This design comes from an exercise in tuning for small area and a short achievable clock period on the open sky130 flow, not from production work.
RTL that was checked went through simulation tests only; none was proved equivalent to the original.
Some runs may be left out. An edit can pass the tests and still lose a function that they never use.
The RTL of runs 2 to 13 was laid out without a check of its function.

==> design/flow/design.v <==
module booth_mul_top(clk, A, B, m, ov);
	input clk;
	input [15:0] A, B;
	output reg [30:0] m;
	output reg ov;
	reg [15:0] a_q, b_q;
	wire [30:0] m_w;
	wire ov_w;
	BoothMUL mul(.A(a_q), .B(b_q), .m(m_w), .ov(ov_w));
	always @(posedge clk) begin
		a_q <= A;
		b_q <= B;
		m <= m_w;
		ov <= ov_w;
	end
endmodule

module Booth_Index_Enc(B, Index, Sign);
	input [2:0] B;
	output [2:0] Index;
	output Sign;
	reg [2:0]Index;
	reg Sign;
	always @ (B) begin
		case(B)
			3'b000: begin Index = 3'd3; Sign = 1'b0; end
			3'b010: begin Index = 3'd2; Sign = 1'b0; end
			3'b100: begin Index = 3'd5; Sign = 1'b1; end
			3'b110: begin Index = 3'd4; Sign = 1'b1; end
			3'b001: begin Index = 3'd2; Sign = 1'b0; end
			3'b011: begin Index = 3'd1; Sign = 1'b0; end
			3'b101: begin Index = 3'd4; Sign = 1'b1; end
			3'b111: begin Index = 3'd3; Sign = 1'b0; end
			default: begin Index = 3'bx; Sign = 1'bx; end
		endcase
	end
endmodule
module pp_Gen_MUX(A, Index, Dout);
	input [15:0] A;
	input [2:0] Index;
	output [16:0] Dout;
	reg [16:0] Dout;
	always @ (A or Index) begin
		casex(Index)
			3'd1: Dout = {A, 1'b0};
			3'd2: Dout = {A[15], A};
			3'd3: Dout = 17'b0;
			3'd4: Dout = ~{A[15], A};
			3'd5: Dout = ~{A, 1'b0};
			default: Dout = 17'bx;
		endcase
	end
endmodule 
module FA(a, b, c, cout, sum);
	input a, b, c;
	output cout, sum;
	assign {cout, sum} = a+b+c;
endmodule
module HA(a, b, cout, sum);
	input a, b;
	output cout, sum;
	assign {cout, sum} = a+b;
endmodule
module CSA1(X, Y, Z, Carry, Sum);  
	input [17:0] X, Y, Z;
	output [17:0] Carry, Sum;
	FA fulladd0(.a(X[0]), .b(Y[0]), .c(Z[0]), .cout(Carry[0]), .sum(Sum[0]));
	FA fulladd1(.a(X[1]), .b(Y[1]), .c(Z[1]), .cout(Carry[1]), .sum(Sum[1]));
	FA fulladd2(.a(X[2]), .b(Y[2]), .c(Z[2]), .cout(Carry[2]), .sum(Sum[2]));
	FA fulladd3(.a(X[3]), .b(Y[3]), .c(Z[3]), .cout(Carry[3]), .sum(Sum[3]));
	FA fulladd4(.a(X[4]), .b(Y[4]), .c(Z[4]), .cout(Carry[4]), .sum(Sum[4]));
	FA fulladd5(.a(X[5]), .b(Y[5]), .c(Z[5]), .cout(Carry[5]), .sum(Sum[5]));
	FA fulladd6(.a(X[6]), .b(Y[6]), .c(Z[6]), .cout(Carry[6]), .sum(Sum[6]));
	FA fulladd7(.a(X[7]), .b(Y[7]), .c(Z[7]), .cout(Carry[7]), .sum(Sum[7]));
	FA fulladd8(.a(X[8]), .b(Y[8]), .c(Z[8]), .cout(Carry[8]), .sum(Sum[8]));
	FA fulladd9(.a(X[9]), .b(Y[9]), .c(Z[9]), .cout(Carry[9]), .sum(Sum[9]));
	FA fulladd10(.a(X[10]), .b(Y[10]), .c(Z[10]), .cout(Carry[10]), .sum(Sum[10]));
	FA fulladd11(.a(X[11]), .b(Y[11]), .c(Z[11]), .cout(Carry[11]), .sum(Sum[11]));
	FA fulladd12(.a(X[12]), .b(Y[12]), .c(Z[12]), .cout(Carry[12]), .sum(Sum[12]));
	FA fulladd13(.a(X[13]), .b(Y[13]), .c(Z[13]), .cout(Carry[13]), .sum(Sum[13]));
	FA fulladd14(.a(X[14]), .b(Y[14]), .c(Z[14]), .cout(Carry[14]), .sum(Sum[14]));
	FA fulladd15(.a(X[15]), .b(Y[15]), .c(Z[15]), .cout(Carry[15]), .sum(Sum[15]));
	FA fulladd16(.a(X[16]), .b(Y[16]), .c(Z[16]), .cout(Carry[16]), .sum(Sum[16]));
	FA fulladd17(.a(X[17]), .b(Y[17]), .c(Z[17]), .cout(Carry[17]), .sum(Sum[17]));
endmodule
module CSA2(X, Y, Carry, Sum);  
	input [16:0] X, Y;
	output [16:0] Carry, Sum;
	HA halfadd0(.a(X[0]), .b(Y[0]), .cout(Carry[0]), .sum(Sum[0]));
	HA halfadd1(.a(X[1]), .b(Y[1]), .cout(Carry[1]), .sum(Sum[1]));
	HA halfadd2(.a(X[2]), .b(Y[2]), .cout(Carry[2]), .sum(Sum[2]));
	HA halfadd3(.a(X[3]), .b(Y[3]), .cout(Carry[3]), .sum(Sum[3]));
	HA halfadd4(.a(X[4]), .b(Y[4]), .cout(Carry[4]), .sum(Sum[4]));
	HA halfadd5(.a(X[5]), .b(Y[5]), .cout(Carry[5]), .sum(Sum[5]));
	HA halfadd6(.a(X[6]), .b(Y[6]), .cout(Carry[6]), .sum(Sum[6]));
	HA halfadd7(.a(X[7]), .b(Y[7]), .cout(Carry[7]), .sum(Sum[7]));
	HA halfadd8(.a(X[8]), .b(Y[8]), .cout(Carry[8]), .sum(Sum[8]));
	HA halfadd9(.a(X[9]), .b(Y[9]), .cout(Carry[9]), .sum(Sum[9]));
	HA halfadd10(.a(X[10]), .b(Y[10]), .cout(Carry[10]), .sum(Sum[10]));
	HA halfadd11(.a(X[11]), .b(Y[11]), .cout(Carry[11]), .sum(Sum[11]));
	HA halfadd12(.a(X[12]), .b(Y[12]), .cout(Carry[12]), .sum(Sum[12]));
	HA halfadd13(.a(X[13]), .b(Y[13]), .cout(Carry[13]), .sum(Sum[13]));
	HA halfadd14(.a(X[14]), .b(Y[14]), .cout(Carry[14]), .sum(Sum[14]));
	HA halfadd15(.a(X[15]), .b(Y[15]), .cout(Carry[15]), .sum(Sum[15]));
	HA halfadd16(.a(X[16]), .b(Y[16]), .cout(Carry[16]), .sum(Sum[16]));
endmodule
module CPA(X, Y, Cin, Cout, Sum, ov);
	input [31:0] X, Y;
	input Cin;
	output [30:0] Sum;  
	output Cout;
	output ov;
	wire[30:0] Carry;
	FA fulladd0(.a(X[0]), .b(Y[0]), .c(Cin), .cout(Carry[0]), .sum(Sum[0]));
	FA fulladd1(.a(X[1]), .b(Y[1]), .c(Carry[0]), .cout(Carry[1]), .sum(Sum[1]));
	FA fulladd2(.a(X[2]), .b(Y[2]), .c(Carry[1]), .cout(Carry[2]), .sum(Sum[2]));
	FA fulladd3(.a(X[3]), .b(Y[3]), .c(Carry[2]), .cout(Carry[3]), .sum(Sum[3]));
	FA fulladd4(.a(X[4]), .b(Y[4]), .c(Carry[3]), .cout(Carry[4]), .sum(Sum[4]));
	FA fulladd5(.a(X[5]), .b(Y[5]), .c(Carry[4]), .cout(Carry[5]), .sum(Sum[5]));
	FA fulladd6(.a(X[6]), .b(Y[6]), .c(Carry[5]), .cout(Carry[6]), .sum(Sum[6]));
	FA fulladd7(.a(X[7]), .b(Y[7]), .c(Carry[6]), .cout(Carry[7]), .sum(Sum[7]));
	FA fulladd8(.a(X[8]), .b(Y[8]), .c(Carry[7]), .cout(Carry[8]), .sum(Sum[8]));
	FA fulladd9(.a(X[9]), .b(Y[9]), .c(Carry[8]), .cout(Carry[9]), .sum(Sum[9]));
	FA fulladd10(.a(X[10]), .b(Y[10]), .c(Carry[9]), .cout(Carry[10]), .sum(Sum[10]));
	FA fulladd11(.a(X[11]), .b(Y[11]), .c(Carry[10]), .cout(Carry[11]), .sum(Sum[11]));
	FA fulladd12(.a(X[12]), .b(Y[12]), .c(Carry[11]), .cout(Carry[12]), .sum(Sum[12]));
	FA fulladd13(.a(X[13]), .b(Y[13]), .c(Carry[12]), .cout(Carry[13]), .sum(Sum[13]));
	FA fulladd14(.a(X[14]), .b(Y[14]), .c(Carry[13]), .cout(Carry[14]), .sum(Sum[14]));
	FA fulladd15(.a(X[15]), .b(Y[15]), .c(Carry[14]), .cout(Carry[15]), .sum(Sum[15]));
	FA fulladd16(.a(X[16]), .b(Y[16]), .c(Carry[15]), .cout(Carry[16]), .sum(Sum[16]));
	FA fulladd17(.a(X[17]), .b(Y[17]), .c(Carry[16]), .cout(Carry[17]), .sum(Sum[17]));
	FA fulladd18(.a(X[18]), .b(Y[18]), .c(Carry[17]), .cout(Carry[18]), .sum(Sum[18]));
	FA fulladd19(.a(X[19]), .b(Y[19]), .c(Carry[18]), .cout(Carry[19]), .sum(Sum[19]));
	FA fulladd20(.a(X[20]), .b(Y[20]), .c(Carry[19]), .cout(Carry[20]), .sum(Sum[20]));
	FA fulladd21(.a(X[21]), .b(Y[21]), .c(Carry[20]), .cout(Carry[21]), .sum(Sum[21]));
	FA fulladd22(.a(X[22]), .b(Y[22]), .c(Carry[21]), .cout(Carry[22]), .sum(Sum[22]));
	FA fulladd23(.a(X[23]), .b(Y[23]), .c(Carry[22]), .cout(Carry[23]), .sum(Sum[23]));
	FA fulladd24(.a(X[24]), .b(Y[24]), .c(Carry[23]), .cout(Carry[24]), .sum(Sum[24]));
	FA fulladd25(.a(X[25]), .b(Y[25]), .c(Carry[24]), .cout(Carry[25]), .sum(Sum[25]));
	FA fulladd26(.a(X[26]), .b(Y[26]), .c(Carry[25]), .cout(Carry[26]), .sum(Sum[26]));
	FA fulladd27(.a(X[27]), .b(Y[27]), .c(Carry[26]), .cout(Carry[27]), .sum(Sum[27]));
	FA fulladd28(.a(X[28]), .b(Y[28]), .c(Carry[27]), .cout(Carry[28]), .sum(Sum[28]));
	FA fulladd29(.a(X[29]), .b(Y[29]), .c(Carry[28]), .cout(Carry[29]), .sum(Sum[29]));
	FA fulladd30(.a(X[30]), .b(Y[30]), .c(Carry[29]), .cout(Carry[30]), .sum(Sum[30]));
	FA fulladd31(.a(X[31]), .b(Y[31]), .c(Carry[30]), .cout(Cout), .sum(ov));
endmodule
module BoothMUL(A, B, m, ov);  
	input [15:0] A, B;
	output [30:0] m;
	output ov;
	wire [7:0] Sb;
	wire [2:0] Index0, Index1, Index2, Index3, Index4, Index5, Index6, Index7;
	wire [16:0] pout0, pout1, pout2, pout3, pout4, pout5, pout6, pout7;
	wire [17:0] carry0, carry1, carry2, carry3, carry4, carry5, carry6, carry7;
	wire [17:0] sum0, sum1, sum2, sum3, sum4, sum5, sum6, sum7;
	wire cout;
	Booth_Index_Enc booth0(.B({B[1:0], 1'b0}), .Index(Index0), .Sign(Sb[0]));
	Booth_Index_Enc booth1(.B(B[3:1]), .Index(Index1), .Sign(Sb[1]));
	Booth_Index_Enc booth2(.B(B[5:3]), .Index(Index2), .Sign(Sb[2]));
	Booth_Index_Enc booth3(.B(B[7:5]), .Index(Index3), .Sign(Sb[3]));
	Booth_Index_Enc booth4(.B(B[9:7]), .Index(Index4), .Sign(Sb[4]));
	Booth_Index_Enc booth5(.B(B[11:9]), .Index(Index5), .Sign(Sb[5]));
	Booth_Index_Enc booth6(.B(B[13:11]), .Index(Index6), .Sign(Sb[6]));
	Booth_Index_Enc booth7(.B(B[15:13]), .Index(Index7), .Sign(Sb[7]));
	pp_Gen_MUX ppgen0(.A(A), .Index(Index0), .Dout(pout0));
	pp_Gen_MUX ppgen1(.A(A), .Index(Index1), .Dout(pout1));
	pp_Gen_MUX ppgen2(.A(A), .Index(Index2), .Dout(pout2));
	pp_Gen_MUX ppgen3(.A(A), .Index(Index3), .Dout(pout3));
	pp_Gen_MUX ppgen4(.A(A), .Index(Index4), .Dout(pout4));
	pp_Gen_MUX ppgen5(.A(A), .Index(Index5), .Dout(pout5));
	pp_Gen_MUX ppgen6(.A(A), .Index(Index6), .Dout(pout6));
	pp_Gen_MUX ppgen7(.A(A), .Index(Index7), .Dout(pout7));
	CSA1 csa0(
		.X({pout2[15:0], 2'b0}), 
		.Y({1'b1, ~pout1[16], pout1[15:0]}), 
		.Z({1'b0, ~pout0[16], pout0[16],pout0[16:2]}), 
		.Carry(carry0), 
		.Sum(sum0));
	CSA1 csa1(
		.X({pout3[15:0], 2'b0}), 
		.Y({1'b1, ~pout2[16], sum0[17:2]}), 
		.Z({1'b0, carry0[17:2], Sb[2]}), 
		.Carry(carry1), 
		.Sum(sum1));
	CSA1 csa2(
		.X({pout4[15:0], 2'b0}), 
		.Y({1'b1, ~pout3[16], sum1[17:2]}), 
		.Z({1'b0, carry1[17:2], Sb[3]}), 
		.Carry(carry2), 
		.Sum(sum2));
	CSA1 csa3(
		.X({pout5[15:0], 2'b0}), 
		.Y({1'b1, ~pout4[16], sum2[17:2]}), 
		.Z({1'b0, carry2[17:2], Sb[4]}), 
		.Carry(carry3), 
		.Sum(sum3));
	CSA1 csa4(
		.X({pout6[15:0], 2'b0}), 
		.Y({1'b1, ~pout5[16], sum3[17:2]}), 
		.Z({1'b0, carry3[17:2], Sb[5]}), 
		.Carry(carry4), 
		.Sum(sum4));
	CSA1 csa5(
		.X({pout7[15:0], 2'b0}), 
		.Y({1'b1, ~pout6[16], sum4[17:2]}), 
		.Z({1'b0, carry4[17:2], Sb[6]}), 
		.Carry(carry5), 
		.Sum(sum5));
	CSA2 csa6(
		.X({~pout7[16], sum5[17:2]}),
		.Y({carry5[17:2], Sb[7]}),
		.Carry(carry6),
		.Sum(sum6));
	CPA cpa0(
		.X({1'b0,sum6[16:0],sum5[1:0],sum4[1:0],sum3[1:0],sum2[1:0] ,sum1[1:0],sum0[1:0],pout0[1:0]}),
		.Y({carry6[16:0],carry5[1:0],carry4[1:0],carry3[1:0],carry2[1:0] ,carry1[1:0],carry0[1:0],Sb[1],1'b0,Sb[0]}),
		.Cin(1'b0),
		.Cout(cout),
		.Sum(m),
		.ov(ov));
endmodule 
==> design/flow/run.sh <==
#!/bin/bash
# synth_recipe.tcl (not shown) runs the flow's synth.tcl, then flattens the netlist and writes it again
# the make line also repeats each setting of config.mk as NAME=value (left out here)
make -C /OpenROAD-flow-scripts/flow DESIGN_CONFIG=/design/flow/config.mk WORK_HOME=/design/flow/orfs CLKGATE_MAP_FILE= SYNTH_SCRIPT=/design/flow/synth_recipe.tcl finish
==> design/flow/config.mk <==
export PLATFORM = sky130hd
export DESIGN_NAME = booth_mul_top
export DESIGN_NICKNAME = booth_mul_top
export VERILOG_FILES = /design/flow/design.v
export SDC_FILE = /design/flow/constraint.sdc
export NUM_CORES = 4
export LEC_CHECK = 0
export CAP_MARGIN = 20
export CORE_MARGIN = 2
export CORE_UTILIZATION = 40
export SLEW_MARGIN = 20
==> design/flow/constraint.sdc <==
create_clock -name core_clock -period 12.2 [get_ports {clk}]
set_input_delay 2.4400 -clock core_clock [delete_from_list [all_inputs] [get_ports {clk}]]
set_output_delay 2.4400 -clock core_clock [all_outputs]
set_load 0.01 [all_outputs]
Figure 1. Full-chip view from the flow's report step (run 1).
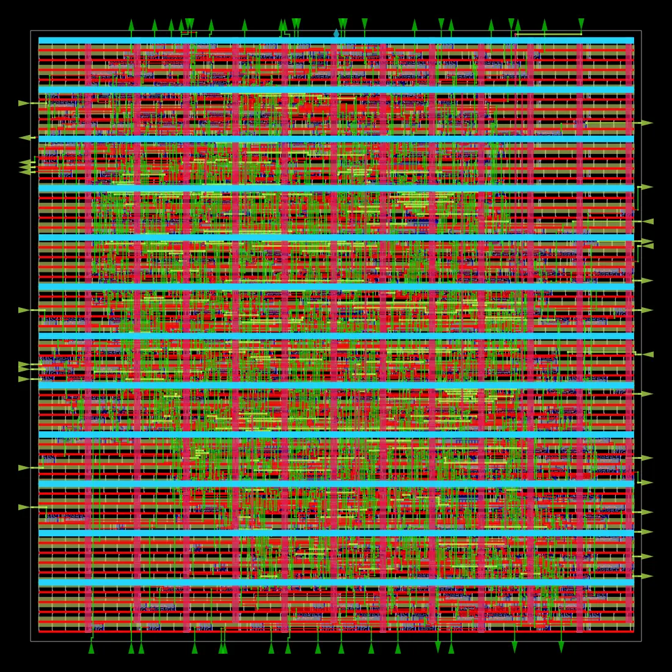
area of all placed cells without fillers: 12,290 um^2
Finished Layout Cells: 1,697
post-layout util: 45.86%
total detailed-routing wirelength: 31,090 um

Figure 2. Metal 3 (run 1).
Drawn at 3 px/um.
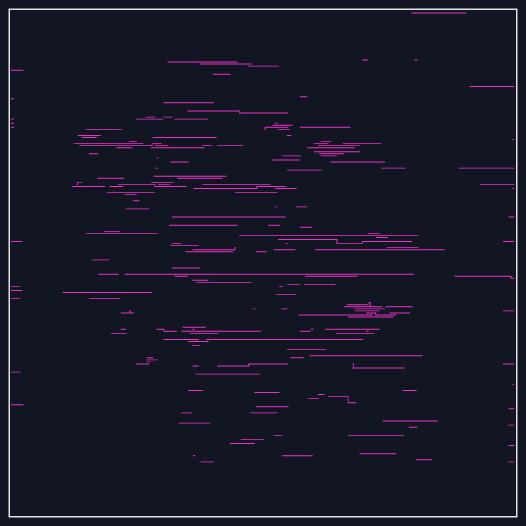
The wires run mostly horizontal. The longest straight run is 96.1 um. The layer carries 1,870 um of wire. 119 nets have wire on it. The layer holds 6.0% of the routed length.
total vias in the final route: 9,866
M3 GR Usage: 3.203%

Figure 3. I/O nets highlighted (run 1).
Drawn at 3 px/um.
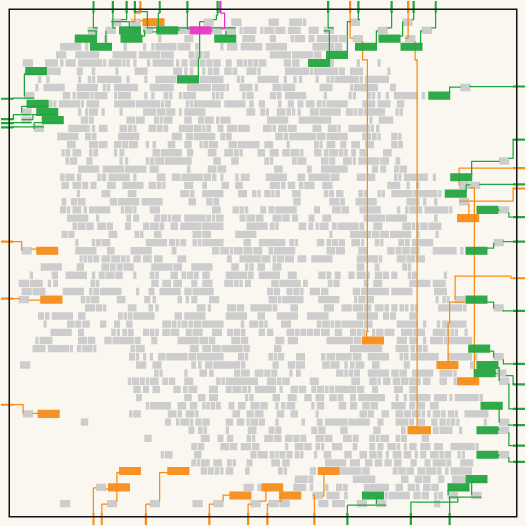
Magenta shows ov, direction output, edge top, end cells 1, buffers 1, wire 9.40 um. Green shows m, direction output, edge 12 right, 12 top, 4 left, 3 bottom, end cells 31, buffers 31, wire 483 um. Orange shows A, direction input, edge 7 bottom, 3 right, 3 left, 3 top, end cells 16, buffers 16, wire 563 um.
count of port buffers added during placement: 64
top-level I/O count: 65

==> results list, run 1 <==
* Final-layout clock buffer total: 10
- Post-synthesis share of cell area spent on full adders, half adders and majority gates: 27.16%
- The number of max-slew violations in the final report is 0.
- Routed WL per cell: 18.32 um
* Synthesized netlist cell count: 1,345
- Post-CTS repair changed the size of 6 cells.
- Post-synth top area share: 21.97%
* Critical Path Source: a_q[1]
- Hold path endpoint: m[2]
- The cell area that synthesis handed to floorplanning was 10,840 um^2.
* Number of endpoints failing setup at the final stage: 0
* Kind of cell adding the most delay to the critical path: adder cells
- Dpl ws: -0.2934 ns
* Leading post-synthesis cells by cell area: sky130_fd_sc_hd__fa_1 22%, sky130_fd_sc_hd__dfxtp_1 13%, sky130_fd_sc_hd__a221oi_1 7.4%, sky130_fd_sc_hd__inv_1 5.9%, sky130_fd_sc_hd__o21ai_0 5.8%
- R2r setup slk: 0.31 ns
- The number of antenna diodes in the final layout is 0.
* Required time worst endpoint: 12.43 ns
* Worst Reg-to-Reg Cells: 35
* Via count of the first global-routing pass: 9,270
- In the final layout, the registers with the most flip-flops are m: 31 flops, a_q: 16 flops.
* Distinct cell type count of the synthesized netlist: 53
* Number of hold-slack violations in the final timing report: 0
- The critical path runs through a total of 35 cells.
- Hold Path Origin: mul.ppgen1.Index[2]
- Final net count: 1,548
* Footprint of the multi-input gates: 8046 um^2
* Global-route total usage across every layer: 22.34%
* Sequential share of cell area: 11.79%
- In the final layout, clock buffers and inverters account for 2.881% of the cell area.
- Yosys warning total: 5
- Outcome: no timing/DRC/antenna violations
- Summed over all nets, wire length on met2 after detailed routing comes to 14,480 um.
* Weighted congestion reported at the end of routability-driven placement: 0.8389
* Remaining antenna violation count after routing: 0
* Top post-synthesis cells by count: 170 x sky130_fd_sc_hd__inv_1, 126 x sky130_fd_sc_hd__o21ai_0, 119 x sky130_fd_sc_hd__fa_1, 92 x sky130_fd_sc_hd__a221oi_1, 92 x sky130_fd_sc_hd__buf_2
* Synth Area in Compound Gates: 30.50%
- The clock reaches the later pin of the worst-skew pair after 0.36 ns.
- Summed over all nets, wire length on met3 after detailed routing comes to 1873 um.
- Main combinational cell family by area after synthesis: compound AO/OA/AOI/OAI gates
- Area-dominant cell class after layout: multi-input gates
- For the final routed database, the setup TNS stands at 0 ns.
* Max_cap viols: 0
- For this run, the leading register cell type out of synthesis is sky130_fd_sc_hd__dfxtp_1.
* Element type at the critical path start: flip-flop
- Mux cell area share after synthesis: 1.673%
* Top metal layer carrying routed signals: met4
* Multi-input comb cells: 937
- For this configuration, the core starts out at a cell density of 40.46%.
Figure 4. Cell sizes after repair (run 1).
Drawn at 3 px/um.
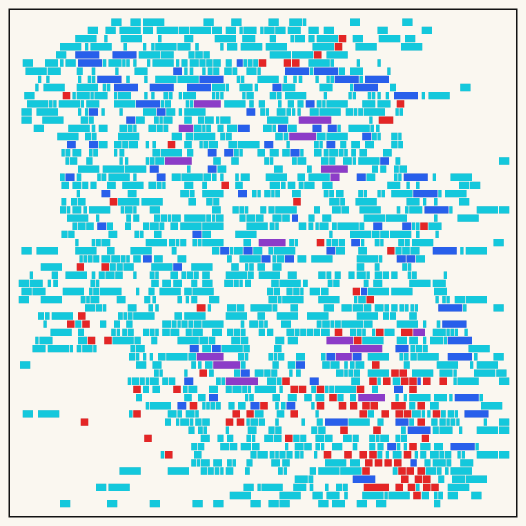

--- run 2 (changed files replaced; the others as in run 1) ---
==> design/flow/design.v <==
module booth_mul_top(clk, A, B, m, ov);
	input clk;
	input [15:0] A, B;
	output reg [30:0] m;
	output reg ov;
	reg [15:0] a_q, b_q;
	wire [30:0] m_w;
	wire ov_w;
	BoothMUL mul(.A(a_q), .B(b_q), .m(m_w), .ov(ov_w));
	always @(posedge clk) begin
		a_q <= A;
		b_q <= B;
		m <= m_w;
		ov <= ov_w;
	end
endmodule

module BoothMUL(A, B, m, ov);
	input [15:0] A, B;
	output [30:0] m;
	output ov;
	wire ci1;
	wire ci2;
	wire ci3;
	wire ci4;
	wire ci5;
	wire ci6;
	wire ci7;
	wire ci8;
	wire s9;
	wire c10;
	wire s11;
	wire c12;
	wire s13;
	wire c14;
	wire s15;
	wire c16;
	wire s17;
	wire c18;
	wire s19;
	wire c20;
	wire s21;
	wire c22;
	wire s23;
	wire c24;
	wire s25;
	wire c26;
	wire s27;
	wire c28;
	wire s29;
	wire c30;
	wire s31;
	wire c32;
	wire s33;
	wire c34;
	wire s35;
	wire c36;
	wire s37;
	wire c38;
	wire s39;
	wire c40;
	wire s41;
	wire c42;
	wire s43;
	wire c44;
	wire s45;
	wire c46;
	wire s47;
	wire c48;
	wire s49;
	wire c50;
	wire s51;
	wire c52;
	wire s53;
	wire c54;
	wire s55;
	wire c56;
	wire s57;
	wire c58;
	wire s59;
	wire c60;
	wire s61;
	wire c62;
	wire s63;
	wire c64;
	wire s65;
	wire c66;
	wire s67;
	wire c68;
	wire s69;
	wire c70;
	wire s71;
	wire c72;
	wire s73;
	wire c74;
	wire s75;
	wire c76;
	wire s77;
	wire c78;
	wire s79;
	wire c80;
	wire s81;
	wire c82;
	wire s83;
	wire c84;
	wire s85;
	wire c86;
	wire s87;
	wire c88;
	wire s89;
	wire c90;
	wire s91;
	wire c92;
	wire s93;
	wire c94;
	wire s95;
	wire c96;
	wire s97;
	wire c98;
	wire s99;
	wire c100;
	wire s101;
	wire c102;
	wire s103;
	wire c104;
	wire s105;
	wire c106;
	wire s107;
	wire c108;
	wire s109;
	wire c110;
	wire s111;
	wire c112;
	wire s113;
	wire c114;
	wire s115;
	wire c116;
	wire s117;
	wire c118;
	wire s119;
	wire c120;
	wire s121;
	wire c122;
	wire s123;
	wire c124;
	wire s125;
	wire c126;
	wire s127;
	wire c128;
	wire s129;
	wire c130;
	wire s131;
	wire c132;
	wire s133;
	wire c134;
	wire s135;
	wire c136;
	wire s137;
	wire c138;
	wire s139;
	wire c140;
	wire s141;
	wire c142;
	wire s143;
	wire c144;
	wire s145;
	wire c146;
	wire s147;
	wire c148;
	wire s149;
	wire c150;
	wire s151;
	wire c152;
	wire s153;
	wire c154;
	wire s155;
	wire c156;
	wire s157;
	wire c158;
	wire s159;
	wire c160;
	wire s161;
	wire c162;
	wire s163;
	wire c164;
	wire s165;
	wire c166;
	wire s167;
	wire c168;
	wire s169;
	wire c170;
	wire s171;
	wire c172;
	wire s173;
	wire c174;
	wire s175;
	wire c176;
	wire s177;
	wire c178;
	wire s179;
	wire c180;
	wire s181;
	wire c182;
	wire s183;
	wire c184;
	wire s185;
	wire c186;
	wire s187;
	wire c188;
	wire s189;
	wire c190;
	wire s191;
	wire c192;
	wire s193;
	wire c194;
	wire s195;
	wire c196;
	wire s197;
	wire c198;
	wire s199;
	wire c200;
	wire s201;
	wire c202;
	wire s203;
	wire c204;
	wire s205;
	wire c206;
	wire s207;
	wire c208;
	wire s209;
	wire c210;
	wire s211;
	wire c212;
	wire s213;
	wire c214;
	wire s215;
	wire c216;
	wire s217;
	wire c218;
	wire s219;
	wire c220;
	wire s221;
	wire c222;
	wire s223;
	wire c224;
	wire s225;
	wire c226;
	wire s227;
	wire c228;
	wire s229;
	wire c230;
	wire s231;
	wire c232;
	wire s233;
	wire c234;
	wire s235;
	wire c236;
	wire s237;
	wire c238;
	wire s239;
	wire c240;
	wire s241;
	wire c242;
	wire s243;
	wire c244;
	wire s245;
	wire c246;
	wire neg0 = B[1];
	wire one0 = B[0] ^ 1'b0;
	wire two0 = (B[1] & ~B[0] & ~1'b0) | (~B[1] & B[0] & 1'b0);
	wire pp0_0 = ((one0 & A[0]) | (two0 & 1'b0)) ^ neg0;
	wire pp0_1 = ((one0 & A[1]) | (two0 & A[0])) ^ neg0;
	wire pp0_2 = ((one0 & A[2]) | (two0 & A[1])) ^ neg0;
	wire pp0_3 = ((one0 & A[3]) | (two0 & A[2])) ^ neg0;
	wire pp0_4 = ((one0 & A[4]) | (two0 & A[3])) ^ neg0;
	wire pp0_5 = ((one0 & A[5]) | (two0 & A[4])) ^ neg0;
	wire pp0_6 = ((one0 & A[6]) | (two0 & A[5])) ^ neg0;
	wire pp0_7 = ((one0 & A[7]) | (two0 & A[6])) ^ neg0;
	wire pp0_8 = ((one0 & A[8]) | (two0 & A[7])) ^ neg0;
	wire pp0_9 = ((one0 & A[9]) | (two0 & A[8])) ^ neg0;
	wire pp0_10 = ((one0 & A[10]) | (two0 & A[9])) ^ neg0;
	wire pp0_11 = ((one0 & A[11]) | (two0 & A[10])) ^ neg0;
	wire pp0_12 = ((one0 & A[12]) | (two0 & A[11])) ^ neg0;
	wire pp0_13 = ((one0 & A[13]) | (two0 & A[12])) ^ neg0;
	wire pp0_14 = ((one0 & A[14]) | (two0 & A[13])) ^ neg0;
	wire pp0_15 = ((one0 & A[15]) | (two0 & A[14])) ^ neg0;
	wire pp0_16 = ~(((one0 & A[15]) | (two0 & A[15])) ^ neg0);
	wire neg1 = B[3];
	wire one1 = B[2] ^ B[1];
	wire two1 = (B[3] & ~B[2] & ~B[1]) | (~B[3] & B[2] & B[1]);
	wire pp1_0 = ((one1 & A[0]) | (two1 & 1'b0)) ^ neg1;
	wire pp1_1 = ((one1 & A[1]) | (two1 & A[0])) ^ neg1;
	wire pp1_2 = ((one1 & A[2]) | (two1 & A[1])) ^ neg1;
	wire pp1_3 = ((one1 & A[3]) | (two1 & A[2])) ^ neg1;
	wire pp1_4 = ((one1 & A[4]) | (two1 & A[3])) ^ neg1;
	wire pp1_5 = ((one1 & A[5]) | (two1 & A[4])) ^ neg1;
	wire pp1_6 = ((one1 & A[6]) | (two1 & A[5])) ^ neg1;
	wire pp1_7 = ((one1 & A[7]) | (two1 & A[6])) ^ neg1;
	wire pp1_8 = ((one1 & A[8]) | (two1 & A[7])) ^ neg1;
	wire pp1_9 = ((one1 & A[9]) | (two1 & A[8])) ^ neg1;
	wire pp1_10 = ((one1 & A[10]) | (two1 & A[9])) ^ neg1;
	wire pp1_11 = ((one1 & A[11]) | (two1 & A[10])) ^ neg1;
	wire pp1_12 = ((one1 & A[12]) | (two1 & A[11])) ^ neg1;
	wire pp1_13 = ((one1 & A[13]) | (two1 & A[12])) ^ neg1;
	wire pp1_14 = ((one1 & A[14]) | (two1 & A[13])) ^ neg1;
	wire pp1_15 = ((one1 & A[15]) | (two1 & A[14])) ^ neg1;
	wire pp1_16 = ~(((one1 & A[15]) | (two1 & A[15])) ^ neg1);
	wire neg2 = B[5];
	wire one2 = B[4] ^ B[3];
	wire two2 = (B[5] & ~B[4] & ~B[3]) | (~B[5] & B[4] & B[3]);
	wire pp2_0 = ((one2 & A[0]) | (two2 & 1'b0)) ^ neg2;
	wire pp2_1 = ((one2 & A[1]) | (two2 & A[0])) ^ neg2;
	wire pp2_2 = ((one2 & A[2]) | (two2 & A[1])) ^ neg2;
	wire pp2_3 = ((one2 & A[3]) | (two2 & A[2])) ^ neg2;
	wire pp2_4 = ((one2 & A[4]) | (two2 & A[3])) ^ neg2;
	wire pp2_5 = ((one2 & A[5]) | (two2 & A[4])) ^ neg2;
	wire pp2_6 = ((one2 & A[6]) | (two2 & A[5])) ^ neg2;
	wire pp2_7 = ((one2 & A[7]) | (two2 & A[6])) ^ neg2;
	wire pp2_8 = ((one2 & A[8]) | (two2 & A[7])) ^ neg2;
	wire pp2_9 = ((one2 & A[9]) | (two2 & A[8])) ^ neg2;
	wire pp2_10 = ((one2 & A[10]) | (two2 & A[9])) ^ neg2;
	wire pp2_11 = ((one2 & A[11]) | (two2 & A[10])) ^ neg2;
	wire pp2_12 = ((one2 & A[12]) | (two2 & A[11])) ^ neg2;
	wire pp2_13 = ((one2 & A[13]) | (two2 & A[12])) ^ neg2;
	wire pp2_14 = ((one2 & A[14]) | (two2 & A[13])) ^ neg2;
	wire pp2_15 = ((one2 & A[15]) | (two2 & A[14])) ^ neg2;
	wire pp2_16 = ~(((one2 & A[15]) | (two2 & A[15])) ^ neg2);
	wire neg3 = B[7];
	wire one3 = B[6] ^ B[5];
	wire two3 = (B[7] & ~B[6] & ~B[5]) | (~B[7] & B[6] & B[5]);
	wire pp3_0 = ((one3 & A[0]) | (two3 & 1'b0)) ^ neg3;
	wire pp3_1 = ((one3 & A[1]) | (two3 & A[0])) ^ neg3;
	wire pp3_2 = ((one3 & A[2]) | (two3 & A[1])) ^ neg3;
	wire pp3_3 = ((one3 & A[3]) | (two3 & A[2])) ^ neg3;
	wire pp3_4 = ((one3 & A[4]) | (two3 & A[3])) ^ neg3;
	wire pp3_5 = ((one3 & A[5]) | (two3 & A[4])) ^ neg3;
	wire pp3_6 = ((one3 & A[6]) | (two3 & A[5])) ^ neg3;
	wire pp3_7 = ((one3 & A[7]) | (two3 & A[6])) ^ neg3;
	wire pp3_8 = ((one3 & A[8]) | (two3 & A[7])) ^ neg3;
	wire pp3_9 = ((one3 & A[9]) | (two3 & A[8])) ^ neg3;
	wire pp3_10 = ((one3 & A[10]) | (two3 & A[9])) ^ neg3;
	wire pp3_11 = ((one3 & A[11]) | (two3 & A[10])) ^ neg3;
	wire pp3_12 = ((one3 & A[12]) | (two3 & A[11])) ^ neg3;
	wire pp3_13 = ((one3 & A[13]) | (two3 & A[12])) ^ neg3;
	wire pp3_14 = ((one3 & A[14]) | (two3 & A[13])) ^ neg3;
	wire pp3_15 = ((one3 & A[15]) | (two3 & A[14])) ^ neg3;
	wire pp3_16 = ~(((one3 & A[15]) | (two3 & A[15])) ^ neg3);
	wire neg4 = B[9];
	wire one4 = B[8] ^ B[7];
	wire two4 = (B[9] & ~B[8] & ~B[7]) | (~B[9] & B[8] & B[7]);
	wire pp4_0 = ((one4 & A[0]) | (two4 & 1'b0)) ^ neg4;
	wire pp4_1 = ((one4 & A[1]) | (two4 & A[0])) ^ neg4;
	wire pp4_2 = ((one4 & A[2]) | (two4 & A[1])) ^ neg4;
	wire pp4_3 = ((one4 & A[3]) | (two4 & A[2])) ^ neg4;
	wire pp4_4 = ((one4 & A[4]) | (two4 & A[3])) ^ neg4;
	wire pp4_5 = ((one4 & A[5]) | (two4 & A[4])) ^ neg4;
	wire pp4_6 = ((one4 & A[6]) | (two4 & A[5])) ^ neg4;
	wire pp4_7 = ((one4 & A[7]) | (two4 & A[6])) ^ neg4;
	wire pp4_8 = ((one4 & A[8]) | (two4 & A[7])) ^ neg4;
	wire pp4_9 = ((one4 & A[9]) | (two4 & A[8])) ^ neg4;
	wire pp4_10 = ((one4 & A[10]) | (two4 & A[9])) ^ neg4;
	wire pp4_11 = ((one4 & A[11]) | (two4 & A[10])) ^ neg4;
	wire pp4_12 = ((one4 & A[12]) | (two4 & A[11])) ^ neg4;
	wire pp4_13 = ((one4 & A[13]) | (two4 & A[12])) ^ neg4;
	wire pp4_14 = ((one4 & A[14]) | (two4 & A[13])) ^ neg4;
	wire pp4_15 = ((one4 & A[15]) | (two4 & A[14])) ^ neg4;
	wire pp4_16 = ~(((one4 & A[15]) | (two4 & A[15])) ^ neg4);
	wire neg5 = B[11];
	wire one5 = B[10] ^ B[9];
	wire two5 = (B[11] & ~B[10] & ~B[9]) | (~B[11] & B[10] & B[9]);
	wire pp5_0 = ((one5 & A[0]) | (two5 & 1'b0)) ^ neg5;
	wire pp5_1 = ((one5 & A[1]) | (two5 & A[0])) ^ neg5;
	wire pp5_2 = ((one5 & A[2]) | (two5 & A[1])) ^ neg5;
	wire pp5_3 = ((one5 & A[3]) | (two5 & A[2])) ^ neg5;
	wire pp5_4 = ((one5 & A[4]) | (two5 & A[3])) ^ neg5;
	wire pp5_5 = ((one5 & A[5]) | (two5 & A[4])) ^ neg5;
	wire pp5_6 = ((one5 & A[6]) | (two5 & A[5])) ^ neg5;
	wire pp5_7 = ((one5 & A[7]) | (two5 & A[6])) ^ neg5;
	wire pp5_8 = ((one5 & A[8]) | (two5 & A[7])) ^ neg5;
	wire pp5_9 = ((one5 & A[9]) | (two5 & A[8])) ^ neg5;
	wire pp5_10 = ((one5 & A[10]) | (two5 & A[9])) ^ neg5;
	wire pp5_11 = ((one5 & A[11]) | (two5 & A[10])) ^ neg5;
	wire pp5_12 = ((one5 & A[12]) | (two5 & A[11])) ^ neg5;
	wire pp5_13 = ((one5 & A[13]) | (two5 & A[12])) ^ neg5;
	wire pp5_14 = ((one5 & A[14]) | (two5 & A[13])) ^ neg5;
	wire pp5_15 = ((one5 & A[15]) | (two5 & A[14])) ^ neg5;
	wire pp5_16 = ~(((one5 & A[15]) | (two5 & A[15])) ^ neg5);
	wire neg6 = B[13];
	wire one6 = B[12] ^ B[11];
	wire two6 = (B[13] & ~B[12] & ~B[11]) | (~B[13] & B[12] & B[11]);
	wire pp6_0 = ((one6 & A[0]) | (two6 & 1'b0)) ^ neg6;
	wire pp6_1 = ((one6 & A[1]) | (two6 & A[0])) ^ neg6;
	wire pp6_2 = ((one6 & A[2]) | (two6 & A[1])) ^ neg6;
	wire pp6_3 = ((one6 & A[3]) | (two6 & A[2])) ^ neg6;
	wire pp6_4 = ((one6 & A[4]) | (two6 & A[3])) ^ neg6;
	wire pp6_5 = ((one6 & A[5]) | (two6 & A[4])) ^ neg6;
	wire pp6_6 = ((one6 & A[6]) | (two6 & A[5])) ^ neg6;
	wire pp6_7 = ((one6 & A[7]) | (two6 & A[6])) ^ neg6;
	wire pp6_8 = ((one6 & A[8]) | (two6 & A[7])) ^ neg6;
	wire pp6_9 = ((one6 & A[9]) | (two6 & A[8])) ^ neg6;
	wire pp6_10 = ((one6 & A[10]) | (two6 & A[9])) ^ neg6;
	wire pp6_11 = ((one6 & A[11]) | (two6 & A[10])) ^ neg6;
	wire pp6_12 = ((one6 & A[12]) | (two6 & A[11])) ^ neg6;
	wire pp6_13 = ((one6 & A[13]) | (two6 & A[12])) ^ neg6;
	wire pp6_14 = ((one6 & A[14]) | (two6 & A[13])) ^ neg6;
	wire pp6_15 = ((one6 & A[15]) | (two6 & A[14])) ^ neg6;
	wire pp6_16 = ~(((one6 & A[15]) | (two6 & A[15])) ^ neg6);
	wire neg7 = B[15];
	wire one7 = B[14] ^ B[13];
	wire two7 = (B[15] & ~B[14] & ~B[13]) | (~B[15] & B[14] & B[13]);
	wire pp7_0 = ((one7 & A[0]) | (two7 & 1'b0)) ^ neg7;
	wire pp7_1 = ((one7 & A[1]) | (two7 & A[0])) ^ neg7;
	wire pp7_2 = ((one7 & A[2]) | (two7 & A[1])) ^ neg7;
	wire pp7_3 = ((one7 & A[3]) | (two7 & A[2])) ^ neg7;
	wire pp7_4 = ((one7 & A[4]) | (two7 & A[3])) ^ neg7;
	wire pp7_5 = ((one7 & A[5]) | (two7 & A[4])) ^ neg7;
	wire pp7_6 = ((one7 & A[6]) | (two7 & A[5])) ^ neg7;
	wire pp7_7 = ((one7 & A[7]) | (two7 & A[6])) ^ neg7;
	wire pp7_8 = ((one7 & A[8]) | (two7 & A[7])) ^ neg7;
	wire pp7_9 = ((one7 & A[9]) | (two7 & A[8])) ^ neg7;
	wire pp7_10 = ((one7 & A[10]) | (two7 & A[9])) ^ neg7;
	wire pp7_11 = ((one7 & A[11]) | (two7 & A[10])) ^ neg7;
	wire pp7_12 = ((one7 & A[12]) | (two7 & A[11])) ^ neg7;
	wire pp7_13 = ((one7 & A[13]) | (two7 & A[12])) ^ neg7;
	wire pp7_14 = ((one7 & A[14]) | (two7 & A[13])) ^ neg7;
	wire pp7_15 = ((one7 & A[15]) | (two7 & A[14])) ^ neg7;
	wire pp7_16 = ~(((one7 & A[15]) | (two7 & A[15])) ^ neg7);
	assign ci1 = ~pp0_16;
	assign ci2 = ~pp1_15;
	assign ci3 = ~pp2_15;
	assign ci4 = ~pp3_15;
	assign ci5 = ~pp4_15;
	assign ci6 = ~pp5_15;
	assign ci7 = ~pp6_15;
	assign ci8 = ~pp7_15;
	assign {c10, s9} = neg5 + pp0_10;
	assign {c12, s11} = pp0_11 + pp1_9;
	assign {c14, s13} = neg6 + pp0_12 + pp1_10;
	assign {c16, s15} = pp2_8 + pp3_6;
	assign {c18, s17} = pp0_13 + pp1_11 + pp2_9;
	assign {c20, s19} = pp3_7 + pp4_5;
	assign {c22, s21} = neg7 + pp0_14 + pp1_12;
	assign {c24, s23} = pp2_10 + pp3_8 + pp4_6;
	assign {c26, s25} = pp5_4 + pp6_2;
	assign {c28, s27} = pp0_15 + pp1_13 + pp2_11;
	assign {c30, s29} = pp3_9 + pp4_7 + pp5_5;
	assign {c32, s31} = pp6_3 + pp7_1;
	assign {c34, s33} = pp1_14 + pp2_12 + pp3_10;
	assign {c36, s35} = pp4_8 + pp5_6 + pp6_4;
	assign {c38, s37} = pp7_2 + ci1;
	assign {c40, s39} = pp2_13 + pp3_11 + pp4_9;
	assign {c42, s41} = pp5_7 + pp6_5 + pp7_3;
	assign {c44, s43} = pp0_16 + ci2;
	assign {c46, s45} = pp1_16 + pp2_14 + pp3_12;
	assign {c48, s47} = pp4_10 + pp5_8 + pp6_6;
	assign {c50, s49} = pp7_4 + pp1_15;
	assign {c52, s51} = pp3_13 + pp4_11 + pp5_9;
	assign {c54, s53} = pp6_7 + pp7_5;
	assign {c56, s55} = pp2_16 + pp3_14 + pp4_12;
	assign {c58, s57} = pp5_10 + pp6_8;
	assign {c60, s59} = pp4_13 + pp5_11;
	assign {c62, s61} = pp3_16 + pp4_14;
	assign {c64, s63} = neg3 + pp0_6;
	assign {c66, s65} = pp0_7 + pp1_5;
	assign {c68, s67} = neg4 + pp0_8 + pp1_6;
	assign {c70, s69} = pp2_4 + pp3_2;
	assign {c72, s71} = pp0_9 + pp1_7 + pp2_5;
	assign {c74, s73} = pp3_3 + pp4_1;
	assign {c76, s75} = pp1_8 + pp2_6 + pp3_4;
	assign {c78, s77} = pp4_2 + pp5_0 + s9;
	assign {c80, s79} = pp2_7 + pp3_5 + pp4_3;
	assign {c82, s81} = pp5_1 + c10 + s11;
	assign {c84, s83} = pp4_4 + pp5_2 + pp6_0;
	assign {c86, s85} = c12 + s15 + s13;
	assign {c88, s87} = pp5_3 + pp6_1 + c16;
	assign {c90, s89} = s19 + c14 + s17;
	assign {c92, s91} = pp7_0 + c20 + s25;
	assign {c94, s93} = c18 + s21 + s23;
	assign {c96, s95} = c26 + s31 + c22;
	assign {c98, s97} = c24 + s27 + s29;
	assign {c100, s99} = c32 + c28 + c30;
	assign {c102, s101} = s37 + s33 + s35;
	assign {c104, s103} = c38 + c34 + c36;
	assign {c106, s105} = s43 + s39 + s41;
	assign {c108, s107} = c44 + s49 + c40;
	assign {c110, s109} = c42 + s45 + s47;
	assign {c112, s111} = ci3 + c50 + s53;
	assign {c114, s113} = c46 + c48 + s51;
	assign {c116, s115} = pp7_6 + pp2_15 + c54;
	assign {c118, s117} = s57 + c52 + s55;
	assign {c120, s119} = pp6_9 + pp7_7 + ci4;
	assign {c122, s121} = c58 + s59 + c56;
	assign {c124, s123} = pp5_12 + pp6_10 + pp7_8;
	assign {c126, s125} = pp3_15 + c60 + s61;
	assign {c128, s127} = pp5_13 + pp6_11 + pp7_9;
	assign {c130, s129} = ci5 + c62;
	assign {c132, s131} = pp4_16 + pp5_14 + pp6_12;
	assign {c134, s133} = pp7_10 + pp4_15;
	assign {c136, s135} = pp6_13 + pp7_11;
	assign {c138, s137} = pp5_16 + pp6_14;
	assign {c140, s139} = neg2 + pp0_4;
	assign {c142, s141} = pp0_5 + pp1_3;
	assign {c144, s143} = pp1_4 + pp2_2 + pp3_0;
	assign {c146, s145} = pp2_3 + pp3_1 + c64;
	assign {c148, s147} = pp4_0 + c66 + s69;
	assign {c150, s149} = c70 + s73 + c68;
	assign {c152, s151} = c74 + c72 + s75;
	assign {c154, s153} = c76 + s79 + c78;
	assign {c156, s155} = c80 + s83 + c82;
	assign {c158, s157} = c84 + s87 + c86;
	assign {c160, s159} = c88 + s91 + c90;
	assign {c162, s161} = c92 + c94 + s95;
	assign {c164, s163} = c96 + c98 + s99;
	assign {c166, s165} = c100 + c102 + s103;
	assign {c168, s167} = c104 + c106 + s107;
	assign {c170, s169} = s111 + c108 + c110;
	assign {c172, s171} = s115 + c112 + c114;
	assign {c174, s173} = s119 + c116 + c118;
	assign {c176, s175} = s123 + c120 + s125;
	assign {c178, s177} = c124 + s127 + s129;
	assign {c180, s179} = s133 + c128 + c130;
	assign {c182, s181} = ci6 + c134 + s135;
	assign {c184, s183} = pp7_12 + pp5_15 + c136;
	assign {c186, s185} = pp7_13 + ci7;
	assign {c188, s187} = pp6_16 + pp7_14;
	assign {c190, s189} = neg1 + pp0_2;
	assign {c192, s191} = pp0_3 + pp1_1;
	assign {c194, s193} = pp1_2 + pp2_0 + s139;
	assign {c196, s195} = pp2_1 + c140 + s141;
	assign {c198, s197} = c142 + s63 + s143;
	assign {c200, s199} = s65 + c144 + s145;
	assign {c202, s201} = s67 + c146 + s147;
	assign {c204, s203} = s71 + c148 + s149;
	assign {c206, s205} = s77 + c150 + s151;
	assign {c208, s207} = s81 + c152 + s153;
	assign {c210, s209} = s85 + c154 + s155;
	assign {c212, s211} = s89 + c156 + s157;
	assign {c214, s213} = s93 + c158 + s159;
	assign {c216, s215} = s97 + c160 + s161;
	assign {c218, s217} = s101 + c162 + s163;
	assign {c220, s219} = s105 + c164 + s165;
	assign {c222, s221} = s109 + c166 + s167;
	assign {c224, s223} = s113 + c168 + s169;
	assign {c226, s225} = s117 + c170 + s171;
	assign {c228, s227} = s121 + c172 + s173;
	assign {c230, s229} = c122 + s175 + c174;
	assign {c232, s231} = c126 + s177 + c176;
	assign {c234, s233} = s131 + s179 + c178;
	assign {c236, s235} = c132 + s181 + c180;
	assign {c238, s237} = s137 + s183 + c182;
	assign {c240, s239} = c138 + s185 + c184;
	assign {c242, s241} = pp6_15 + c186 + s187;
	assign {c244, s243} = ci8 + c188;
	assign {c246, s245} = pp7_16 + pp7_15;
	wire [31:0] X = {1'b1, s245, s243, s241, s239, s237, s235, s233, s231, s229, c226, c224, c222, c220, c218, c216, c214, c212, c210, c208, c206, c204, c202, c200, c198, c196, c194, c192, c190, pp1_0, pp0_1, neg0};
	wire [31:0] Y = {c246, c244, c242, c240, c238, c236, c234, c232, c230, c228, s227, s225, s223, s221, s219, s217, s215, s213, s211, s209, s207, s205, s203, s201, s199, s197, s195, s193, s191, s189, 1'b0, pp0_0};
	wire [31:0] P;
	wire [31:0] g = X & Y;
	wire [31:0] p = X ^ Y;
	assign G247 = g[1] | (p[1] & g[0]);
	assign Pq248 = p[1] & p[0];
	assign G249 = g[3] | (p[3] & g[2]);
	assign Pq250 = p[3] & p[2];
	assign G251 = g[5] | (p[5] & g[4]);
	assign Pq252 = p[5] & p[4];
	assign G253 = g[7] | (p[7] & g[6]);
	assign Pq254 = p[7] & p[6];
	assign G255 = g[9] | (p[9] & g[8]);
	assign Pq256 = p[9] & p[8];
	assign G257 = g[11] | (p[11] & g[10]);
	assign Pq258 = p[11] & p[10];
	assign G259 = g[13] | (p[13] & g[12]);
	assign Pq260 = p[13] & p[12];
	assign G261 = g[15] | (p[15] & g[14]);
	assign Pq262 = p[15] & p[14];
	assign G263 = g[17] | (p[17] & g[16]);
	assign Pq264 = p[17] & p[16];
	assign G265 = g[19] | (p[19] & g[18]);
	assign Pq266 = p[19] & p[18];
	assign G267 = g[21] | (p[21] & g[20]);
	assign Pq268 = p[21] & p[20];
	assign G269 = g[23] | (p[23] & g[22]);
	assign Pq270 = p[23] & p[22];
	assign G271 = g[25] | (p[25] & g[24]);
	assign Pq272 = p[25] & p[24];
	assign G273 = g[27] | (p[27] & g[26]);
	assign Pq274 = p[27] & p[26];
	assign G275 = g[29] | (p[29] & g[28]);
	assign Pq276 = p[29] & p[28];
	assign G277 = g[31] | (p[31] & g[30]);
	assign Pq278 = p[31] & p[30];
	assign G279 = g[2] | (p[2] & G247);
	assign Pq280 = p[2] & Pq248;
	assign G281 = G249 | (Pq250 & G247);
	assign Pq282 = Pq250 & Pq248;
	assign G283 = g[6] | (p[6] & G251);
	assign Pq284 = p[6] & Pq252;
	assign G285 = G253 | (Pq254 & G251);
	assign Pq286 = Pq254 & Pq252;
	assign G287 = g[10] | (p[10] & G255);
	assign Pq288 = p[10] & Pq256;
	assign G289 = G257 | (Pq258 & G255);
	assign Pq290 = Pq258 & Pq256;
	assign G291 = g[14] | (p[14] & G259);
	assign Pq292 = p[14] & Pq260;
	assign G293 = G261 | (Pq262 & G259);
	assign Pq294 = Pq262 & Pq260;
	assign G295 = g[18] | (p[18] & G263);
	assign Pq296 = p[18] & Pq264;
	assign G297 = G265 | (Pq266 & G263);
	assign Pq298 = Pq266 & Pq264;
	assign G299 = g[22] | (p[22] & G267);
	assign Pq300 = p[22] & Pq268;
	assign G301 = G269 | (Pq270 & G267);
	assign Pq302 = Pq270 & Pq268;
	assign G303 = g[26] | (p[26] & G271);
	assign Pq304 = p[26] & Pq272;
	assign G305 = G273 | (Pq274 & G271);
	assign Pq306 = Pq274 & Pq272;
	assign G307 = g[30] | (p[30] & G275);
	assign Pq308 = p[30] & Pq276;
	assign G309 = G277 | (Pq278 & G275);
	assign Pq310 = Pq278 & Pq276;
	assign G311 = g[4] | (p[4] & G281);
	assign Pq312 = p[4] & Pq282;
	assign G313 = G251 | (Pq252 & G281);
	assign Pq314 = Pq252 & Pq282;
	assign G315 = G283 | (Pq284 & G281);
	assign Pq316 = Pq284 & Pq282;
	assign G317 = G285 | (Pq286 & G281);
	assign Pq318 = Pq286 & Pq282;
	assign G319 = g[12] | (p[12] & G289);
	assign Pq320 = p[12] & Pq290;
	assign G321 = G259 | (Pq260 & G289);
	assign Pq322 = Pq260 & Pq290;
	assign G323 = G291 | (Pq292 & G289);
	assign Pq324 = Pq292 & Pq290;
	assign G325 = G293 | (Pq294 & G289);
	assign Pq326 = Pq294 & Pq290;
	assign G327 = g[20] | (p[20] & G297);
	assign Pq328 = p[20] & Pq298;
	assign G329 = G267 | (Pq268 & G297);
	assign Pq330 = Pq268 & Pq298;
	assign G331 = G299 | (Pq300 & G297);
	assign Pq332 = Pq300 & Pq298;
	assign G333 = G301 | (Pq302 & G297);
	assign Pq334 = Pq302 & Pq298;
	assign G335 = g[28] | (p[28] & G305);
	assign Pq336 = p[28] & Pq306;
	assign G337 = G275 | (Pq276 & G305);
	assign Pq338 = Pq276 & Pq306;
	assign G339 = G307 | (Pq308 & G305);
	assign Pq340 = Pq308 & Pq306;
	assign G341 = G309 | (Pq310 & G305);
	assign Pq342 = Pq310 & Pq306;
	assign G343 = g[8] | (p[8] & G317);
	assign Pq344 = p[8] & Pq318;
	assign G345 = G255 | (Pq256 & G317);
	assign Pq346 = Pq256 & Pq318;
	assign G347 = G287 | (Pq288 & G317);
	assign Pq348 = Pq288 & Pq318;
	assign G349 = G289 | (Pq290 & G317);
	assign Pq350 = Pq290 & Pq318;
	assign G351 = G319 | (Pq320 & G317);
	assign Pq352 = Pq320 & Pq318;
	assign G353 = G321 | (Pq322 & G317);
	assign Pq354 = Pq322 & Pq318;
	assign G355 = G323 | (Pq324 & G317);
	assign Pq356 = Pq324 & Pq318;
	assign G357 = G325 | (Pq326 & G317);
	assign Pq358 = Pq326 & Pq318;
	assign G359 = g[24] | (p[24] & G333);
	assign Pq360 = p[24] & Pq334;
	assign G361 = G271 | (Pq272 & G333);
	assign Pq362 = Pq272 & Pq334;
	assign G363 = G303 | (Pq304 & G333);
	assign Pq364 = Pq304 & Pq334;
	assign G365 = G305 | (Pq306 & G333);
	assign Pq366 = Pq306 & Pq334;
	assign G367 = G335 | (Pq336 & G333);
	assign Pq368 = Pq336 & Pq334;
	assign G369 = G337 | (Pq338 & G333);
	assign Pq370 = Pq338 & Pq334;
	assign G371 = G339 | (Pq340 & G333);
	assign Pq372 = Pq340 & Pq334;
	assign G373 = G341 | (Pq342 & G333);
	assign Pq374 = Pq342 & Pq334;
	assign G375 = g[16] | (p[16] & G357);
	assign Pq376 = p[16] & Pq358;
	assign G377 = G263 | (Pq264 & G357);
	assign Pq378 = Pq264 & Pq358;
	assign G379 = G295 | (Pq296 & G357);
	assign Pq380 = Pq296 & Pq358;
	assign G381 = G297 | (Pq298 & G357);
	assign Pq382 = Pq298 & Pq358;
	assign G383 = G327 | (Pq328 & G357);
	assign Pq384 = Pq328 & Pq358;
	assign G385 = G329 | (Pq330 & G357);
	assign Pq386 = Pq330 & Pq358;
	assign G387 = G331 | (Pq332 & G357);
	assign Pq388 = Pq332 & Pq358;
	assign G389 = G333 | (Pq334 & G357);
	assign Pq390 = Pq334 & Pq358;
	assign G391 = G359 | (Pq360 & G357);
	assign Pq392 = Pq360 & Pq358;
	assign G393 = G361 | (Pq362 & G357);
	assign Pq394 = Pq362 & Pq358;
	assign G395 = G363 | (Pq364 & G357);
	assign Pq396 = Pq364 & Pq358;
	assign G397 = G365 | (Pq366 & G357);
	assign Pq398 = Pq366 & Pq358;
	assign G399 = G367 | (Pq368 & G357);
	assign Pq400 = Pq368 & Pq358;
	assign G401 = G369 | (Pq370 & G357);
	assign Pq402 = Pq370 & Pq358;
	assign G403 = G371 | (Pq372 & G357);
	assign Pq404 = Pq372 & Pq358;
	assign G405 = G373 | (Pq374 & G357);
	assign Pq406 = Pq374 & Pq358;
	assign P[0] = p[0];
	assign P[1] = p[1] ^ g[0];
	assign P[2] = p[2] ^ G247;
	assign P[3] = p[3] ^ G279;
	assign P[4] = p[4] ^ G281;
	assign P[5] = p[5] ^ G311;
	assign P[6] = p[6] ^ G313;
	assign P[7] = p[7] ^ G315;
	assign P[8] = p[8] ^ G317;
	assign P[9] = p[9] ^ G343;
	assign P[10] = p[10] ^ G345;
	assign P[11] = p[11] ^ G347;
	assign P[12] = p[12] ^ G349;
	assign P[13] = p[13] ^ G351;
	assign P[14] = p[14] ^ G353;
	assign P[15] = p[15] ^ G355;
	assign P[16] = p[16] ^ G357;
	assign P[17] = p[17] ^ G375;
	assign P[18] = p[18] ^ G377;
	assign P[19] = p[19] ^ G379;
	assign P[20] = p[20] ^ G381;
	assign P[21] = p[21] ^ G383;
	assign P[22] = p[22] ^ G385;
	assign P[23] = p[23] ^ G387;
	assign P[24] = p[24] ^ G389;
	assign P[25] = p[25] ^ G391;
	assign P[26] = p[26] ^ G393;
	assign P[27] = p[27] ^ G395;
	assign P[28] = p[28] ^ G397;
	assign P[29] = p[29] ^ G399;
	assign P[30] = p[30] ^ G401;
	assign P[31] = p[31] ^ G403;
	assign m = P[30:0];
	assign ov = ~P[31];
endmodule
==> design/flow/config.mk <==
export PLATFORM = sky130hd
export DESIGN_NAME = booth_mul_top
export DESIGN_NICKNAME = booth_mul_top
export VERILOG_FILES = /design/flow/design.v
export SDC_FILE = /design/flow/constraint.sdc
export NUM_CORES = 4
export LEC_CHECK = 0
export ABC_AREA = 1
export CAP_MARGIN = 20
export CORE_MARGIN = 2
export CORE_UTILIZATION = 40
export SLEW_MARGIN = 20
Figure 5. Cell sizes after repair (run 2).
Drawn at 4 px/um.
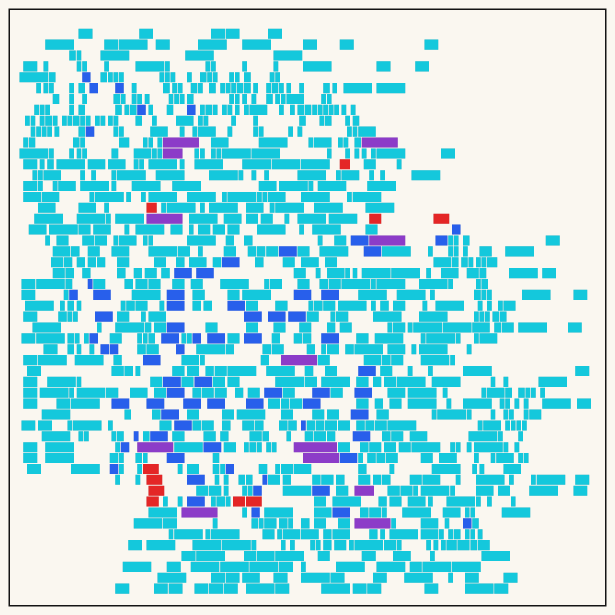
Cyan shows x1 and smaller, cells 915, share 91%, most used inv_1. Purple shows x6 and larger, cells 12, share 1.2%, most used clkbuf_16. Red shows x3 and x4, cells 10, share 0.99%, most used nand2_4. Blue shows x2, cells 71, share 7.0%, most used o22ai_2.
Plain + repair buffers: 64
setup slack of the critical path after layout: 6.430 ns
Layout Area Growth over Synthesis: 11.71%

==> run 2 against run 1 <==
Against the previous run:
- still clean
- routed wire length fell by 37%
- final cell count shrank 25%
- utilization is 0.10 points higher
- maximum frequency is 110% higher
- die area is 22% lower
- setup slack improved by 6.1 ns
- sequential share of layout area up 1.9 points
- clock-buffer cell count is 1 higher
- hold slack lost 0.091 ns
- critical path depth down 19
- critical endpoint is now m[16]
==> results list, run 2 <==
* Outcome: no timing/DRC/antenna violations
- Initial cell density of the core: 41.15% (+0.69 points)
- Max_cap viols: 0 (unchanged)
- Top post-synthesis cells by count: 180 x sky130_fd_sc_hd__inv_1, 139 x sky130_fd_sc_hd__nand2_1, 131 x sky130_fd_sc_hd__xor2_1, 94 x sky130_fd_sc_hd__fa_1, 72 x sky130_fd_sc_hd__o22ai_1
* Placeable core region: 20,360 um^2
- The routed length on met3 came to 1270 um (-32%).
* Post-synthesis share of cell area spent on full adders, half adders and majority gates: 31.42% (+4.3 points)
- R2r setup slk: 6.43 ns (+6.12 ns)
* Most used DFF post-synth: sky130_fd_sc_hd__dfxtp_1
- Critical Path Source: b_q[1]
- Share of synthesized flip-flops with an asynchronous set or reset: 0%
- Top metal layer carrying routed signals: met4
* Mux cell area share after synthesis: 0% (-1.7 points)
- Top-level I/O count: 65 (unchanged)
- Number of endpoints failing setup at the final stage: 0 (unchanged)
- The synthesis warning total is 161 (+156).
- Among all cell classes, the greatest summed area belongs to multi-input gates.
- Finished Layout Cells: 1,278 (-25%)
- The clock latency on the worst-skew pair is 0.35 ns (about the same).
- The worst slack after detailed placement is 6.473 ns (+6.766 ns).
* Die Area: 22,120 um^2
- Distinct cell type count of the synthesized netlist: 28 (-47%)
* Number of hold-slack violations in the final timing report: 0 (unchanged)
- Summed negative setup slack over all endpoints: 0 ns (unchanged)
- Fin. max-slew vios: 0 (unchanged)
- The number of buffers added on ports is 64 (unchanged).
- The multi-input gate area in the final layout came to 6103 um^2 (-24%).
* Total detailed-routing wirelength: 19,740 um (-37%)
- The fraction of area in clock buffers and inverters is 3.275% (+0.39 points).
* Post-CTS sizing: 0 (-6)
* Kind of cell adding the most delay to the critical path: adder cells
- The share of the final layout cell area in sequential cells is 13.69% (+1.9 points).
- Pin count of the biggest net entering global routing: 19
- Main combinational cell family by area after synthesis: adder cells
- Area of all placed cells without fillers: 9360 um^2 (-24%)
- For this run, design rule violations remaining after detail routing come to 0.
- The total met2 wirelength after detailed routing is 9081 um (-37%).
- The synthesized netlist devotes 14.42% of its cell area to XOR and XNOR gates.
- Ranked by total cell area, the synthesized netlist is headed by sky130_fd_sc_hd__fa_1 22%, sky130_fd_sc_hd__dfxtp_1 15%, sky130_fd_sc_hd__xor2_1 14%, sky130_fd_sc_hd__ha_1 9.0%, sky130_fd_sc_hd__inv_1 8.1%.
- The summed instance area of the synthesized netlist came to 8379 um^2 (-23%).
* Hold Path Origin: a_q[0]
- Total vias in the final route: 6,487 (-34%)
- The number of multi-input logic gates was 681 (-27%).
* Worst Reg-to-Reg Cells: 16 (-54%)
- Final-layout clock buffer total: 11 (+1)
* Element type at the critical path start: flip-flop
- The global placer's final weighted congestion is 0.9225 (+10%).
- Synth Area in Compound Gates: 15.16% (-15 points)
* Worst path depth: 16 (-54%)
* Via count of the first global-routing pass: 6,412 (-31%)
Figure 6. Track usage over the die (run 2).
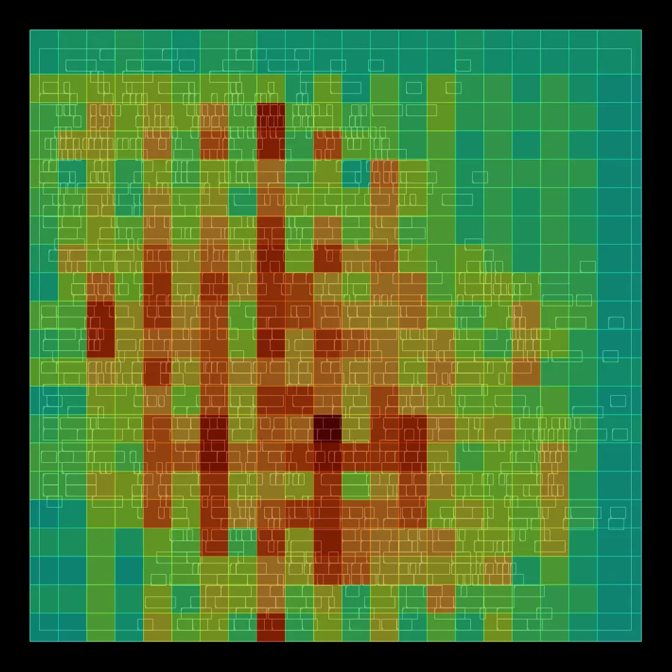
Most Used Layer, Global Route: met2
Routed WL per cell: 15.44 um
post-layout util: 45.96%
global-route total usage across every layer: 19.13%

Figure 7. Metal 3 (run 2).
Drawn at 3 px/um.
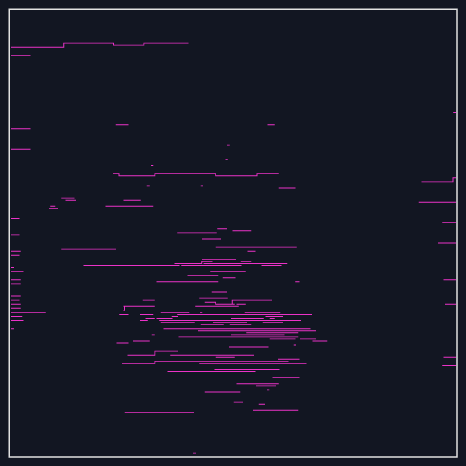

==> run 3: changes to the inputs <==
--- a/design/flow/config.mk
+++ b/design/flow/config.mk
@@ -9,4 +9,4 @@
 export CAP_MARGIN = 20
 export CORE_MARGIN = 2
 export CORE_UTILIZATION = 40
-export SLEW_MARGIN = 20
+export SLEW_MARGIN = 50
Figure 8. Metal 3 (run 3).
Drawn at 3 px/um.
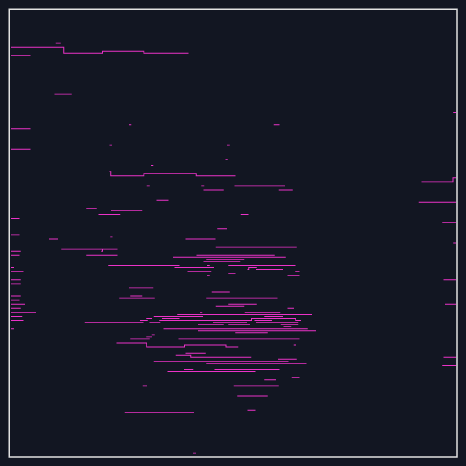
The layer holds 6.3% of the routed length. 92 nets have wire on it. The longest straight run is 47.8 um. The layer carries 1,230 um of wire.
total vias in the final route: 6,479
M3 GR Usage: 4.128%
total detailed-routing wirelength: 19,700 um

Figure 9. Where the registers sit (run 3).
Drawn at 3 px/um. Other sequential cells in the stronger grey, the rest of the logic in the fainter grey.
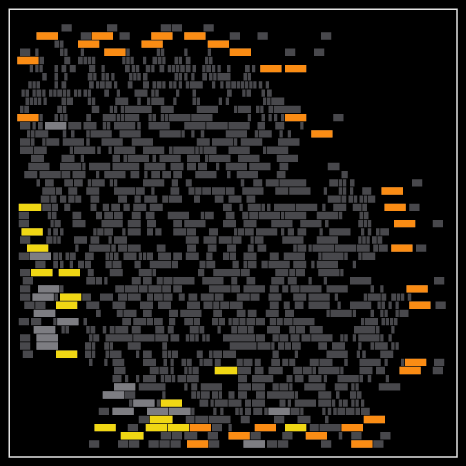
Yellow shows b_q, sequential cells 16. Orange shows m, sequential cells 31, where spread over the die.
sequential share of cell area: 13.73%

==> run 3 against run 2 <==
Against the previous run:
- setup slack better by 0.18 ns
- die area stayed put
- area after synthesis stayed put
- register-to-register slack better by 0.18 ns
- hold slack better by 0.0025 ns
- non-clock buffer count stayed put
- routed wire length is 0.20% lower
- critical path type unchanged
- largest cell class unchanged
- highest routed layer unchanged
==> results list, run 3 <==
* Drt drc: 0 (unchanged)
* Synth Area in Compound Gates: 15.16% (unchanged)
* Top-level I/O count: 65 (unchanged)
* Clock insertion delay at the later pin of the skew report: 0.35 ns (about the same)
* Footprint of the multi-input gates: 6103 um^2 (unchanged)
- Placeable core region: 20,360 um^2 (unchanged)
- The count of clock-net buffers in the final layout was 11 (unchanged).
- The synthesized-area fraction occupied by xor and xnor cells came to 14.42% (unchanged).
- R2r setup slk: 6.61 ns (+0.18 ns)
- Top metal layer carrying routed signals: met4
* Weighted congestion reported at the end of routability-driven placement: 0.9225 (unchanged)
- The fraction of synthesis flops using an asynchronous set or reset pin was 0% (unchanged).
* Setup slack of the critical path after layout: 6.610 ns (+0.1795 ns)
* Worst path depth: 18 (+2)
- The final instance count without filler cells is 1,278 (unchanged).
- Hold Path Origin: a_q[0]
- Leading post-synthesis cells by cell area: sky130_fd_sc_hd__fa_1 22%, sky130_fd_sc_hd__dfxtp_1 15%, sky130_fd_sc_hd__xor2_1 14%, sky130_fd_sc_hd__ha_1 9.0%, sky130_fd_sc_hd__inv_1 8.1%
- Post-CTS sizing: 0 (unchanged)
* Dpl ws: 6.545 ns (+0.07217 ns)
* Routed length on met3: 1232 um (-3.0%)
* Clock-cell share: 3.273% (about the same)
* Element type at the critical path start: flip-flop
- In this run the most used layer during global routing was met2.
* Outcome: no timing/DRC/antenna violations
* Critical Path Source: b_q[5]
- Kind of cell adding the most delay to the critical path: adder cells
- Main combinational cell family by area after synthesis: adder cells
- The detail-routed net length per standard cell was 15.41 um (-0.20%).
- Distinct cell type count of the synthesized netlist: 28 (unchanged)
- The post-route standard cell area excluding fillers is 9365 um^2 (about the same).
* Worst Reg-to-Reg Cells: 18 (+2)
- Post-synthesis share of cell area spent on full adders, half adders and majority gates: 31.42% (unchanged)
- Top post-synthesis cells by count: 180 x sky130_fd_sc_hd__inv_1, 139 x sky130_fd_sc_hd__nand2_1, 131 x sky130_fd_sc_hd__xor2_1, 94 x sky130_fd_sc_hd__fa_1, 72 x sky130_fd_sc_hd__o22ai_1
- The proportion of synthesized area in mux cells is 0% (unchanged).
- The die footprint was 22,120 um^2 (unchanged).
* Summed negative setup slack over all endpoints: 0 ns (unchanged)
- The synthesis warning total was 161 (unchanged).
- Post-layout util: 45.99% (about the same)
* Initial cell density of the core: 41.15% (unchanged)
- The total met2 wirelength after detailed routing is 8992 um (-0.98%).
Figure 10. Track usage over the die (run 3).
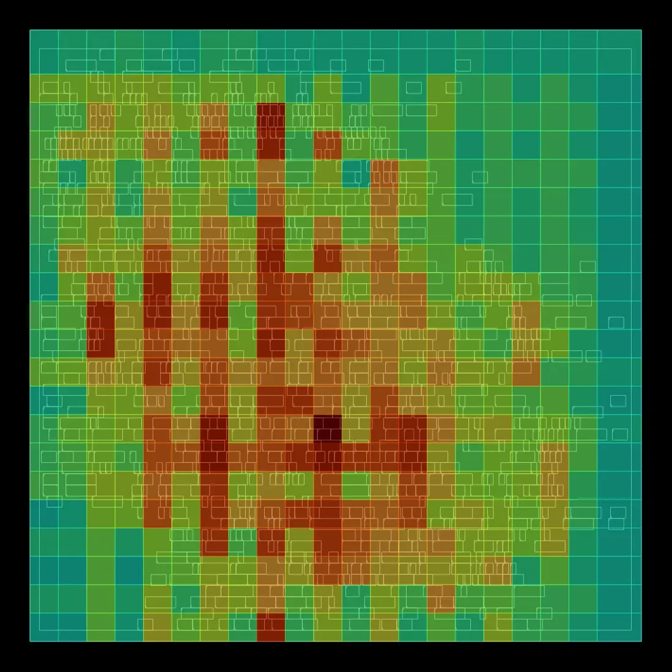

==> run 4: changes to the inputs <==
--- a/design/flow/config.mk
+++ b/design/flow/config.mk
@@ -9,4 +9,4 @@
 export CAP_MARGIN = 20
 export CORE_MARGIN = 2
 export CORE_UTILIZATION = 40
-export SLEW_MARGIN = 50
+export SLEW_MARGIN = 80
Figure 11. Track usage over the die (run 4).
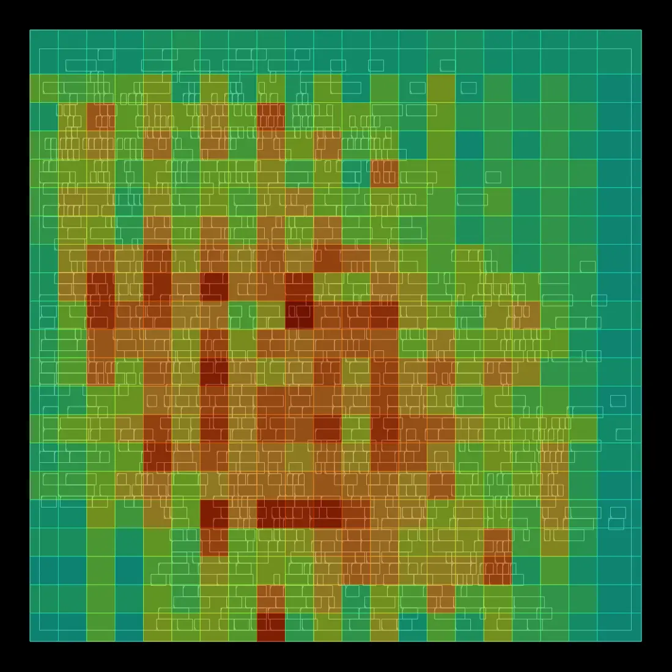
global-route total usage across every layer: 18.92%
Routed WL per cell: 15.34 um
GR met1 Demand/Resource: 26.10%
post-layout util: 47.37%
met2 demand-to-capacity share in global routing: 30.53%

Figure 12. Full-chip view from the flow's report step (run 4).
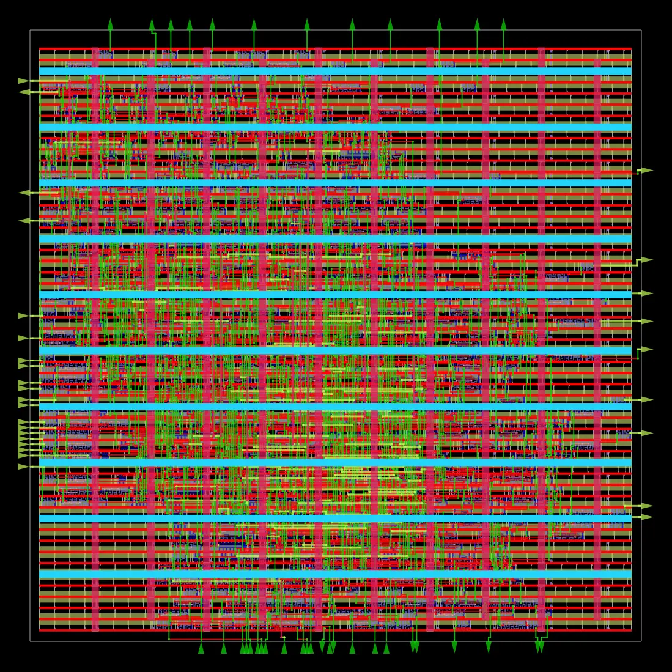
total detailed-routing wirelength: 19,630 um
floorplan row count: 52
area of all placed cells without fillers: 9647 um^2
chip height: 148.7 um
Die Area: 22,120 um^2

==> run 4 against run 3 <==
Against the previous run:
- critical path type unchanged
- routed wire length down 0.32%
- cell area increased by 3.0%
- still clean
==> results list, run 4 <==
- STA classifies the critical path startpoint as a flip-flop.
* Clock-cell share: 2.931% (-0.34 points)
* Routed length on met3: 1193 um (-3.2%)
* Outcome: no timing/DRC/antenna violations
* Leading post-synthesis cells by cell area: sky130_fd_sc_hd__fa_1 22%, sky130_fd_sc_hd__dfxtp_1 15%, sky130_fd_sc_hd__xor2_1 14%, sky130_fd_sc_hd__ha_1 9.0%, sky130_fd_sc_hd__inv_1 8.1%
* Drt drc: 0 (unchanged)
- Post-CTS sizing: 0 (unchanged)
- After synthesis, the largest family of logic cells by area is adder cells.
- The post-synthesis adder-cell area fraction is 31.42% (unchanged).
* Top metal layer carrying routed signals: met4
- Top post-synthesis cells by count: 180 x sky130_fd_sc_hd__inv_1, 139 x sky130_fd_sc_hd__nand2_1, 131 x sky130_fd_sc_hd__xor2_1, 94 x sky130_fd_sc_hd__fa_1, 72 x sky130_fd_sc_hd__o22ai_1
- Met2 layer wire length in the routed design: 9166 um (+1.9%)
- Final-layout clock buffer total: 10 (-1)
- The met3 track demand over resource in global routing was 2.752% (-1.4 points).
- The standard cell core area came to 20,360 um^2 (unchanged).
- Kind of cell adding the most delay to the critical path: adder cells
* Total vias in the final route: 6,472 (-0.11%)
- The multi-input gate area in the final layout came to 6315 um^2 (+3.5%).
- Initial cell density of the core: 41.15% (unchanged)
- The synthesis warning total came to 161 (unchanged).
* Clock insertion delay at the later pin of the skew report: 0.35 ns (about the same)
* Summed negative setup slack over all endpoints: 0 ns (unchanged)
- The share of the synthesized area in compound gates (AO/OA/AOI/OAI) was 15.16% (unchanged).
- The cell count of the worst reg-to-reg path came to 19 (+1).
- The number of gates on the worst path with buffers counted is 19 (+1).
- Dpl ws: 7.053 ns (+0.5085 ns)
- Share of the synthesized netlist area taken by xor and xnor gates: 14.42% (unchanged)
* Critical Path Source: b_q[1]
- The least setup slack across all paths after layout is 7.062 ns (+0.4526 ns).
- Distinct cell type count of the synthesized netlist: 28 (unchanged)
- The final instance count without filler cells was 1,280 (+0.16%).
- Weighted congestion reported at the end of routability-driven placement: 0.9225 (unchanged)
==> run 5: changes to the inputs <==
--- a/design/flow/config.mk
+++ b/design/flow/config.mk
@@ -6,7 +6,7 @@
 export NUM_CORES = 4
 export LEC_CHECK = 0
 export ABC_AREA = 1
-export CAP_MARGIN = 20
+export CAP_MARGIN = 80
 export CORE_MARGIN = 2
 export CORE_UTILIZATION = 40
 export SLEW_MARGIN = 80
Figure 13. Metal 3 (run 5).
Drawn at 3 px/um.
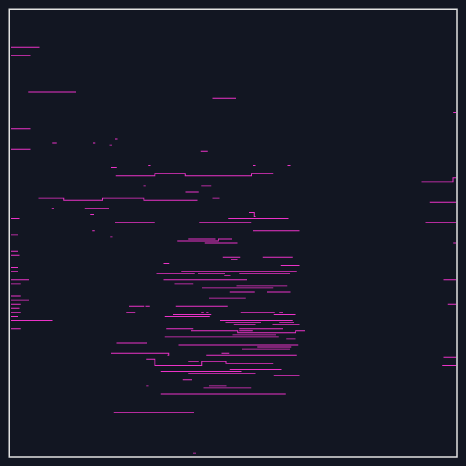
The layer holds 6.1% of the routed length. The wires run mostly horizontal. 86 nets have wire on it.
total vias in the final route: 6,472
M3 GR Usage: 2.752%

Figure 14. I/O nets highlighted (run 5).
Drawn at 3 px/um.
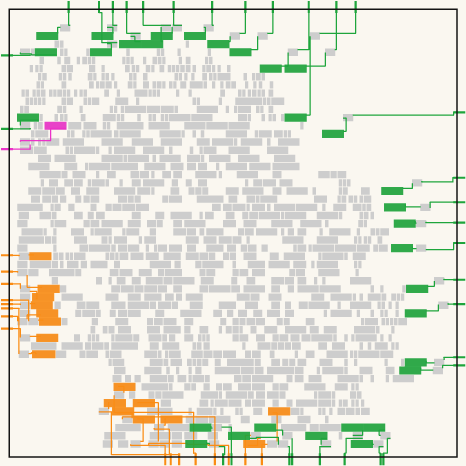
Green shows m, direction output, edge 12 top, 9 right, 8 bottom, 2 left, end cells 31, buffers 31, wire 475 um. Orange shows A, direction input, edge 8 bottom, 8 left, end cells 16, buffers 16, wire 354 um. Magenta shows ov, direction output, edge left, end cells 1, buffers 1, wire 27.3 um.

==> run 5 against run 4 <==
Against the previous run:
- clock-buffer cell count stayed put
- routed wire length is the same
- critical endpoint unchanged
- die area unchanged
- largest cell class unchanged
- synthesized cell count unchanged
- global-route usage did not move
==> results list, run 5 <==
* Share of the synthesized netlist area taken by xor and xnor gates: 14.42% (unchanged)
- The post-synthesis adder-cell area fraction was 31.42% (unchanged).
- Broken down by cell family, the worst path's largest delay share belongs to adder cells.
* Final-layout clock buffer total: 10 (unchanged)
- The die footprint was 22,120 um^2 (unchanged).
* Leading post-synthesis cells by cell area: sky130_fd_sc_hd__fa_1 22%, sky130_fd_sc_hd__dfxtp_1 15%, sky130_fd_sc_hd__xor2_1 14%, sky130_fd_sc_hd__ha_1 9.0%, sky130_fd_sc_hd__inv_1 8.1%
- The clock latency on the worst-skew pair is 0.35 ns (about the same).
- The detail-routed net length per standard cell came to 15.34 um (unchanged).
- The final wirelength is 19,630 um (unchanged).
- The post-route setup TNS is 0 ns (unchanged).
* Chip height: 148.7 um (unchanged)
- The share of the synthesized area in compound gates (AO/OA/AOI/OAI) came to 15.16% (unchanged).
- The worst slack after detailed placement is 7.053 ns (unchanged).
- The global placer's final weighted congestion was 0.9225 (unchanged).
* Footprint of the multi-input gates: 6315 um^2 (unchanged)
* Worst Reg-to-Reg Cells: 19 (unchanged)
- Tracing the worst setup path back leads to its startpoint at b_q[1].
- Met2 demand-to-capacity share in global routing: 30.53% (unchanged)
* Floorplan row count: 52 (unchanged)
* Post-layout util: 47.37% (unchanged)
- Worst path depth: 19 (unchanged)
- The remaining routing DRC violations came to 0 (unchanged).
- The initial core utilization was 41.15% (unchanged).
- Outcome: no timing/DRC/antenna violations
- Area of all placed cells without fillers: 9647 um^2 (unchanged)
- The least setup slack across all paths after layout was 7.062 ns (unchanged).
- The standard cell core area is 20,360 um^2 (unchanged).
- The final instance count without filler cells came to 1,280 (unchanged).
Figure 15. Where the registers sit (run 5).
Drawn at 3 px/um. Other sequential cells in the stronger grey, the rest of the logic in the fainter grey.
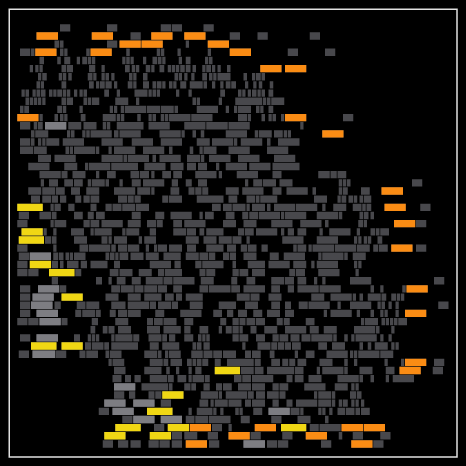

==> run 6: changes to the inputs <==
--- a/design/flow/config.mk
+++ b/design/flow/config.mk
@@ -6,7 +6,8 @@
 export NUM_CORES = 4
 export LEC_CHECK = 0
 export ABC_AREA = 1
-export CAP_MARGIN = 80
+export ABC_CLOCK_PERIOD_IN_PS = 4000
+export CAP_MARGIN = 20
 export CORE_MARGIN = 2
 export CORE_UTILIZATION = 40
-export SLEW_MARGIN = 80
+export SLEW_MARGIN = 20
Figure 16. Where the registers sit (run 6).
Drawn at 3 px/um. Other sequential cells in the stronger grey, the rest of the logic in the fainter grey.
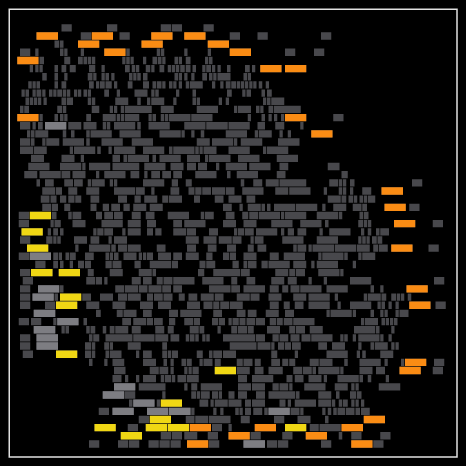
Yellow shows b_q, sequential cells 16. Orange shows m, sequential cells 31, where spread over the die.
Another 17 sequential cells are not coloured.
post-layout util: 45.96%
sequential cell area: 1281 um^2
sequential share of cell area: 13.69%

==> run 6 against run 5 <==
Against the previous run:
- clock-buffer cell count rose by 1
- routed wire length up 0.53%
- non-clock buffer count fell by 1
- maximum frequency fell by 11%
- global-route usage is 0.22 points higher
- hold slack better by 0.065 ns
- area after synthesis is the same
==> results list, run 6 <==
* Outcome: no timing/DRC/antenna violations
- Clock insertion delay at the later pin of the skew report: 0.35 ns (about the same)
- The via count of the routed design was 6,487 (+0.23%).
- The post-synthesis adder-cell area fraction came to 31.42% (unchanged).
- Routed WL per cell: 15.44 um (+0.69%)
* Critical Path Source: b_q[1]
* Critical Path End Type: flip-flop
- The cell count of the worst reg-to-reg path is 16 (-3).
- Number of buffers added by the clock tree synthesis step: 9
* Final-layout clock buffer total: 11 (+1)
- The share of the synthesized area in compound gates (AO/OA/AOI/OAI) is 15.16% (unchanged).
* M3 GR Usage: 4.128% (+1.4 points)
- Leaving out the clock tree, the finished layout contains a buffer count of 64.
* Drt drc: 0 (unchanged)
- For this block, the initial DRC count from the detailed router was 454.
* Distinct cell type count of the synthesized netlist: 28
- Setup slack of the critical path after layout: 6.430 ns (-0.6321 ns)
- In this design, the largest share of critical-path delay is due to adder cells.
- Register with the most flip-flops: m
* Placeable core region: 20,360 um^2 (unchanged)
- Setup repair after global routing left no endpoint under its margin.
* Weighted congestion reported at the end of routability-driven placement: 0.9225 (unchanged)
- The number of gates on the worst path with buffers counted was 16 (-3).
- The multi-input gate area in the final layout was 6103 um^2 (-3.3%).
- Summed negative setup slack over all endpoints: 0 ns (unchanged)
- The initial core utilization was 41.15% (unchanged).
- Yosys warning total: 161
- Share of the synthesized netlist area taken by xor and xnor gates: 14.42% (unchanged)
- Setup violations remaining at the end of the flow were counted as 0.
* Post-DR vias/cell: 5.076
- The number of standard-cell rows in the floorplan came to 52 (unchanged).
- Ranked by total cell area, the synthesized netlist is headed by sky130_fd_sc_hd__fa_1 22%, sky130_fd_sc_hd__dfxtp_1 15%, sky130_fd_sc_hd__xor2_1 14%, sky130_fd_sc_hd__ha_1 9.0%, sky130_fd_sc_hd__inv_1 8.1%.
- After layout, the inverter instance count without clock inverters stands at 184.
- The worst hold path terminates at m[0].
* First-pass GRT wire length: 33,050 um
* Sequential-to-total area share from yosys stat: 15.29%
- The met2 track utilization from global routing came to 30.65% (+0.12 points).
- The most critical setup path has its endpoint at m[16].
Figure 17. Full-chip view from the flow's report step (run 6).
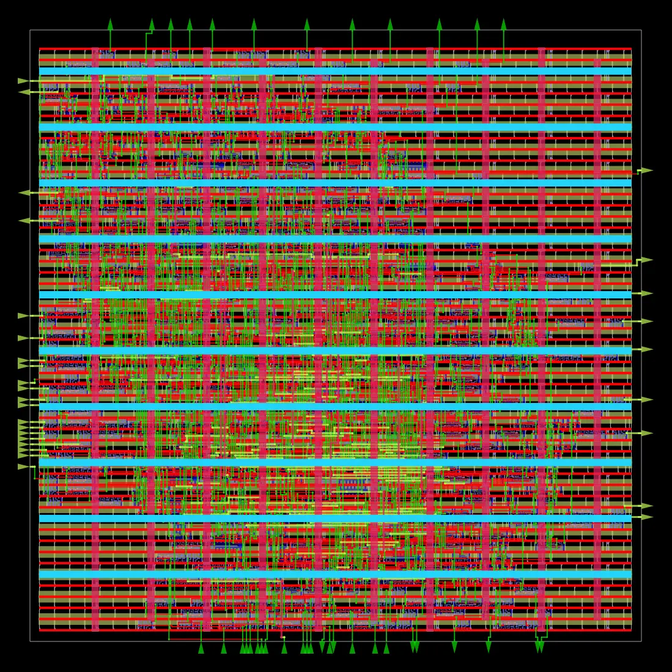
area of all placed cells without fillers: 9360 um^2
Finished Layout Cells: 1,278
Die X: 148.7 um
total detailed-routing wirelength: 19,740 um

Figure 18. I/O nets highlighted (run 6).
Drawn at 3 px/um.
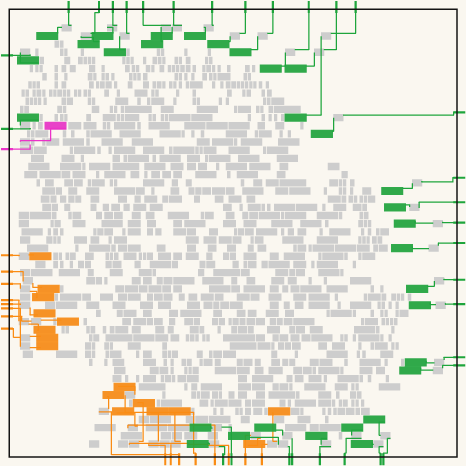

==> run 7: too many edits to list; what changed since run 6 <==
design/flow/design.v: 754 -> 764 lines; modules unchanged: 1
  FA: new, 5 lines
  HA: new, 5 lines
  BoothMUL: edited, 737 -> 737 lines
==> module HA as of run 7 <==
module HA(a, b, cout, sum);
	input a, b;
	output cout, sum;
	assign {cout, sum} = a + b;
endmodule
==> module FA as of run 7 <==
module FA(a, b, c, cout, sum);
	input a, b, c;
	output cout, sum;
	assign {cout, sum} = a + b + c;
endmodule
--- a/design/flow/config.mk
+++ b/design/flow/config.mk
@@ -7,7 +7,8 @@
 export LEC_CHECK = 0
 export ABC_AREA = 1
-export ABC_CLOCK_PERIOD_IN_PS = 4000
 export CAP_MARGIN = 20
 export CORE_MARGIN = 2
 export CORE_UTILIZATION = 40
-export SLEW_MARGIN = 20
+export SLEW_MARGIN = 80
+export SYNTH_HIERARCHICAL = 1
+export SYNTH_MINIMUM_KEEP_SIZE = 0
Figure 19. I/O nets highlighted (run 7).
Drawn at 3 px/um.
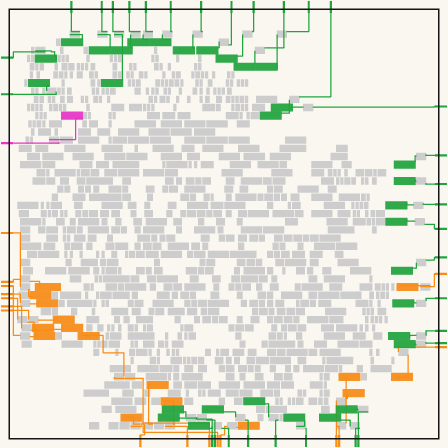
Green shows m, direction output, edge 12 top, 9 right, 8 bottom, 2 left, end cells 31, buffers 31, wire 472 um. Magenta shows ov, direction output, edge left, end cells 1, buffers 1, wire 34.2 um. Orange shows A, direction input, edge 7 bottom, 7 left, 2 right, end cells 16, buffers 16, wire 369 um.

Figure 20. Cell sizes after repair (run 7).
Drawn at 4 px/um.
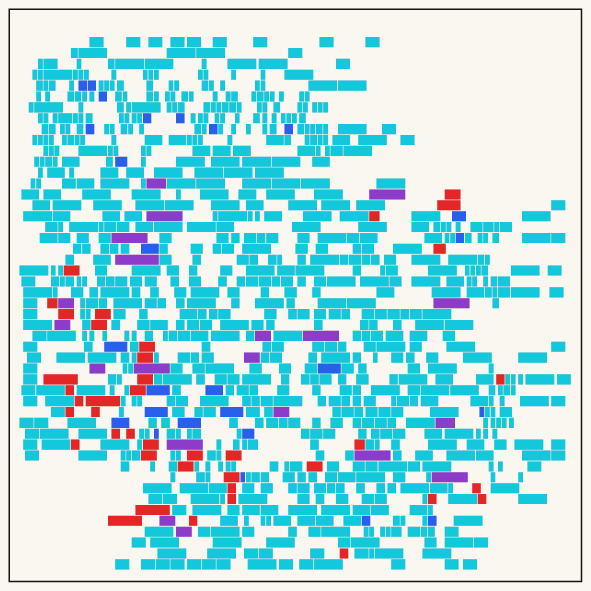
Purple shows x6 and larger, cells 20, share 2.2%, most used clkbuf_16. Blue shows x2, cells 26, share 2.8%, most used nand2_2. Red shows x3 and x4, cells 40, share 4.3%, most used nand2_4. Cyan shows x1 and smaller, cells 834, share 91%, most used nand2_1.
setup slack of the critical path after layout: 7.096 ns
Layout Area Growth over Synthesis: 16.43%

==> run 7 against run 6 <==
Against the previous run:
- clock-buffer cell count is 1 higher
- setup slack improved by 0.67 ns
- largest cell class unchanged
- routed wire length fell by 6.7%
- sequential cell count is the same
- critical path depth rose by 7
- global-route usage rose by 0.18 points
- still clean
- register-to-register slack better by 0.67 ns
==> results list, run 7 <==
- The initial core utilization was 40.98% (-0.17 points).
* Post-synthesis share of cell area spent on full adders, half adders and majority gates: 34.23% (+2.8 points)
- Critical Path Source: b_q[1]
- The count of clock-net buffers in the final layout came to 12 (+1).
- Hold path endpoint: m[0]
- The multi-input gate area in the final layout came to 5947 um^2 (-2.6%).
- Sequential share of cell area: 14.48% (+0.79 points)
- The most critical setup path has its endpoint at m[28].
* Worst path depth: 23 (+7)
- Number of buffers added by the clock tree synthesis step: 9 (unchanged)
- First-pass GRT wire length: 30,950 um (-6.4%)
- Synth Area in Compound Gates: 12.85% (-2.3 points)
- The final wirelength was 18,420 um (-6.7%).
* Leading post-synthesis cells by cell area: sky130_fd_sc_hd__fa_1 24%, sky130_fd_sc_hd__dfxtp_1 17%, sky130_fd_sc_hd__xor2_1 15%, sky130_fd_sc_hd__ha_1 9.8%, sky130_fd_sc_hd__o22ai_1 9.5%
- The part of the Yosys area used for sequential elements came to 16.66% (+1.4 points).
- Share of the synthesized netlist area taken by xor and xnor gates: 15.71% (+1.3 points)
- The flow ran to the end and the layout has no timing, DRC or antenna violations.
* Finished Layout Cells: 1,154 (-9.7%)
- Total vias in the final route: 6,126 (-5.6%)
* Placeable core region: 18,770 um^2 (-7.8%)
- Distinct cell type count of the synthesized netlist: 30 (+7.1%)
- The share of the core filled with cells came to 47.71% (+1.7 points).
Figure 21. Metal 3 (run 7).
Drawn at 3 px/um.
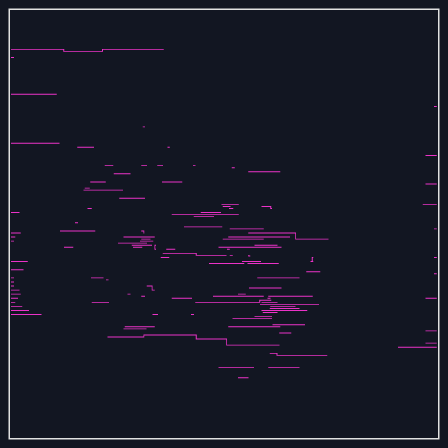

==> run 8: changes to the inputs <==
--- a/design/flow/config.mk
+++ b/design/flow/config.mk
@@ -9,6 +9,6 @@
 export CAP_MARGIN = 20
 export CORE_MARGIN = 2
 export CORE_UTILIZATION = 40
-export SLEW_MARGIN = 80
+export SLEW_MARGIN = 20
 export SYNTH_HIERARCHICAL = 1
 export SYNTH_MINIMUM_KEEP_SIZE = 0
Figure 22. Metal 3 (run 8).
Drawn at 3 px/um.
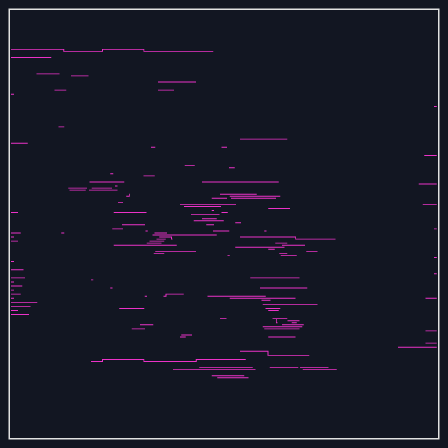
The layer holds 5.2% of the routed length. 90 nets have wire on it.
M3 GR Usage: 3.488%
total detailed-routing wirelength: 18,260 um

Figure 23. Where the registers sit (run 8).
Drawn at 3 px/um. Other sequential cells in the stronger grey, the rest of the logic in the fainter grey.
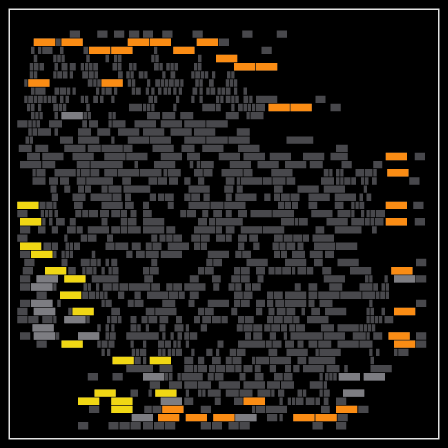
Yellow shows b_q, sequential cells 16. Orange shows m, sequential cells 31, where spread over the die.
sequential share of cell area: 14.71%
post-layout util: 46.41%

==> run 8 against run 7 <==
Against the previous run:
- critical path depth decreased by 6
- first-iteration DRC count decreased by 18%
- routed wire length decreased by 0.83%
- sequential cell count unchanged
- critical path type unchanged
- largest cell class unchanged
- highest routed layer unchanged
==> results list, run 8 <==
- The critical path ends at m[17].
* Placeable core region: 18,770 um^2 (unchanged)
- For hold timing, the worst endpoint is m[0].
* Synth Area in Compound Gates: 12.85% (unchanged)
- The part of the Yosys area used for sequential elements was 16.66% (unchanged).
* First-pass GRT wire length: 31,000 um (+0.18%)
- The initial core utilization came to 40.98% (unchanged).
* Mux cell area share after synthesis: 0%
- The final instance count without filler cells came to 1,148 (-0.52%).
- The via count of the routed design came to 6,122 (-0.065%).
* Setup slack of the critical path after layout: 6.489 ns (-0.6064 ns)
- Multi-input gate share of the layout cell area: 66.46%
* Leading post-synthesis cells by cell area: sky130_fd_sc_hd__fa_1 24%, sky130_fd_sc_hd__dfxtp_1 17%, sky130_fd_sc_hd__xor2_1 15%, sky130_fd_sc_hd__ha_1 9.8%, sky130_fd_sc_hd__o22ai_1 9.5%
- The number of distinct library cells after synthesis came to 30 (unchanged).
* Area of all placed cells without fillers: 8711 um^2
- Layout Area Growth over Synthesis: 13.26%
* Max Fclk: 175.1 MHz
- Proportion of layout cells with a drive suffix above 1: 4.705%
- The largest single stage delay on the critical path is 1.05 ns.
- In this run the post-CTS setup repair buffer count came out at 0.
- In the layout the commonest cells are 145 x sky130_fd_sc_hd__nand2_1, 134 x sky130_fd_sc_hd__xor2_1, 117 x sky130_fd_sc_hd__o22ai_1.
* Footprint of the multi-input gates: 5789 um^2 (-2.7%)
- In this run the worst setup path begins at b_q[7].
- Outcome: no timing/DRC/antenna violations
* Worst path depth: 17 (-26%)
- Final-layout clock buffer total: 9 (-3)
- The final layout contains 1,096 nets.
==> run 9: changes to the inputs <==
--- a/design/flow/config.mk
+++ b/design/flow/config.mk
@@ -9,6 +9,6 @@
 export CAP_MARGIN = 20
 export CORE_MARGIN = 2
 export CORE_UTILIZATION = 40
-export SLEW_MARGIN = 20
+export SLEW_MARGIN = 90
 export SYNTH_HIERARCHICAL = 1
 export SYNTH_MINIMUM_KEEP_SIZE = 0
==> run 9 against run 8 <==
Against the previous run:
- the run now fails in global routing
- synthesized cell count unchanged
- area after synthesis stayed put
==> results list, run 9 <==
* Post-CTS sizing: 0
- Among all flip-flop cells after synthesis, the most frequent one is sky130_fd_sc_hd__dfxtp_1.
- The commonest cells after synthesis are 145 x sky130_fd_sc_hd__nand2_1, 134 x sky130_fd_sc_hd__xor2_1, 117 x sky130_fd_sc_hd__o22ai_1, 94 x sky130_fd_sc_hd__fa_1, 84 x sky130_fd_sc_hd__inv_1.
- It got as far as global routing and failed there.
* Top-level I/O count: 65
- Netlist Area Pre-Place: 7691 um^2
- GRT overflow: 102
- After synthesis, the cell types taking the most area are sky130_fd_sc_hd__fa_1 24%, sky130_fd_sc_hd__dfxtp_1 17%, sky130_fd_sc_hd__xor2_1 15%, sky130_fd_sc_hd__ha_1 9.8%, sky130_fd_sc_hd__o22ai_1 9.5%.
* Share of the synthesized netlist area taken by xor and xnor gates: 15.71%
- Floorplan row count: 50
- Placement Cell Area: 14,390 um^2
- The proportion of synthesized area in mux cells came to 0% (unchanged).
* Die X: 142.7 um
- Clock tree root buffer cell: sky130_fd_sc_hd__clkbuf_16
- Entering global routing, the biggest net connects 16 pins.
* Met2 demand-to-capacity share in global routing: 88.66%
- The synthesized netlist devotes 12.48% of its cell area to simple gates.
* Sequential-to-total area share from yosys stat: 16.66% (unchanged)
- The longest clock path from root to sink contains 2 buffers.
* Count of port buffers added during placement: 64
* Half-perimeter wire length after detailed placement: 31,230 um
* Synthesized netlist cell count: 879
- Initial cell density of the core: 40.98% (unchanged)
- For this run, global-route usage on met3 was measured as 39.17%.
* Halt Reason: [ERROR GRT-0232] Routing congestion too high. Check the congestion heatmap in the GUI.
- Outcome: aborted with a tool error
* Post-synthesis share of cell area spent on full adders, half adders and majority gates: 34.23%
* Clock Sink Count: 64
* Postcts setup bufs: 0 (unchanged)
- The number of distinct library cells after synthesis came to 30 (unchanged).
- The share of the synthesized area in compound gates (AO/OA/AOI/OAI) was 12.85% (unchanged).
* Chip height: 142.7 um
- Syn Nets: 1,066
- Syn Area/Cell: 8.750 um^2
- Routability-driven placement finished with a final weighted congestion of 0.8817.
==> run 10: changes to the inputs <==
--- a/design/flow/config.mk
+++ b/design/flow/config.mk
@@ -9,6 +9,6 @@
 export CAP_MARGIN = 20
 export CORE_MARGIN = 2
 export CORE_UTILIZATION = 40
-export SLEW_MARGIN = 90
+export SLEW_MARGIN = 95
 export SYNTH_HIERARCHICAL = 1
 export SYNTH_MINIMUM_KEEP_SIZE = 0
==> run 10 against run 9 <==
Against the previous run:
- the flow stops in detailed placement
- area after synthesis unchanged
- synthesized cell count unchanged
==> results list, run 10 <==
- The number of placed I/O pins was 65 (unchanged).
- Sequential-to-total area share from yosys stat: 16.66% (unchanged)
* Most common cell in the synthesized netlist: sky130_fd_sc_hd__nand2_1
- After synthesis, the largest family of logic cells by area is adder cells.
* Synth Area in Compound Gates: 12.85% (unchanged)
- Counting flops with an async set or reset pin after synthesis yields a share of 0%.
- The mean instance size in the synthesized netlist is 8.750 um^2 (unchanged).
- The synthesized-area fraction occupied by xor and xnor cells came to 15.71% (unchanged).
- Post-synth top area share: 24.47%
* Library cell occupying the most area in the post-synthesis netlist: sky130_fd_sc_hd__fa_1
* Seq cells post-synth: 64
* Weighted congestion reported at the end of routability-driven placement: 0.8817 (unchanged)
- Terminating stage of the flow: detailed placement
- The run stopped with a tool error.
- The tool reported: "[ERROR DPL-0038] Utilization greater than 100%, impossible to legalize".
- The number of distinct library cells after synthesis came to 30 (unchanged).
- Count of port buffers added during placement: 64 (unchanged)
- The proportion of synthesized area in mux cells is 0% (unchanged).
* Most used DFF post-synth: sky130_fd_sc_hd__dfxtp_1
- The post-synthesis cell count is 879 (unchanged).
- Leading post-synthesis cells by cell area: sky130_fd_sc_hd__fa_1 24%, sky130_fd_sc_hd__dfxtp_1 17%, sky130_fd_sc_hd__xor2_1 15%, sky130_fd_sc_hd__ha_1 9.8%, sky130_fd_sc_hd__o22ai_1 9.5%
* Initial cell density of the core: 40.98% (unchanged)
- The post-synthesis net count was 1,066 (unchanged).
- The die extent in x is 142.7 um (unchanged).
- The post-synthesis adder-cell area fraction was 34.23% (unchanged).
* Number of synthesized flops with an enable pin: 0
- Post-synthesis share of cell area spent on and, or, nand and nor gates: 12.48% (unchanged)
- After synthesis, the most frequently instantiated cells are 145 x sky130_fd_sc_hd__nand2_1, 134 x sky130_fd_sc_hd__xor2_1, 117 x sky130_fd_sc_hd__o22ai_1, 94 x sky130_fd_sc_hd__fa_1, 84 x sky130_fd_sc_hd__inv_1.
- Chip height: 142.7 um (unchanged)
- Floorplan row count: 50 (unchanged)
* Netlist Area Pre-Place: 7691 um^2 (unchanged)
==> run 11: changes to the inputs <==
--- a/design/flow/config.mk
+++ b/design/flow/config.mk
@@ -8,7 +8,8 @@
 export ABC_AREA = 1
 export CAP_MARGIN = 20
 export CORE_MARGIN = 2
-export CORE_UTILIZATION = 40
-export SLEW_MARGIN = 95
+export CORE_UTILIZATION = 65
+export PLACE_DENSITY = 0.75
+export SLEW_MARGIN = 80
 export SYNTH_HIERARCHICAL = 1
 export SYNTH_MINIMUM_KEEP_SIZE = 0
Figure 24. Cell sizes after repair (run 11).
Drawn at 4 px/um.
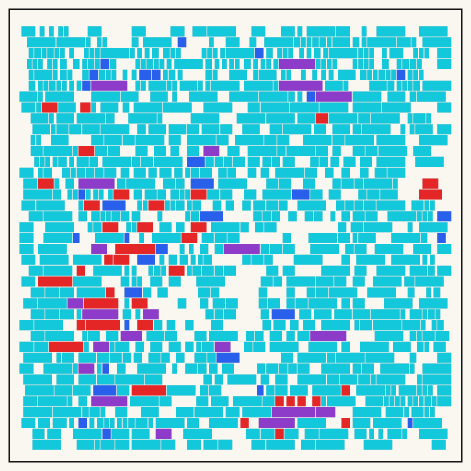
Red shows x3 and x4, cells 37, share 4.0%, most used nand2_4. Cyan shows x1 and smaller, cells 829, share 90%, most used nand2_1. Purple shows x6 and larger, cells 21, share 2.3%, most used clkbuf_16. Blue shows x2, cells 31, share 3.4%, most used nand2_2.
setup slack of the critical path after layout: 7.104 ns
Layout Area Growth over Synthesis: 15.37%
area of all placed cells without fillers: 8874 um^2
Plain + repair buffers: 73

==> run 11 against run 10 <==
Against the previous run:
- area after synthesis unchanged
- the run now finishes clean
- synthesized cell count stayed put
==> results list, run 11 <==
- Netlist Area Pre-Place: 7691 um^2 (unchanged)
- The top cell type's share of synthesized area was 24.47% (unchanged).
- The die extent in x was 112.8 um (-21%).
- Sequential-to-total area share from yosys stat: 16.66% (unchanged)
* Post-layout util: 77.38%
- Number of synthesized flops with an enable pin: 0 (unchanged)
* Largest registers ranked by flip-flop count: m: 31 flops, a_q: 16 flops, b_q: 16 flops
* Arr. time, crit path: 5.33 ns
- Among all flip-flop cells after synthesis, the most frequent one is sky130_fd_sc_hd__dfxtp_1.
- The global placer's final weighted congestion is 0.9226 (+4.6%).
- Outcome: no timing/DRC/antenna violations
- First-pass GRT wire length: 31,150 um
- Final critical-path share of the clock period: 41.77%
- Syn Nets: 1,066 (unchanged)
- Signal routing reaches up to met4.
* Summed negative setup slack over all endpoints: 0 ns
- The die covers 12,720 um^2.
- Synth Area in Compound Gates: 12.85% (unchanged)
- By area the synthesized netlist is led by sky130_fd_sc_hd__fa_1 24%, sky130_fd_sc_hd__dfxtp_1 17%, sky130_fd_sc_hd__xor2_1 15%, sky130_fd_sc_hd__ha_1 9.8%, sky130_fd_sc_hd__o22ai_1 9.5%.
- The post-synthesis simple-gate area fraction came to 12.48% (unchanged).
- The number of placed I/O pins came to 65 (unchanged).
- Ranked by instance count, the synthesized netlist is headed by 145 x sky130_fd_sc_hd__nand2_1, 134 x sky130_fd_sc_hd__xor2_1, 117 x sky130_fd_sc_hd__o22ai_1, 94 x sky130_fd_sc_hd__fa_1, 84 x sky130_fd_sc_hd__inv_1.
* Seq cells post-synth: 64 (unchanged)
- Registers represent a cell area share of 14.65%.
- Syn Area/Cell: 8.750 um^2 (unchanged)
* First DRT Iteration DRCs: 521
- Mux cell area share after synthesis: 0% (unchanged)
* Post-synthesis share of cell area spent on full adders, half adders and majority gates: 34.23% (unchanged)
- Count of port buffers added during placement: 64 (unchanged)
* Main combinational cell family by area after synthesis: adder cells
* Most common cell in the synthesized netlist: sky130_fd_sc_hd__nand2_1
* Share of the synthesized netlist area taken by xor and xnor gates: 15.71% (unchanged)
Figure 25. Full-chip view from the flow's report step (run 11).
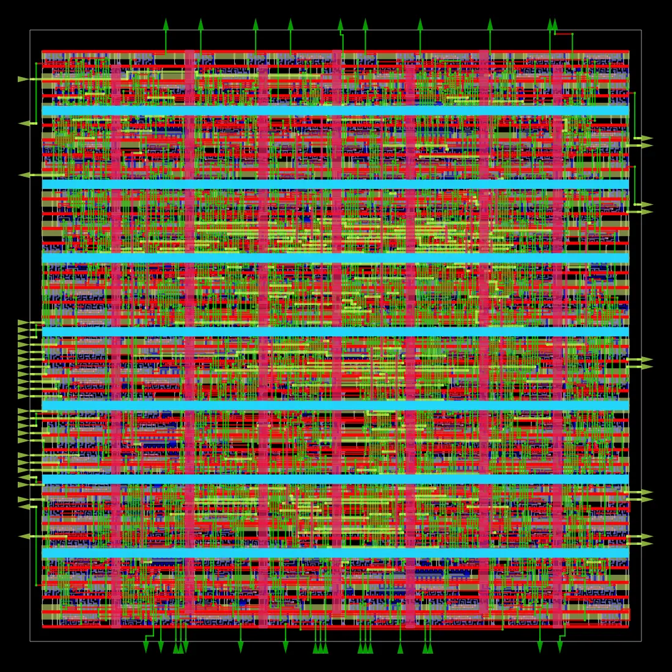
Finished Layout Cells: 1,061
chip height: 112.8 um

Figure 26. Where the registers sit (run 11).
Drawn at 4 px/um. Other sequential cells in the stronger grey, the rest of the logic in the fainter grey.
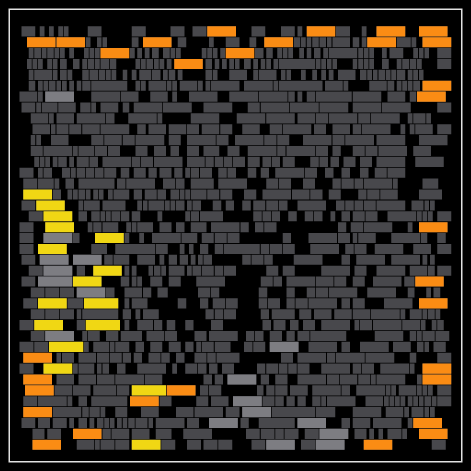

==> run 12: changes to the inputs <==
--- a/design/flow/config.mk
+++ b/design/flow/config.mk
@@ -8,8 +8,7 @@
 export ABC_AREA = 1
 export CAP_MARGIN = 20
 export CORE_MARGIN = 2
-export CORE_UTILIZATION = 65
-export PLACE_DENSITY = 0.75
+export CORE_UTILIZATION = 50
 export SLEW_MARGIN = 80
 export SYNTH_HIERARCHICAL = 1
 export SYNTH_MINIMUM_KEEP_SIZE = 0
Figure 27. Where the registers sit (run 12).
Drawn at 4 px/um. Other sequential cells in the stronger grey, the rest of the logic in the fainter grey.
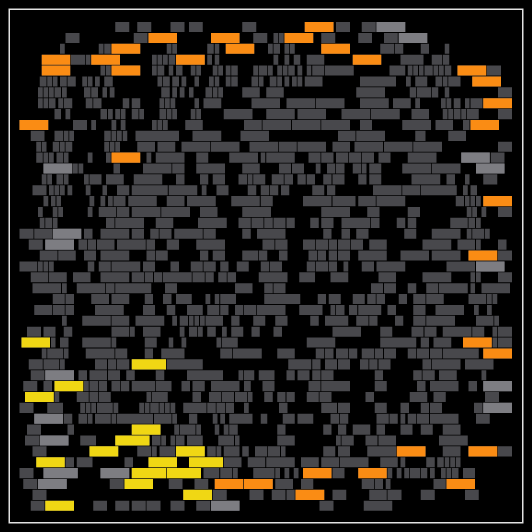
Orange shows m, sequential cells 31, where spread over the die. Yellow shows b_q, sequential cells 16.
Another 17 sequential cells are not coloured.
sequential share of cell area: 14.55%
post-layout util: 59.39%
sequential cell area: 1304 um^2

Figure 28. Metal 3 (run 12).
Drawn at 4 px/um.
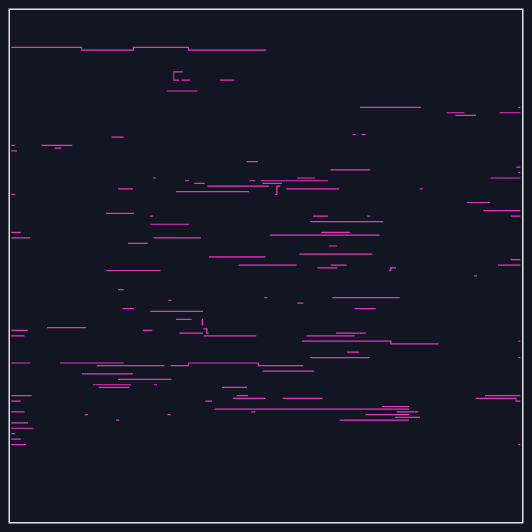
87 nets have wire on it. The layer carries 868 um of wire.
total detailed-routing wirelength: 19,400 um
total vias in the final route: 6,291
M3 GR Usage: 3.798%

==> run 12 against run 11 <==
Against the previous run:
- critical path depth down 2
- maximum frequency up 4.9%
- sequential cell count unchanged
- first-iteration DRC count down 18%
- hold slack better by 0.16 ns
- final cell count up 4.3%
- routed wire length up 2.5%
- clock-buffer cell count down 1
- still clean
==> results list, run 12 <==
- The run finished with no timing, DRC or antenna violations.
- First DRT Iteration DRCs: 429 (-18%)
* Most common cell in the synthesized netlist: sky130_fd_sc_hd__nand2_1
- Largest registers ranked by flip-flop count: m: 31 flops, a_q: 16 flops, b_q: 16 flops
* Depth of the worst hold-timing path: 3
- The number of placed I/O pins was 65 (unchanged).
- Syn Area/Cell: 8.750 um^2 (unchanged)
- Weighted congestion reported at the end of routability-driven placement: 0.8733 (-5.3%)
* Max Fclk: 205.7 MHz
- The worst endpoint data arrival time came to 5.10 ns (-0.23 ns).
- The post-synthesis adder-cell area fraction is 34.23% (unchanged).
- Final critical-path share of the clock period: 39.84% (-1.9 points)
- Distinct cell type count of the synthesized netlist: 30
- Area of all placed cells without fillers: 8962 um^2 (+1.0%)
* Setup slack of the critical path after layout: 7.340 ns (+0.2360 ns)
- Most used DFF post-synth: sky130_fd_sc_hd__dfxtp_1
- The proportion of synthesized area in mux cells is 0% (unchanged).
* Plain + repair buffers: 74 (+1.4%)
* Syn Nets: 1,066 (unchanged)
- Post-synth top area share: 24.47% (unchanged)
- Once placement completed, the tool counted placed cells totaling 1,091.
* Chip height: 128.0 um (+14%)
- Multi-input comb cells: 680
- The number of global-route vias before repair is 6,316.
- Count of port buffers added during placement: 64 (unchanged)
- CP cell instances: or2_1, nand2_1, nand2_4, o22ai_1, xor2_1, fa_1, fa_1, fa_1, fa_1, ha_1, nand2_1, inv_1, nand2_1, nand2_1, a21oi_4, nand2_4, fa_1, xor2_1
- The post-synthesis sequential element count was 64 (unchanged).
- In the layout the commonest cells are 135 x sky130_fd_sc_hd__nand2_1, 125 x sky130_fd_sc_hd__xor2_1, 115 x sky130_fd_sc_hd__o22ai_1.
- Summed negative setup slack over all endpoints: 0 ns (unchanged)
- Worst path depth: 18
* Synth Area in Compound Gates: 12.85% (unchanged)
- The die footprint is 16,390 um^2 (+29%).
- In this run the top signal layer used is met4.
- The first-pass GRT wire length came to 31,920 um (+2.5%).
- Leading post-synthesis cells by cell area: sky130_fd_sc_hd__fa_1 24%, sky130_fd_sc_hd__dfxtp_1 17%, sky130_fd_sc_hd__xor2_1 15%, sky130_fd_sc_hd__ha_1 9.8%, sky130_fd_sc_hd__o22ai_1 9.5%
- The die extent in x was 128.0 um (+14%).
* Netlist Area Pre-Place: 7691 um^2 (unchanged)
* Fin. max-slew vios: 0
- After synthesis, the most frequently instantiated cells are 145 x sky130_fd_sc_hd__nand2_1, 134 x sky130_fd_sc_hd__xor2_1, 117 x sky130_fd_sc_hd__o22ai_1, 94 x sky130_fd_sc_hd__fa_1, 84 x sky130_fd_sc_hd__inv_1.
* Share of the synthesized netlist area taken by xor and xnor gates: 15.71% (unchanged)
- Of all flip-flops after synthesis, the portion carrying an async set or reset was 0%.
- Sequential cells: 64
- For met1 alone, demand over resource in global routing was 30.15%.
* Pin count of the biggest net entering global routing: 22
- Layout Area Growth over Synthesis: 16.53%
- The part of the Yosys area used for sequential elements is 16.66% (unchanged).
- Placeable core region: 15,090 um^2
* Finished Layout Cells: 1,107 (+4.3%)
- By area, the combinational part of the netlist is dominated by adder cells.
- Once placement finished, the instance area stood at 8593 um^2.
- The post-synthesis simple-gate area fraction came to 12.48% (unchanged).
- The number of enable-type register cells in the synthesized netlist was 0 (unchanged).
Figure 29. Full-chip view from the flow's report step (run 12).
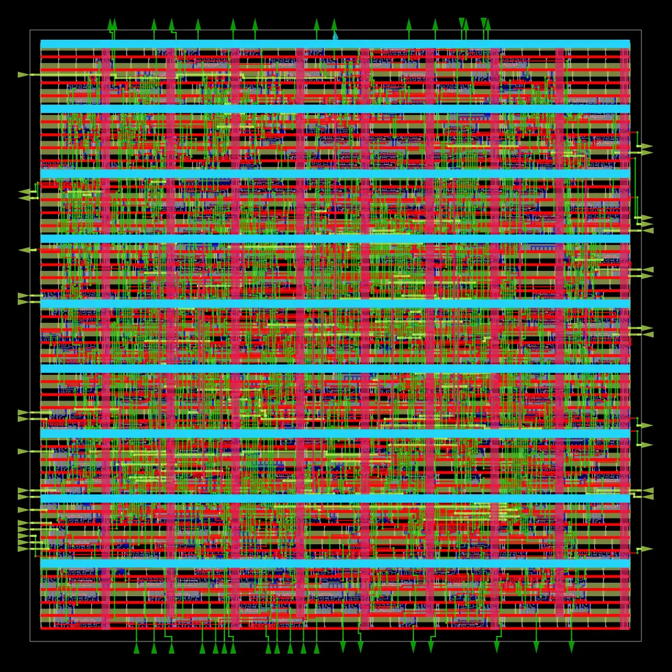

--- run 13: outline of the changes from run 12 ---
design/flow/design.v: 764 -> 571 lines; modules unchanged: 3
  BoothMUL: edited, 737 -> 544 lines
Figure 30. Full-chip view from the flow's report step (run 13).
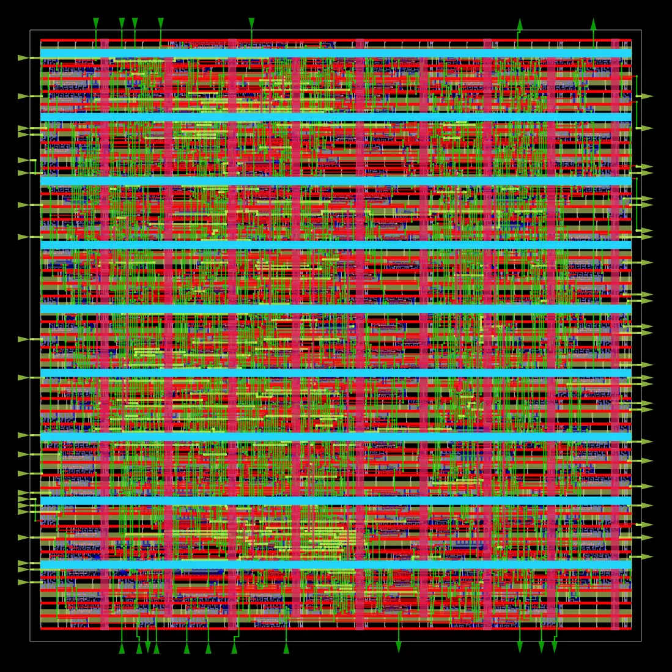
post-layout util: 59.90%
area of all placed cells without fillers: 9412 um^2
Finished Layout Cells: 1,197

==> run 13 against run 12 <==
Against the previous run:
- sequential cell count did not move
- clock-buffer cell count fell by 1
- synthesized cell count grew 5.5%
- maximum frequency fell by 7.7%
- largest cell class unchanged
- critical endpoint is now m[20]
- utilization up 0.50 points
- global-route usage up 3.4 points
- area after synthesis rose by 3.3%
- cell area rose by 5.0%
- still clean
- via count is 10% higher
==> results list, run 13 <==
- Count of port buffers added during placement: 64 (unchanged)
- Walking the worst path, the cells encountered are buf_6, nand2_1, nand2_1, o21ai_4, buf_2, buf_2, o22ai_1, xor2_1, fa_1, fa_1, fa_1, fa_1, ha_1, nand4_1, nor2_1, nand4_1, nand3_1, xor2_1.
* Main combinational cell family by area after synthesis: adder cells
* Seq cells post-synth: 64 (unchanged)
- Multi-input comb cells: 746 (+9.7%)
- The synthesized-area fraction occupied by xor and xnor cells came to 15.99% (+0.27 points).
- The commonest cells after synthesis are 143 x sky130_fd_sc_hd__xor2_1, 123 x sky130_fd_sc_hd__nand2_1, 118 x sky130_fd_sc_hd__o22ai_1, 90 x sky130_fd_sc_hd__fa_1, 67 x sky130_fd_sc_hd__inv_1.
- Sorting the synthesized cells by area gives the leading types as sky130_fd_sc_hd__fa_1 23%, sky130_fd_sc_hd__dfxtp_1 16%, sky130_fd_sc_hd__xor2_1 16%, sky130_fd_sc_hd__ha_1 9.5%, sky130_fd_sc_hd__o22ai_1 9.3%.
- Top-level I/O count: 65 (unchanged)
- The summed instance area of the synthesized netlist is 7943 um^2 (+3.3%).
* Cell total after placement: 1,180 (+8.2%)
* Summed negative setup slack over all endpoints: 0 ns (unchanged)
- Via count of the first global-routing pass: 6,778 (+7.3%)
- The die footprint came to 16,910 um^2 (+3.2%).
- The first-pass GRT wire length is 37,050 um (+16%).
* Most common cell in the synthesized netlist: sky130_fd_sc_hd__xor2_1
- Depth of the worst hold-timing path: 3 (unchanged)
- Among all flip-flop cells after synthesis, the most frequent one is sky130_fd_sc_hd__dfxtp_1.
- Outcome: no timing/DRC/antenna violations
- Top metal layer carrying routed signals: met4
- The global placer's final weighted congestion came to 1.007 (+15%).
- The cell area after placement was 8984 um^2 (+4.5%).
- Fin. max-slew vios: 0 (unchanged)
- The fraction of synthesis flops using an asynchronous set or reset pin is 0% (unchanged).
- Die X: 130.0 um (+1.6%)
- First DRT Iteration DRCs: 636 (+48%)
* Post-synthesis share of cell area spent on full adders, half adders and majority gates: 32.14% (-2.1 points)
* Number of synthesized flops with an enable pin: 0 (unchanged)
- The share of the final layout cell area in sequential cells was 13.79% (-0.76 points).
- Sequential-to-total area share from yosys stat: 16.13% (-0.53 points)
- M3 GR Usage: 3.854% (+0.056 points)
- The worst endpoint data arrival time came to 5.53 ns (+0.43 ns).
- The footprint of the flip-flops and latches is 1297 um^2 (-0.48%).
* Syn Nets: 1,110 (+4.1%)
* Largest registers ranked by flip-flop count: m: 31 flops, a_q: 16 flops, b_q: 16 flops
* Post-synthesis share of cell area spent on and, or, nand and nor gates: 13.09% (+0.61 points)
Figure 31. Cell sizes after repair (run 13).
Drawn at 4 px/um.
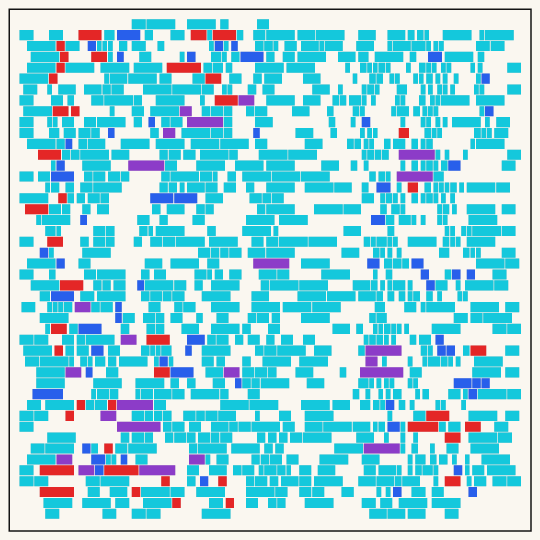
Blue shows x2, cells 61, share 6.2%, most used nand2_2. Purple shows x6 and larger, cells 23, share 2.3%. Cyan shows x1 and smaller, cells 855, share 87%, most used xor2_1. Red shows x3 and x4, cells 42, share 4.3%, most used inv_4.
Layout Area Growth over Synthesis: 18.49%
setup slack of the critical path after layout: 6.934 ns
Plain + repair buffers: 87


==> layout pictures side by side <==
Track usage over the die.
Plate I
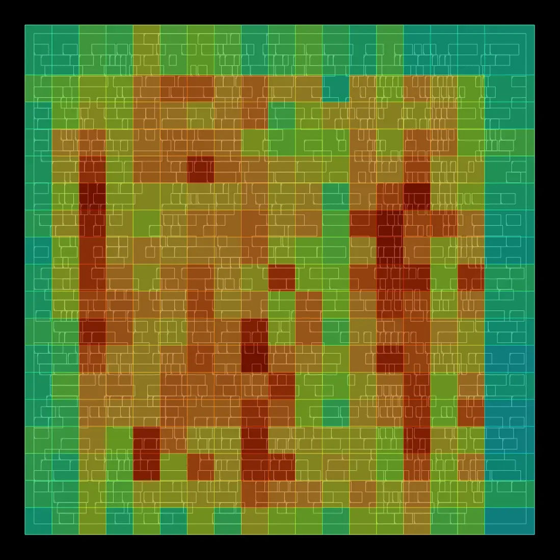
Plate II
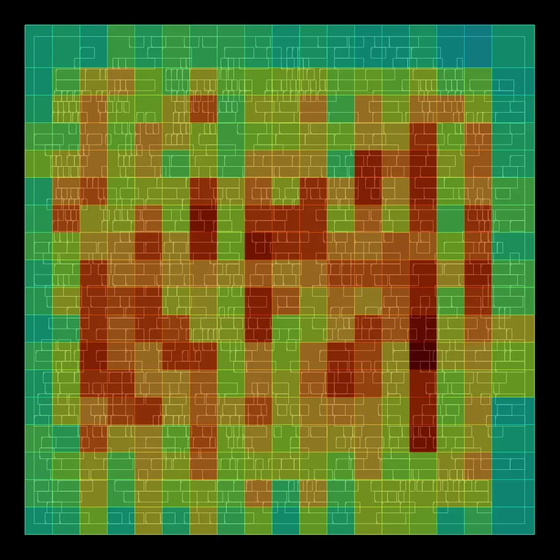
Plate III
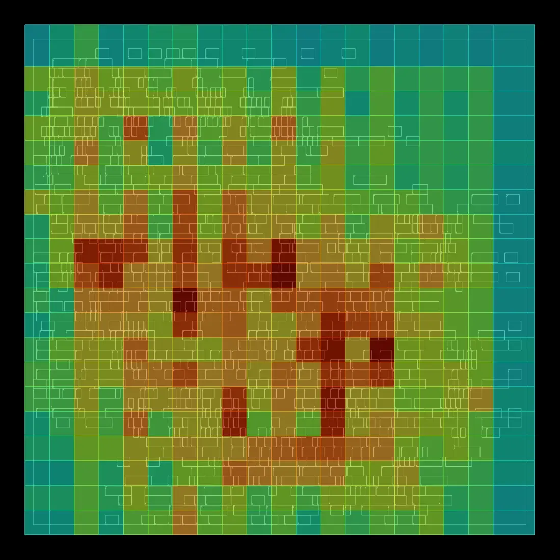
Plate IV
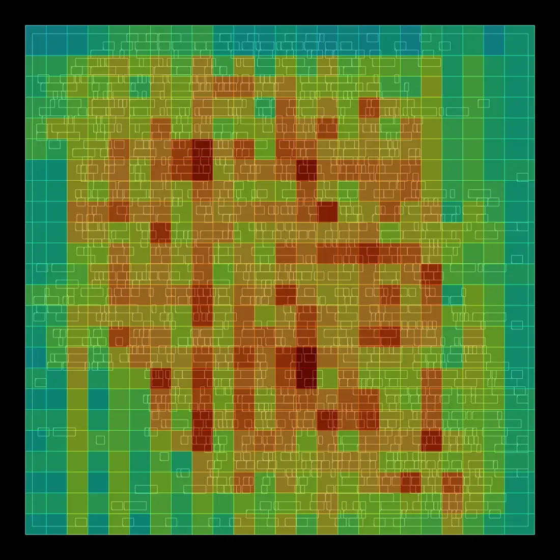
Plate V
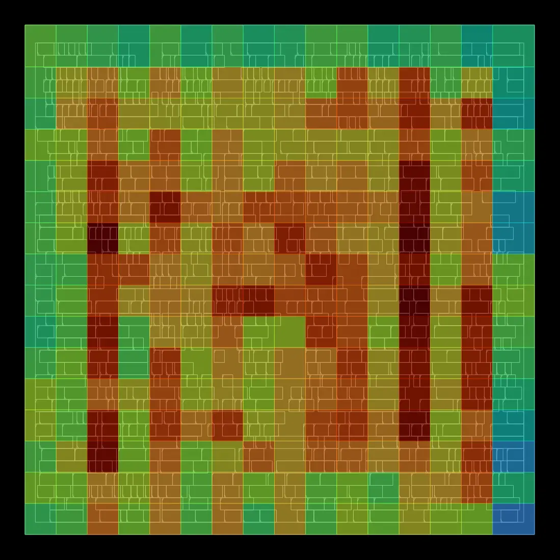
Plate III comes from run 8.
Plate V comes from run 11.
Plate I comes from run 13.
Plate IV comes from run 1.
Plate II comes from run 12.
- highest utilization: Plate V
- lowest track usage: Plate III


==> gallery <==
Where the registers sit.
shot_01.png
Drawn at 3 px/um. Other sequential cells in the stronger grey, the rest of the logic in the fainter grey.
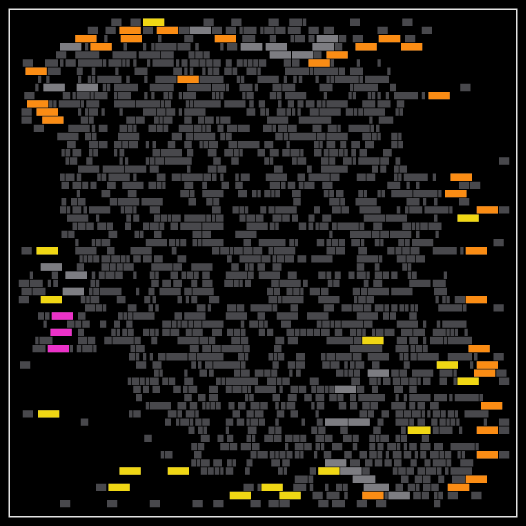
shot_02.png
Drawn at 4 px/um. Other sequential cells in the stronger grey, the rest of the logic in the fainter grey.
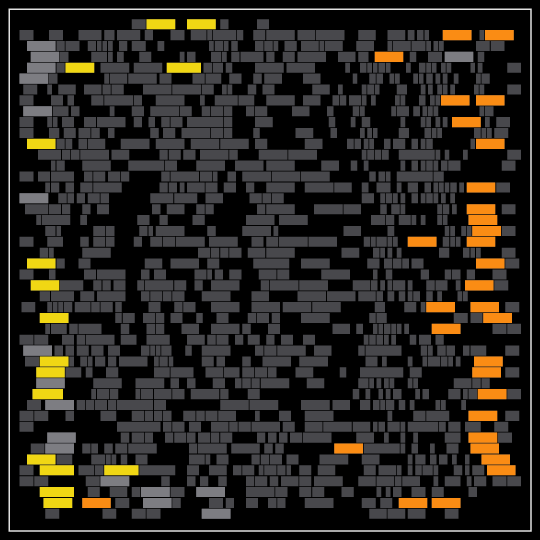
shot_03.png
Drawn at 3 px/um. Other sequential cells in the stronger grey, the rest of the logic in the fainter grey.
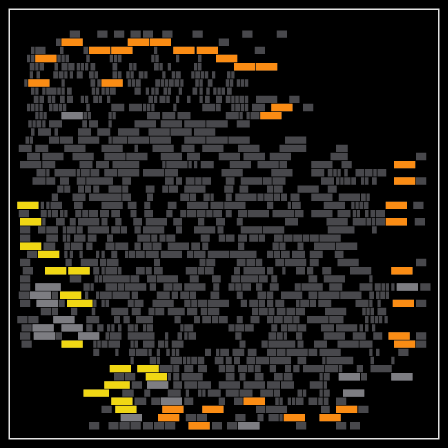
- largest die: shot_01.png
- most cells: shot_01.png
shot_03.png -> run 7
shot_01.png -> run 1
shot_02.png -> run 13

-- re-timing with driven ports --
The results above use ideal ports. As a check the final layouts listed here were re-extracted and re-timed, cells and wires unchanged.
Step 1 (the two cells are an assumption about what drives the block):
set clk [get_ports {clk}]
set_driving_cell -lib_cell sky130_fd_sc_hd__clkbuf_16 $clk
set_driving_cell -lib_cell sky130_fd_sc_hd__buf_2 [delete_from_list [all_inputs] $clk]
Step 2 also shifts input and output timing later by t, the mid clock arrival at the registers, as if the neighbouring blocks saw the same clock.
Three values: no drivers, after step 1, after step 2; two values: the first two.
| run | t, ns | setup WS [ns] | worst hold slack (ns) | worst setup path after step 2 | clock arrival spread, ns |
|---|---|---|---|---|---|
| run 1 | 0.399 | 0.308 / 0.308 / 0.308 | 0.720 / 0.720 / 0.720 | register to register | 0.017 / 0.017 |
| run 2 | 0.398 | 6.430 / 6.430 / 6.430 | 0.628 / 0.628 / 0.628 | register to register | 0.012 / 0.013 |
| run 3 | 0.397 | 6.610 / 6.610 / 6.610 | 0.631 / 0.631 / 0.631 | register to register | 0.013 / 0.013 |
| run 4 | 0.388 | 7.062 / 7.062 / 7.062 | 0.563 / 0.563 / 0.563 | register to register | 0.010 / 0.009 |
| run 5 | 0.388 | 7.062 / 7.062 / 7.062 | 0.563 / 0.563 / 0.563 | register to register | 0.010 / 0.009 |
| run 6 | 0.398 | 6.430 / 6.430 / 6.430 | 0.628 / 0.628 / 0.628 | register to register | 0.012 / 0.013 |
| run 7 | 0.396 | 7.096 / 7.096 / 7.096 | 0.650 / 0.650 / 0.650 | register to register | 0.016 / 0.016 |
| run 8 | 0.394 | 6.489 / 6.489 / 6.489 | 0.616 / 0.616 / 0.616 | register to register | 0.014 / 0.013 |
| run 11 | 0.386 | 7.104 / 7.104 / 7.104 | 0.461 / 0.461 / 0.461 | register to register | 0.008 / 0.008 |
| run 12 | 0.392 | 7.340 / 7.340 / 7.340 | 0.620 / 0.620 / 0.620 | register to register | 0.012 / 0.012 |
| run 13 | 0.395 | 6.934 / 6.934 / 6.934 | 0.648 / 0.648 / 0.648 | register to register | 0.005 / 0.005 |
After both steps setup and hold are still met in every run listed.
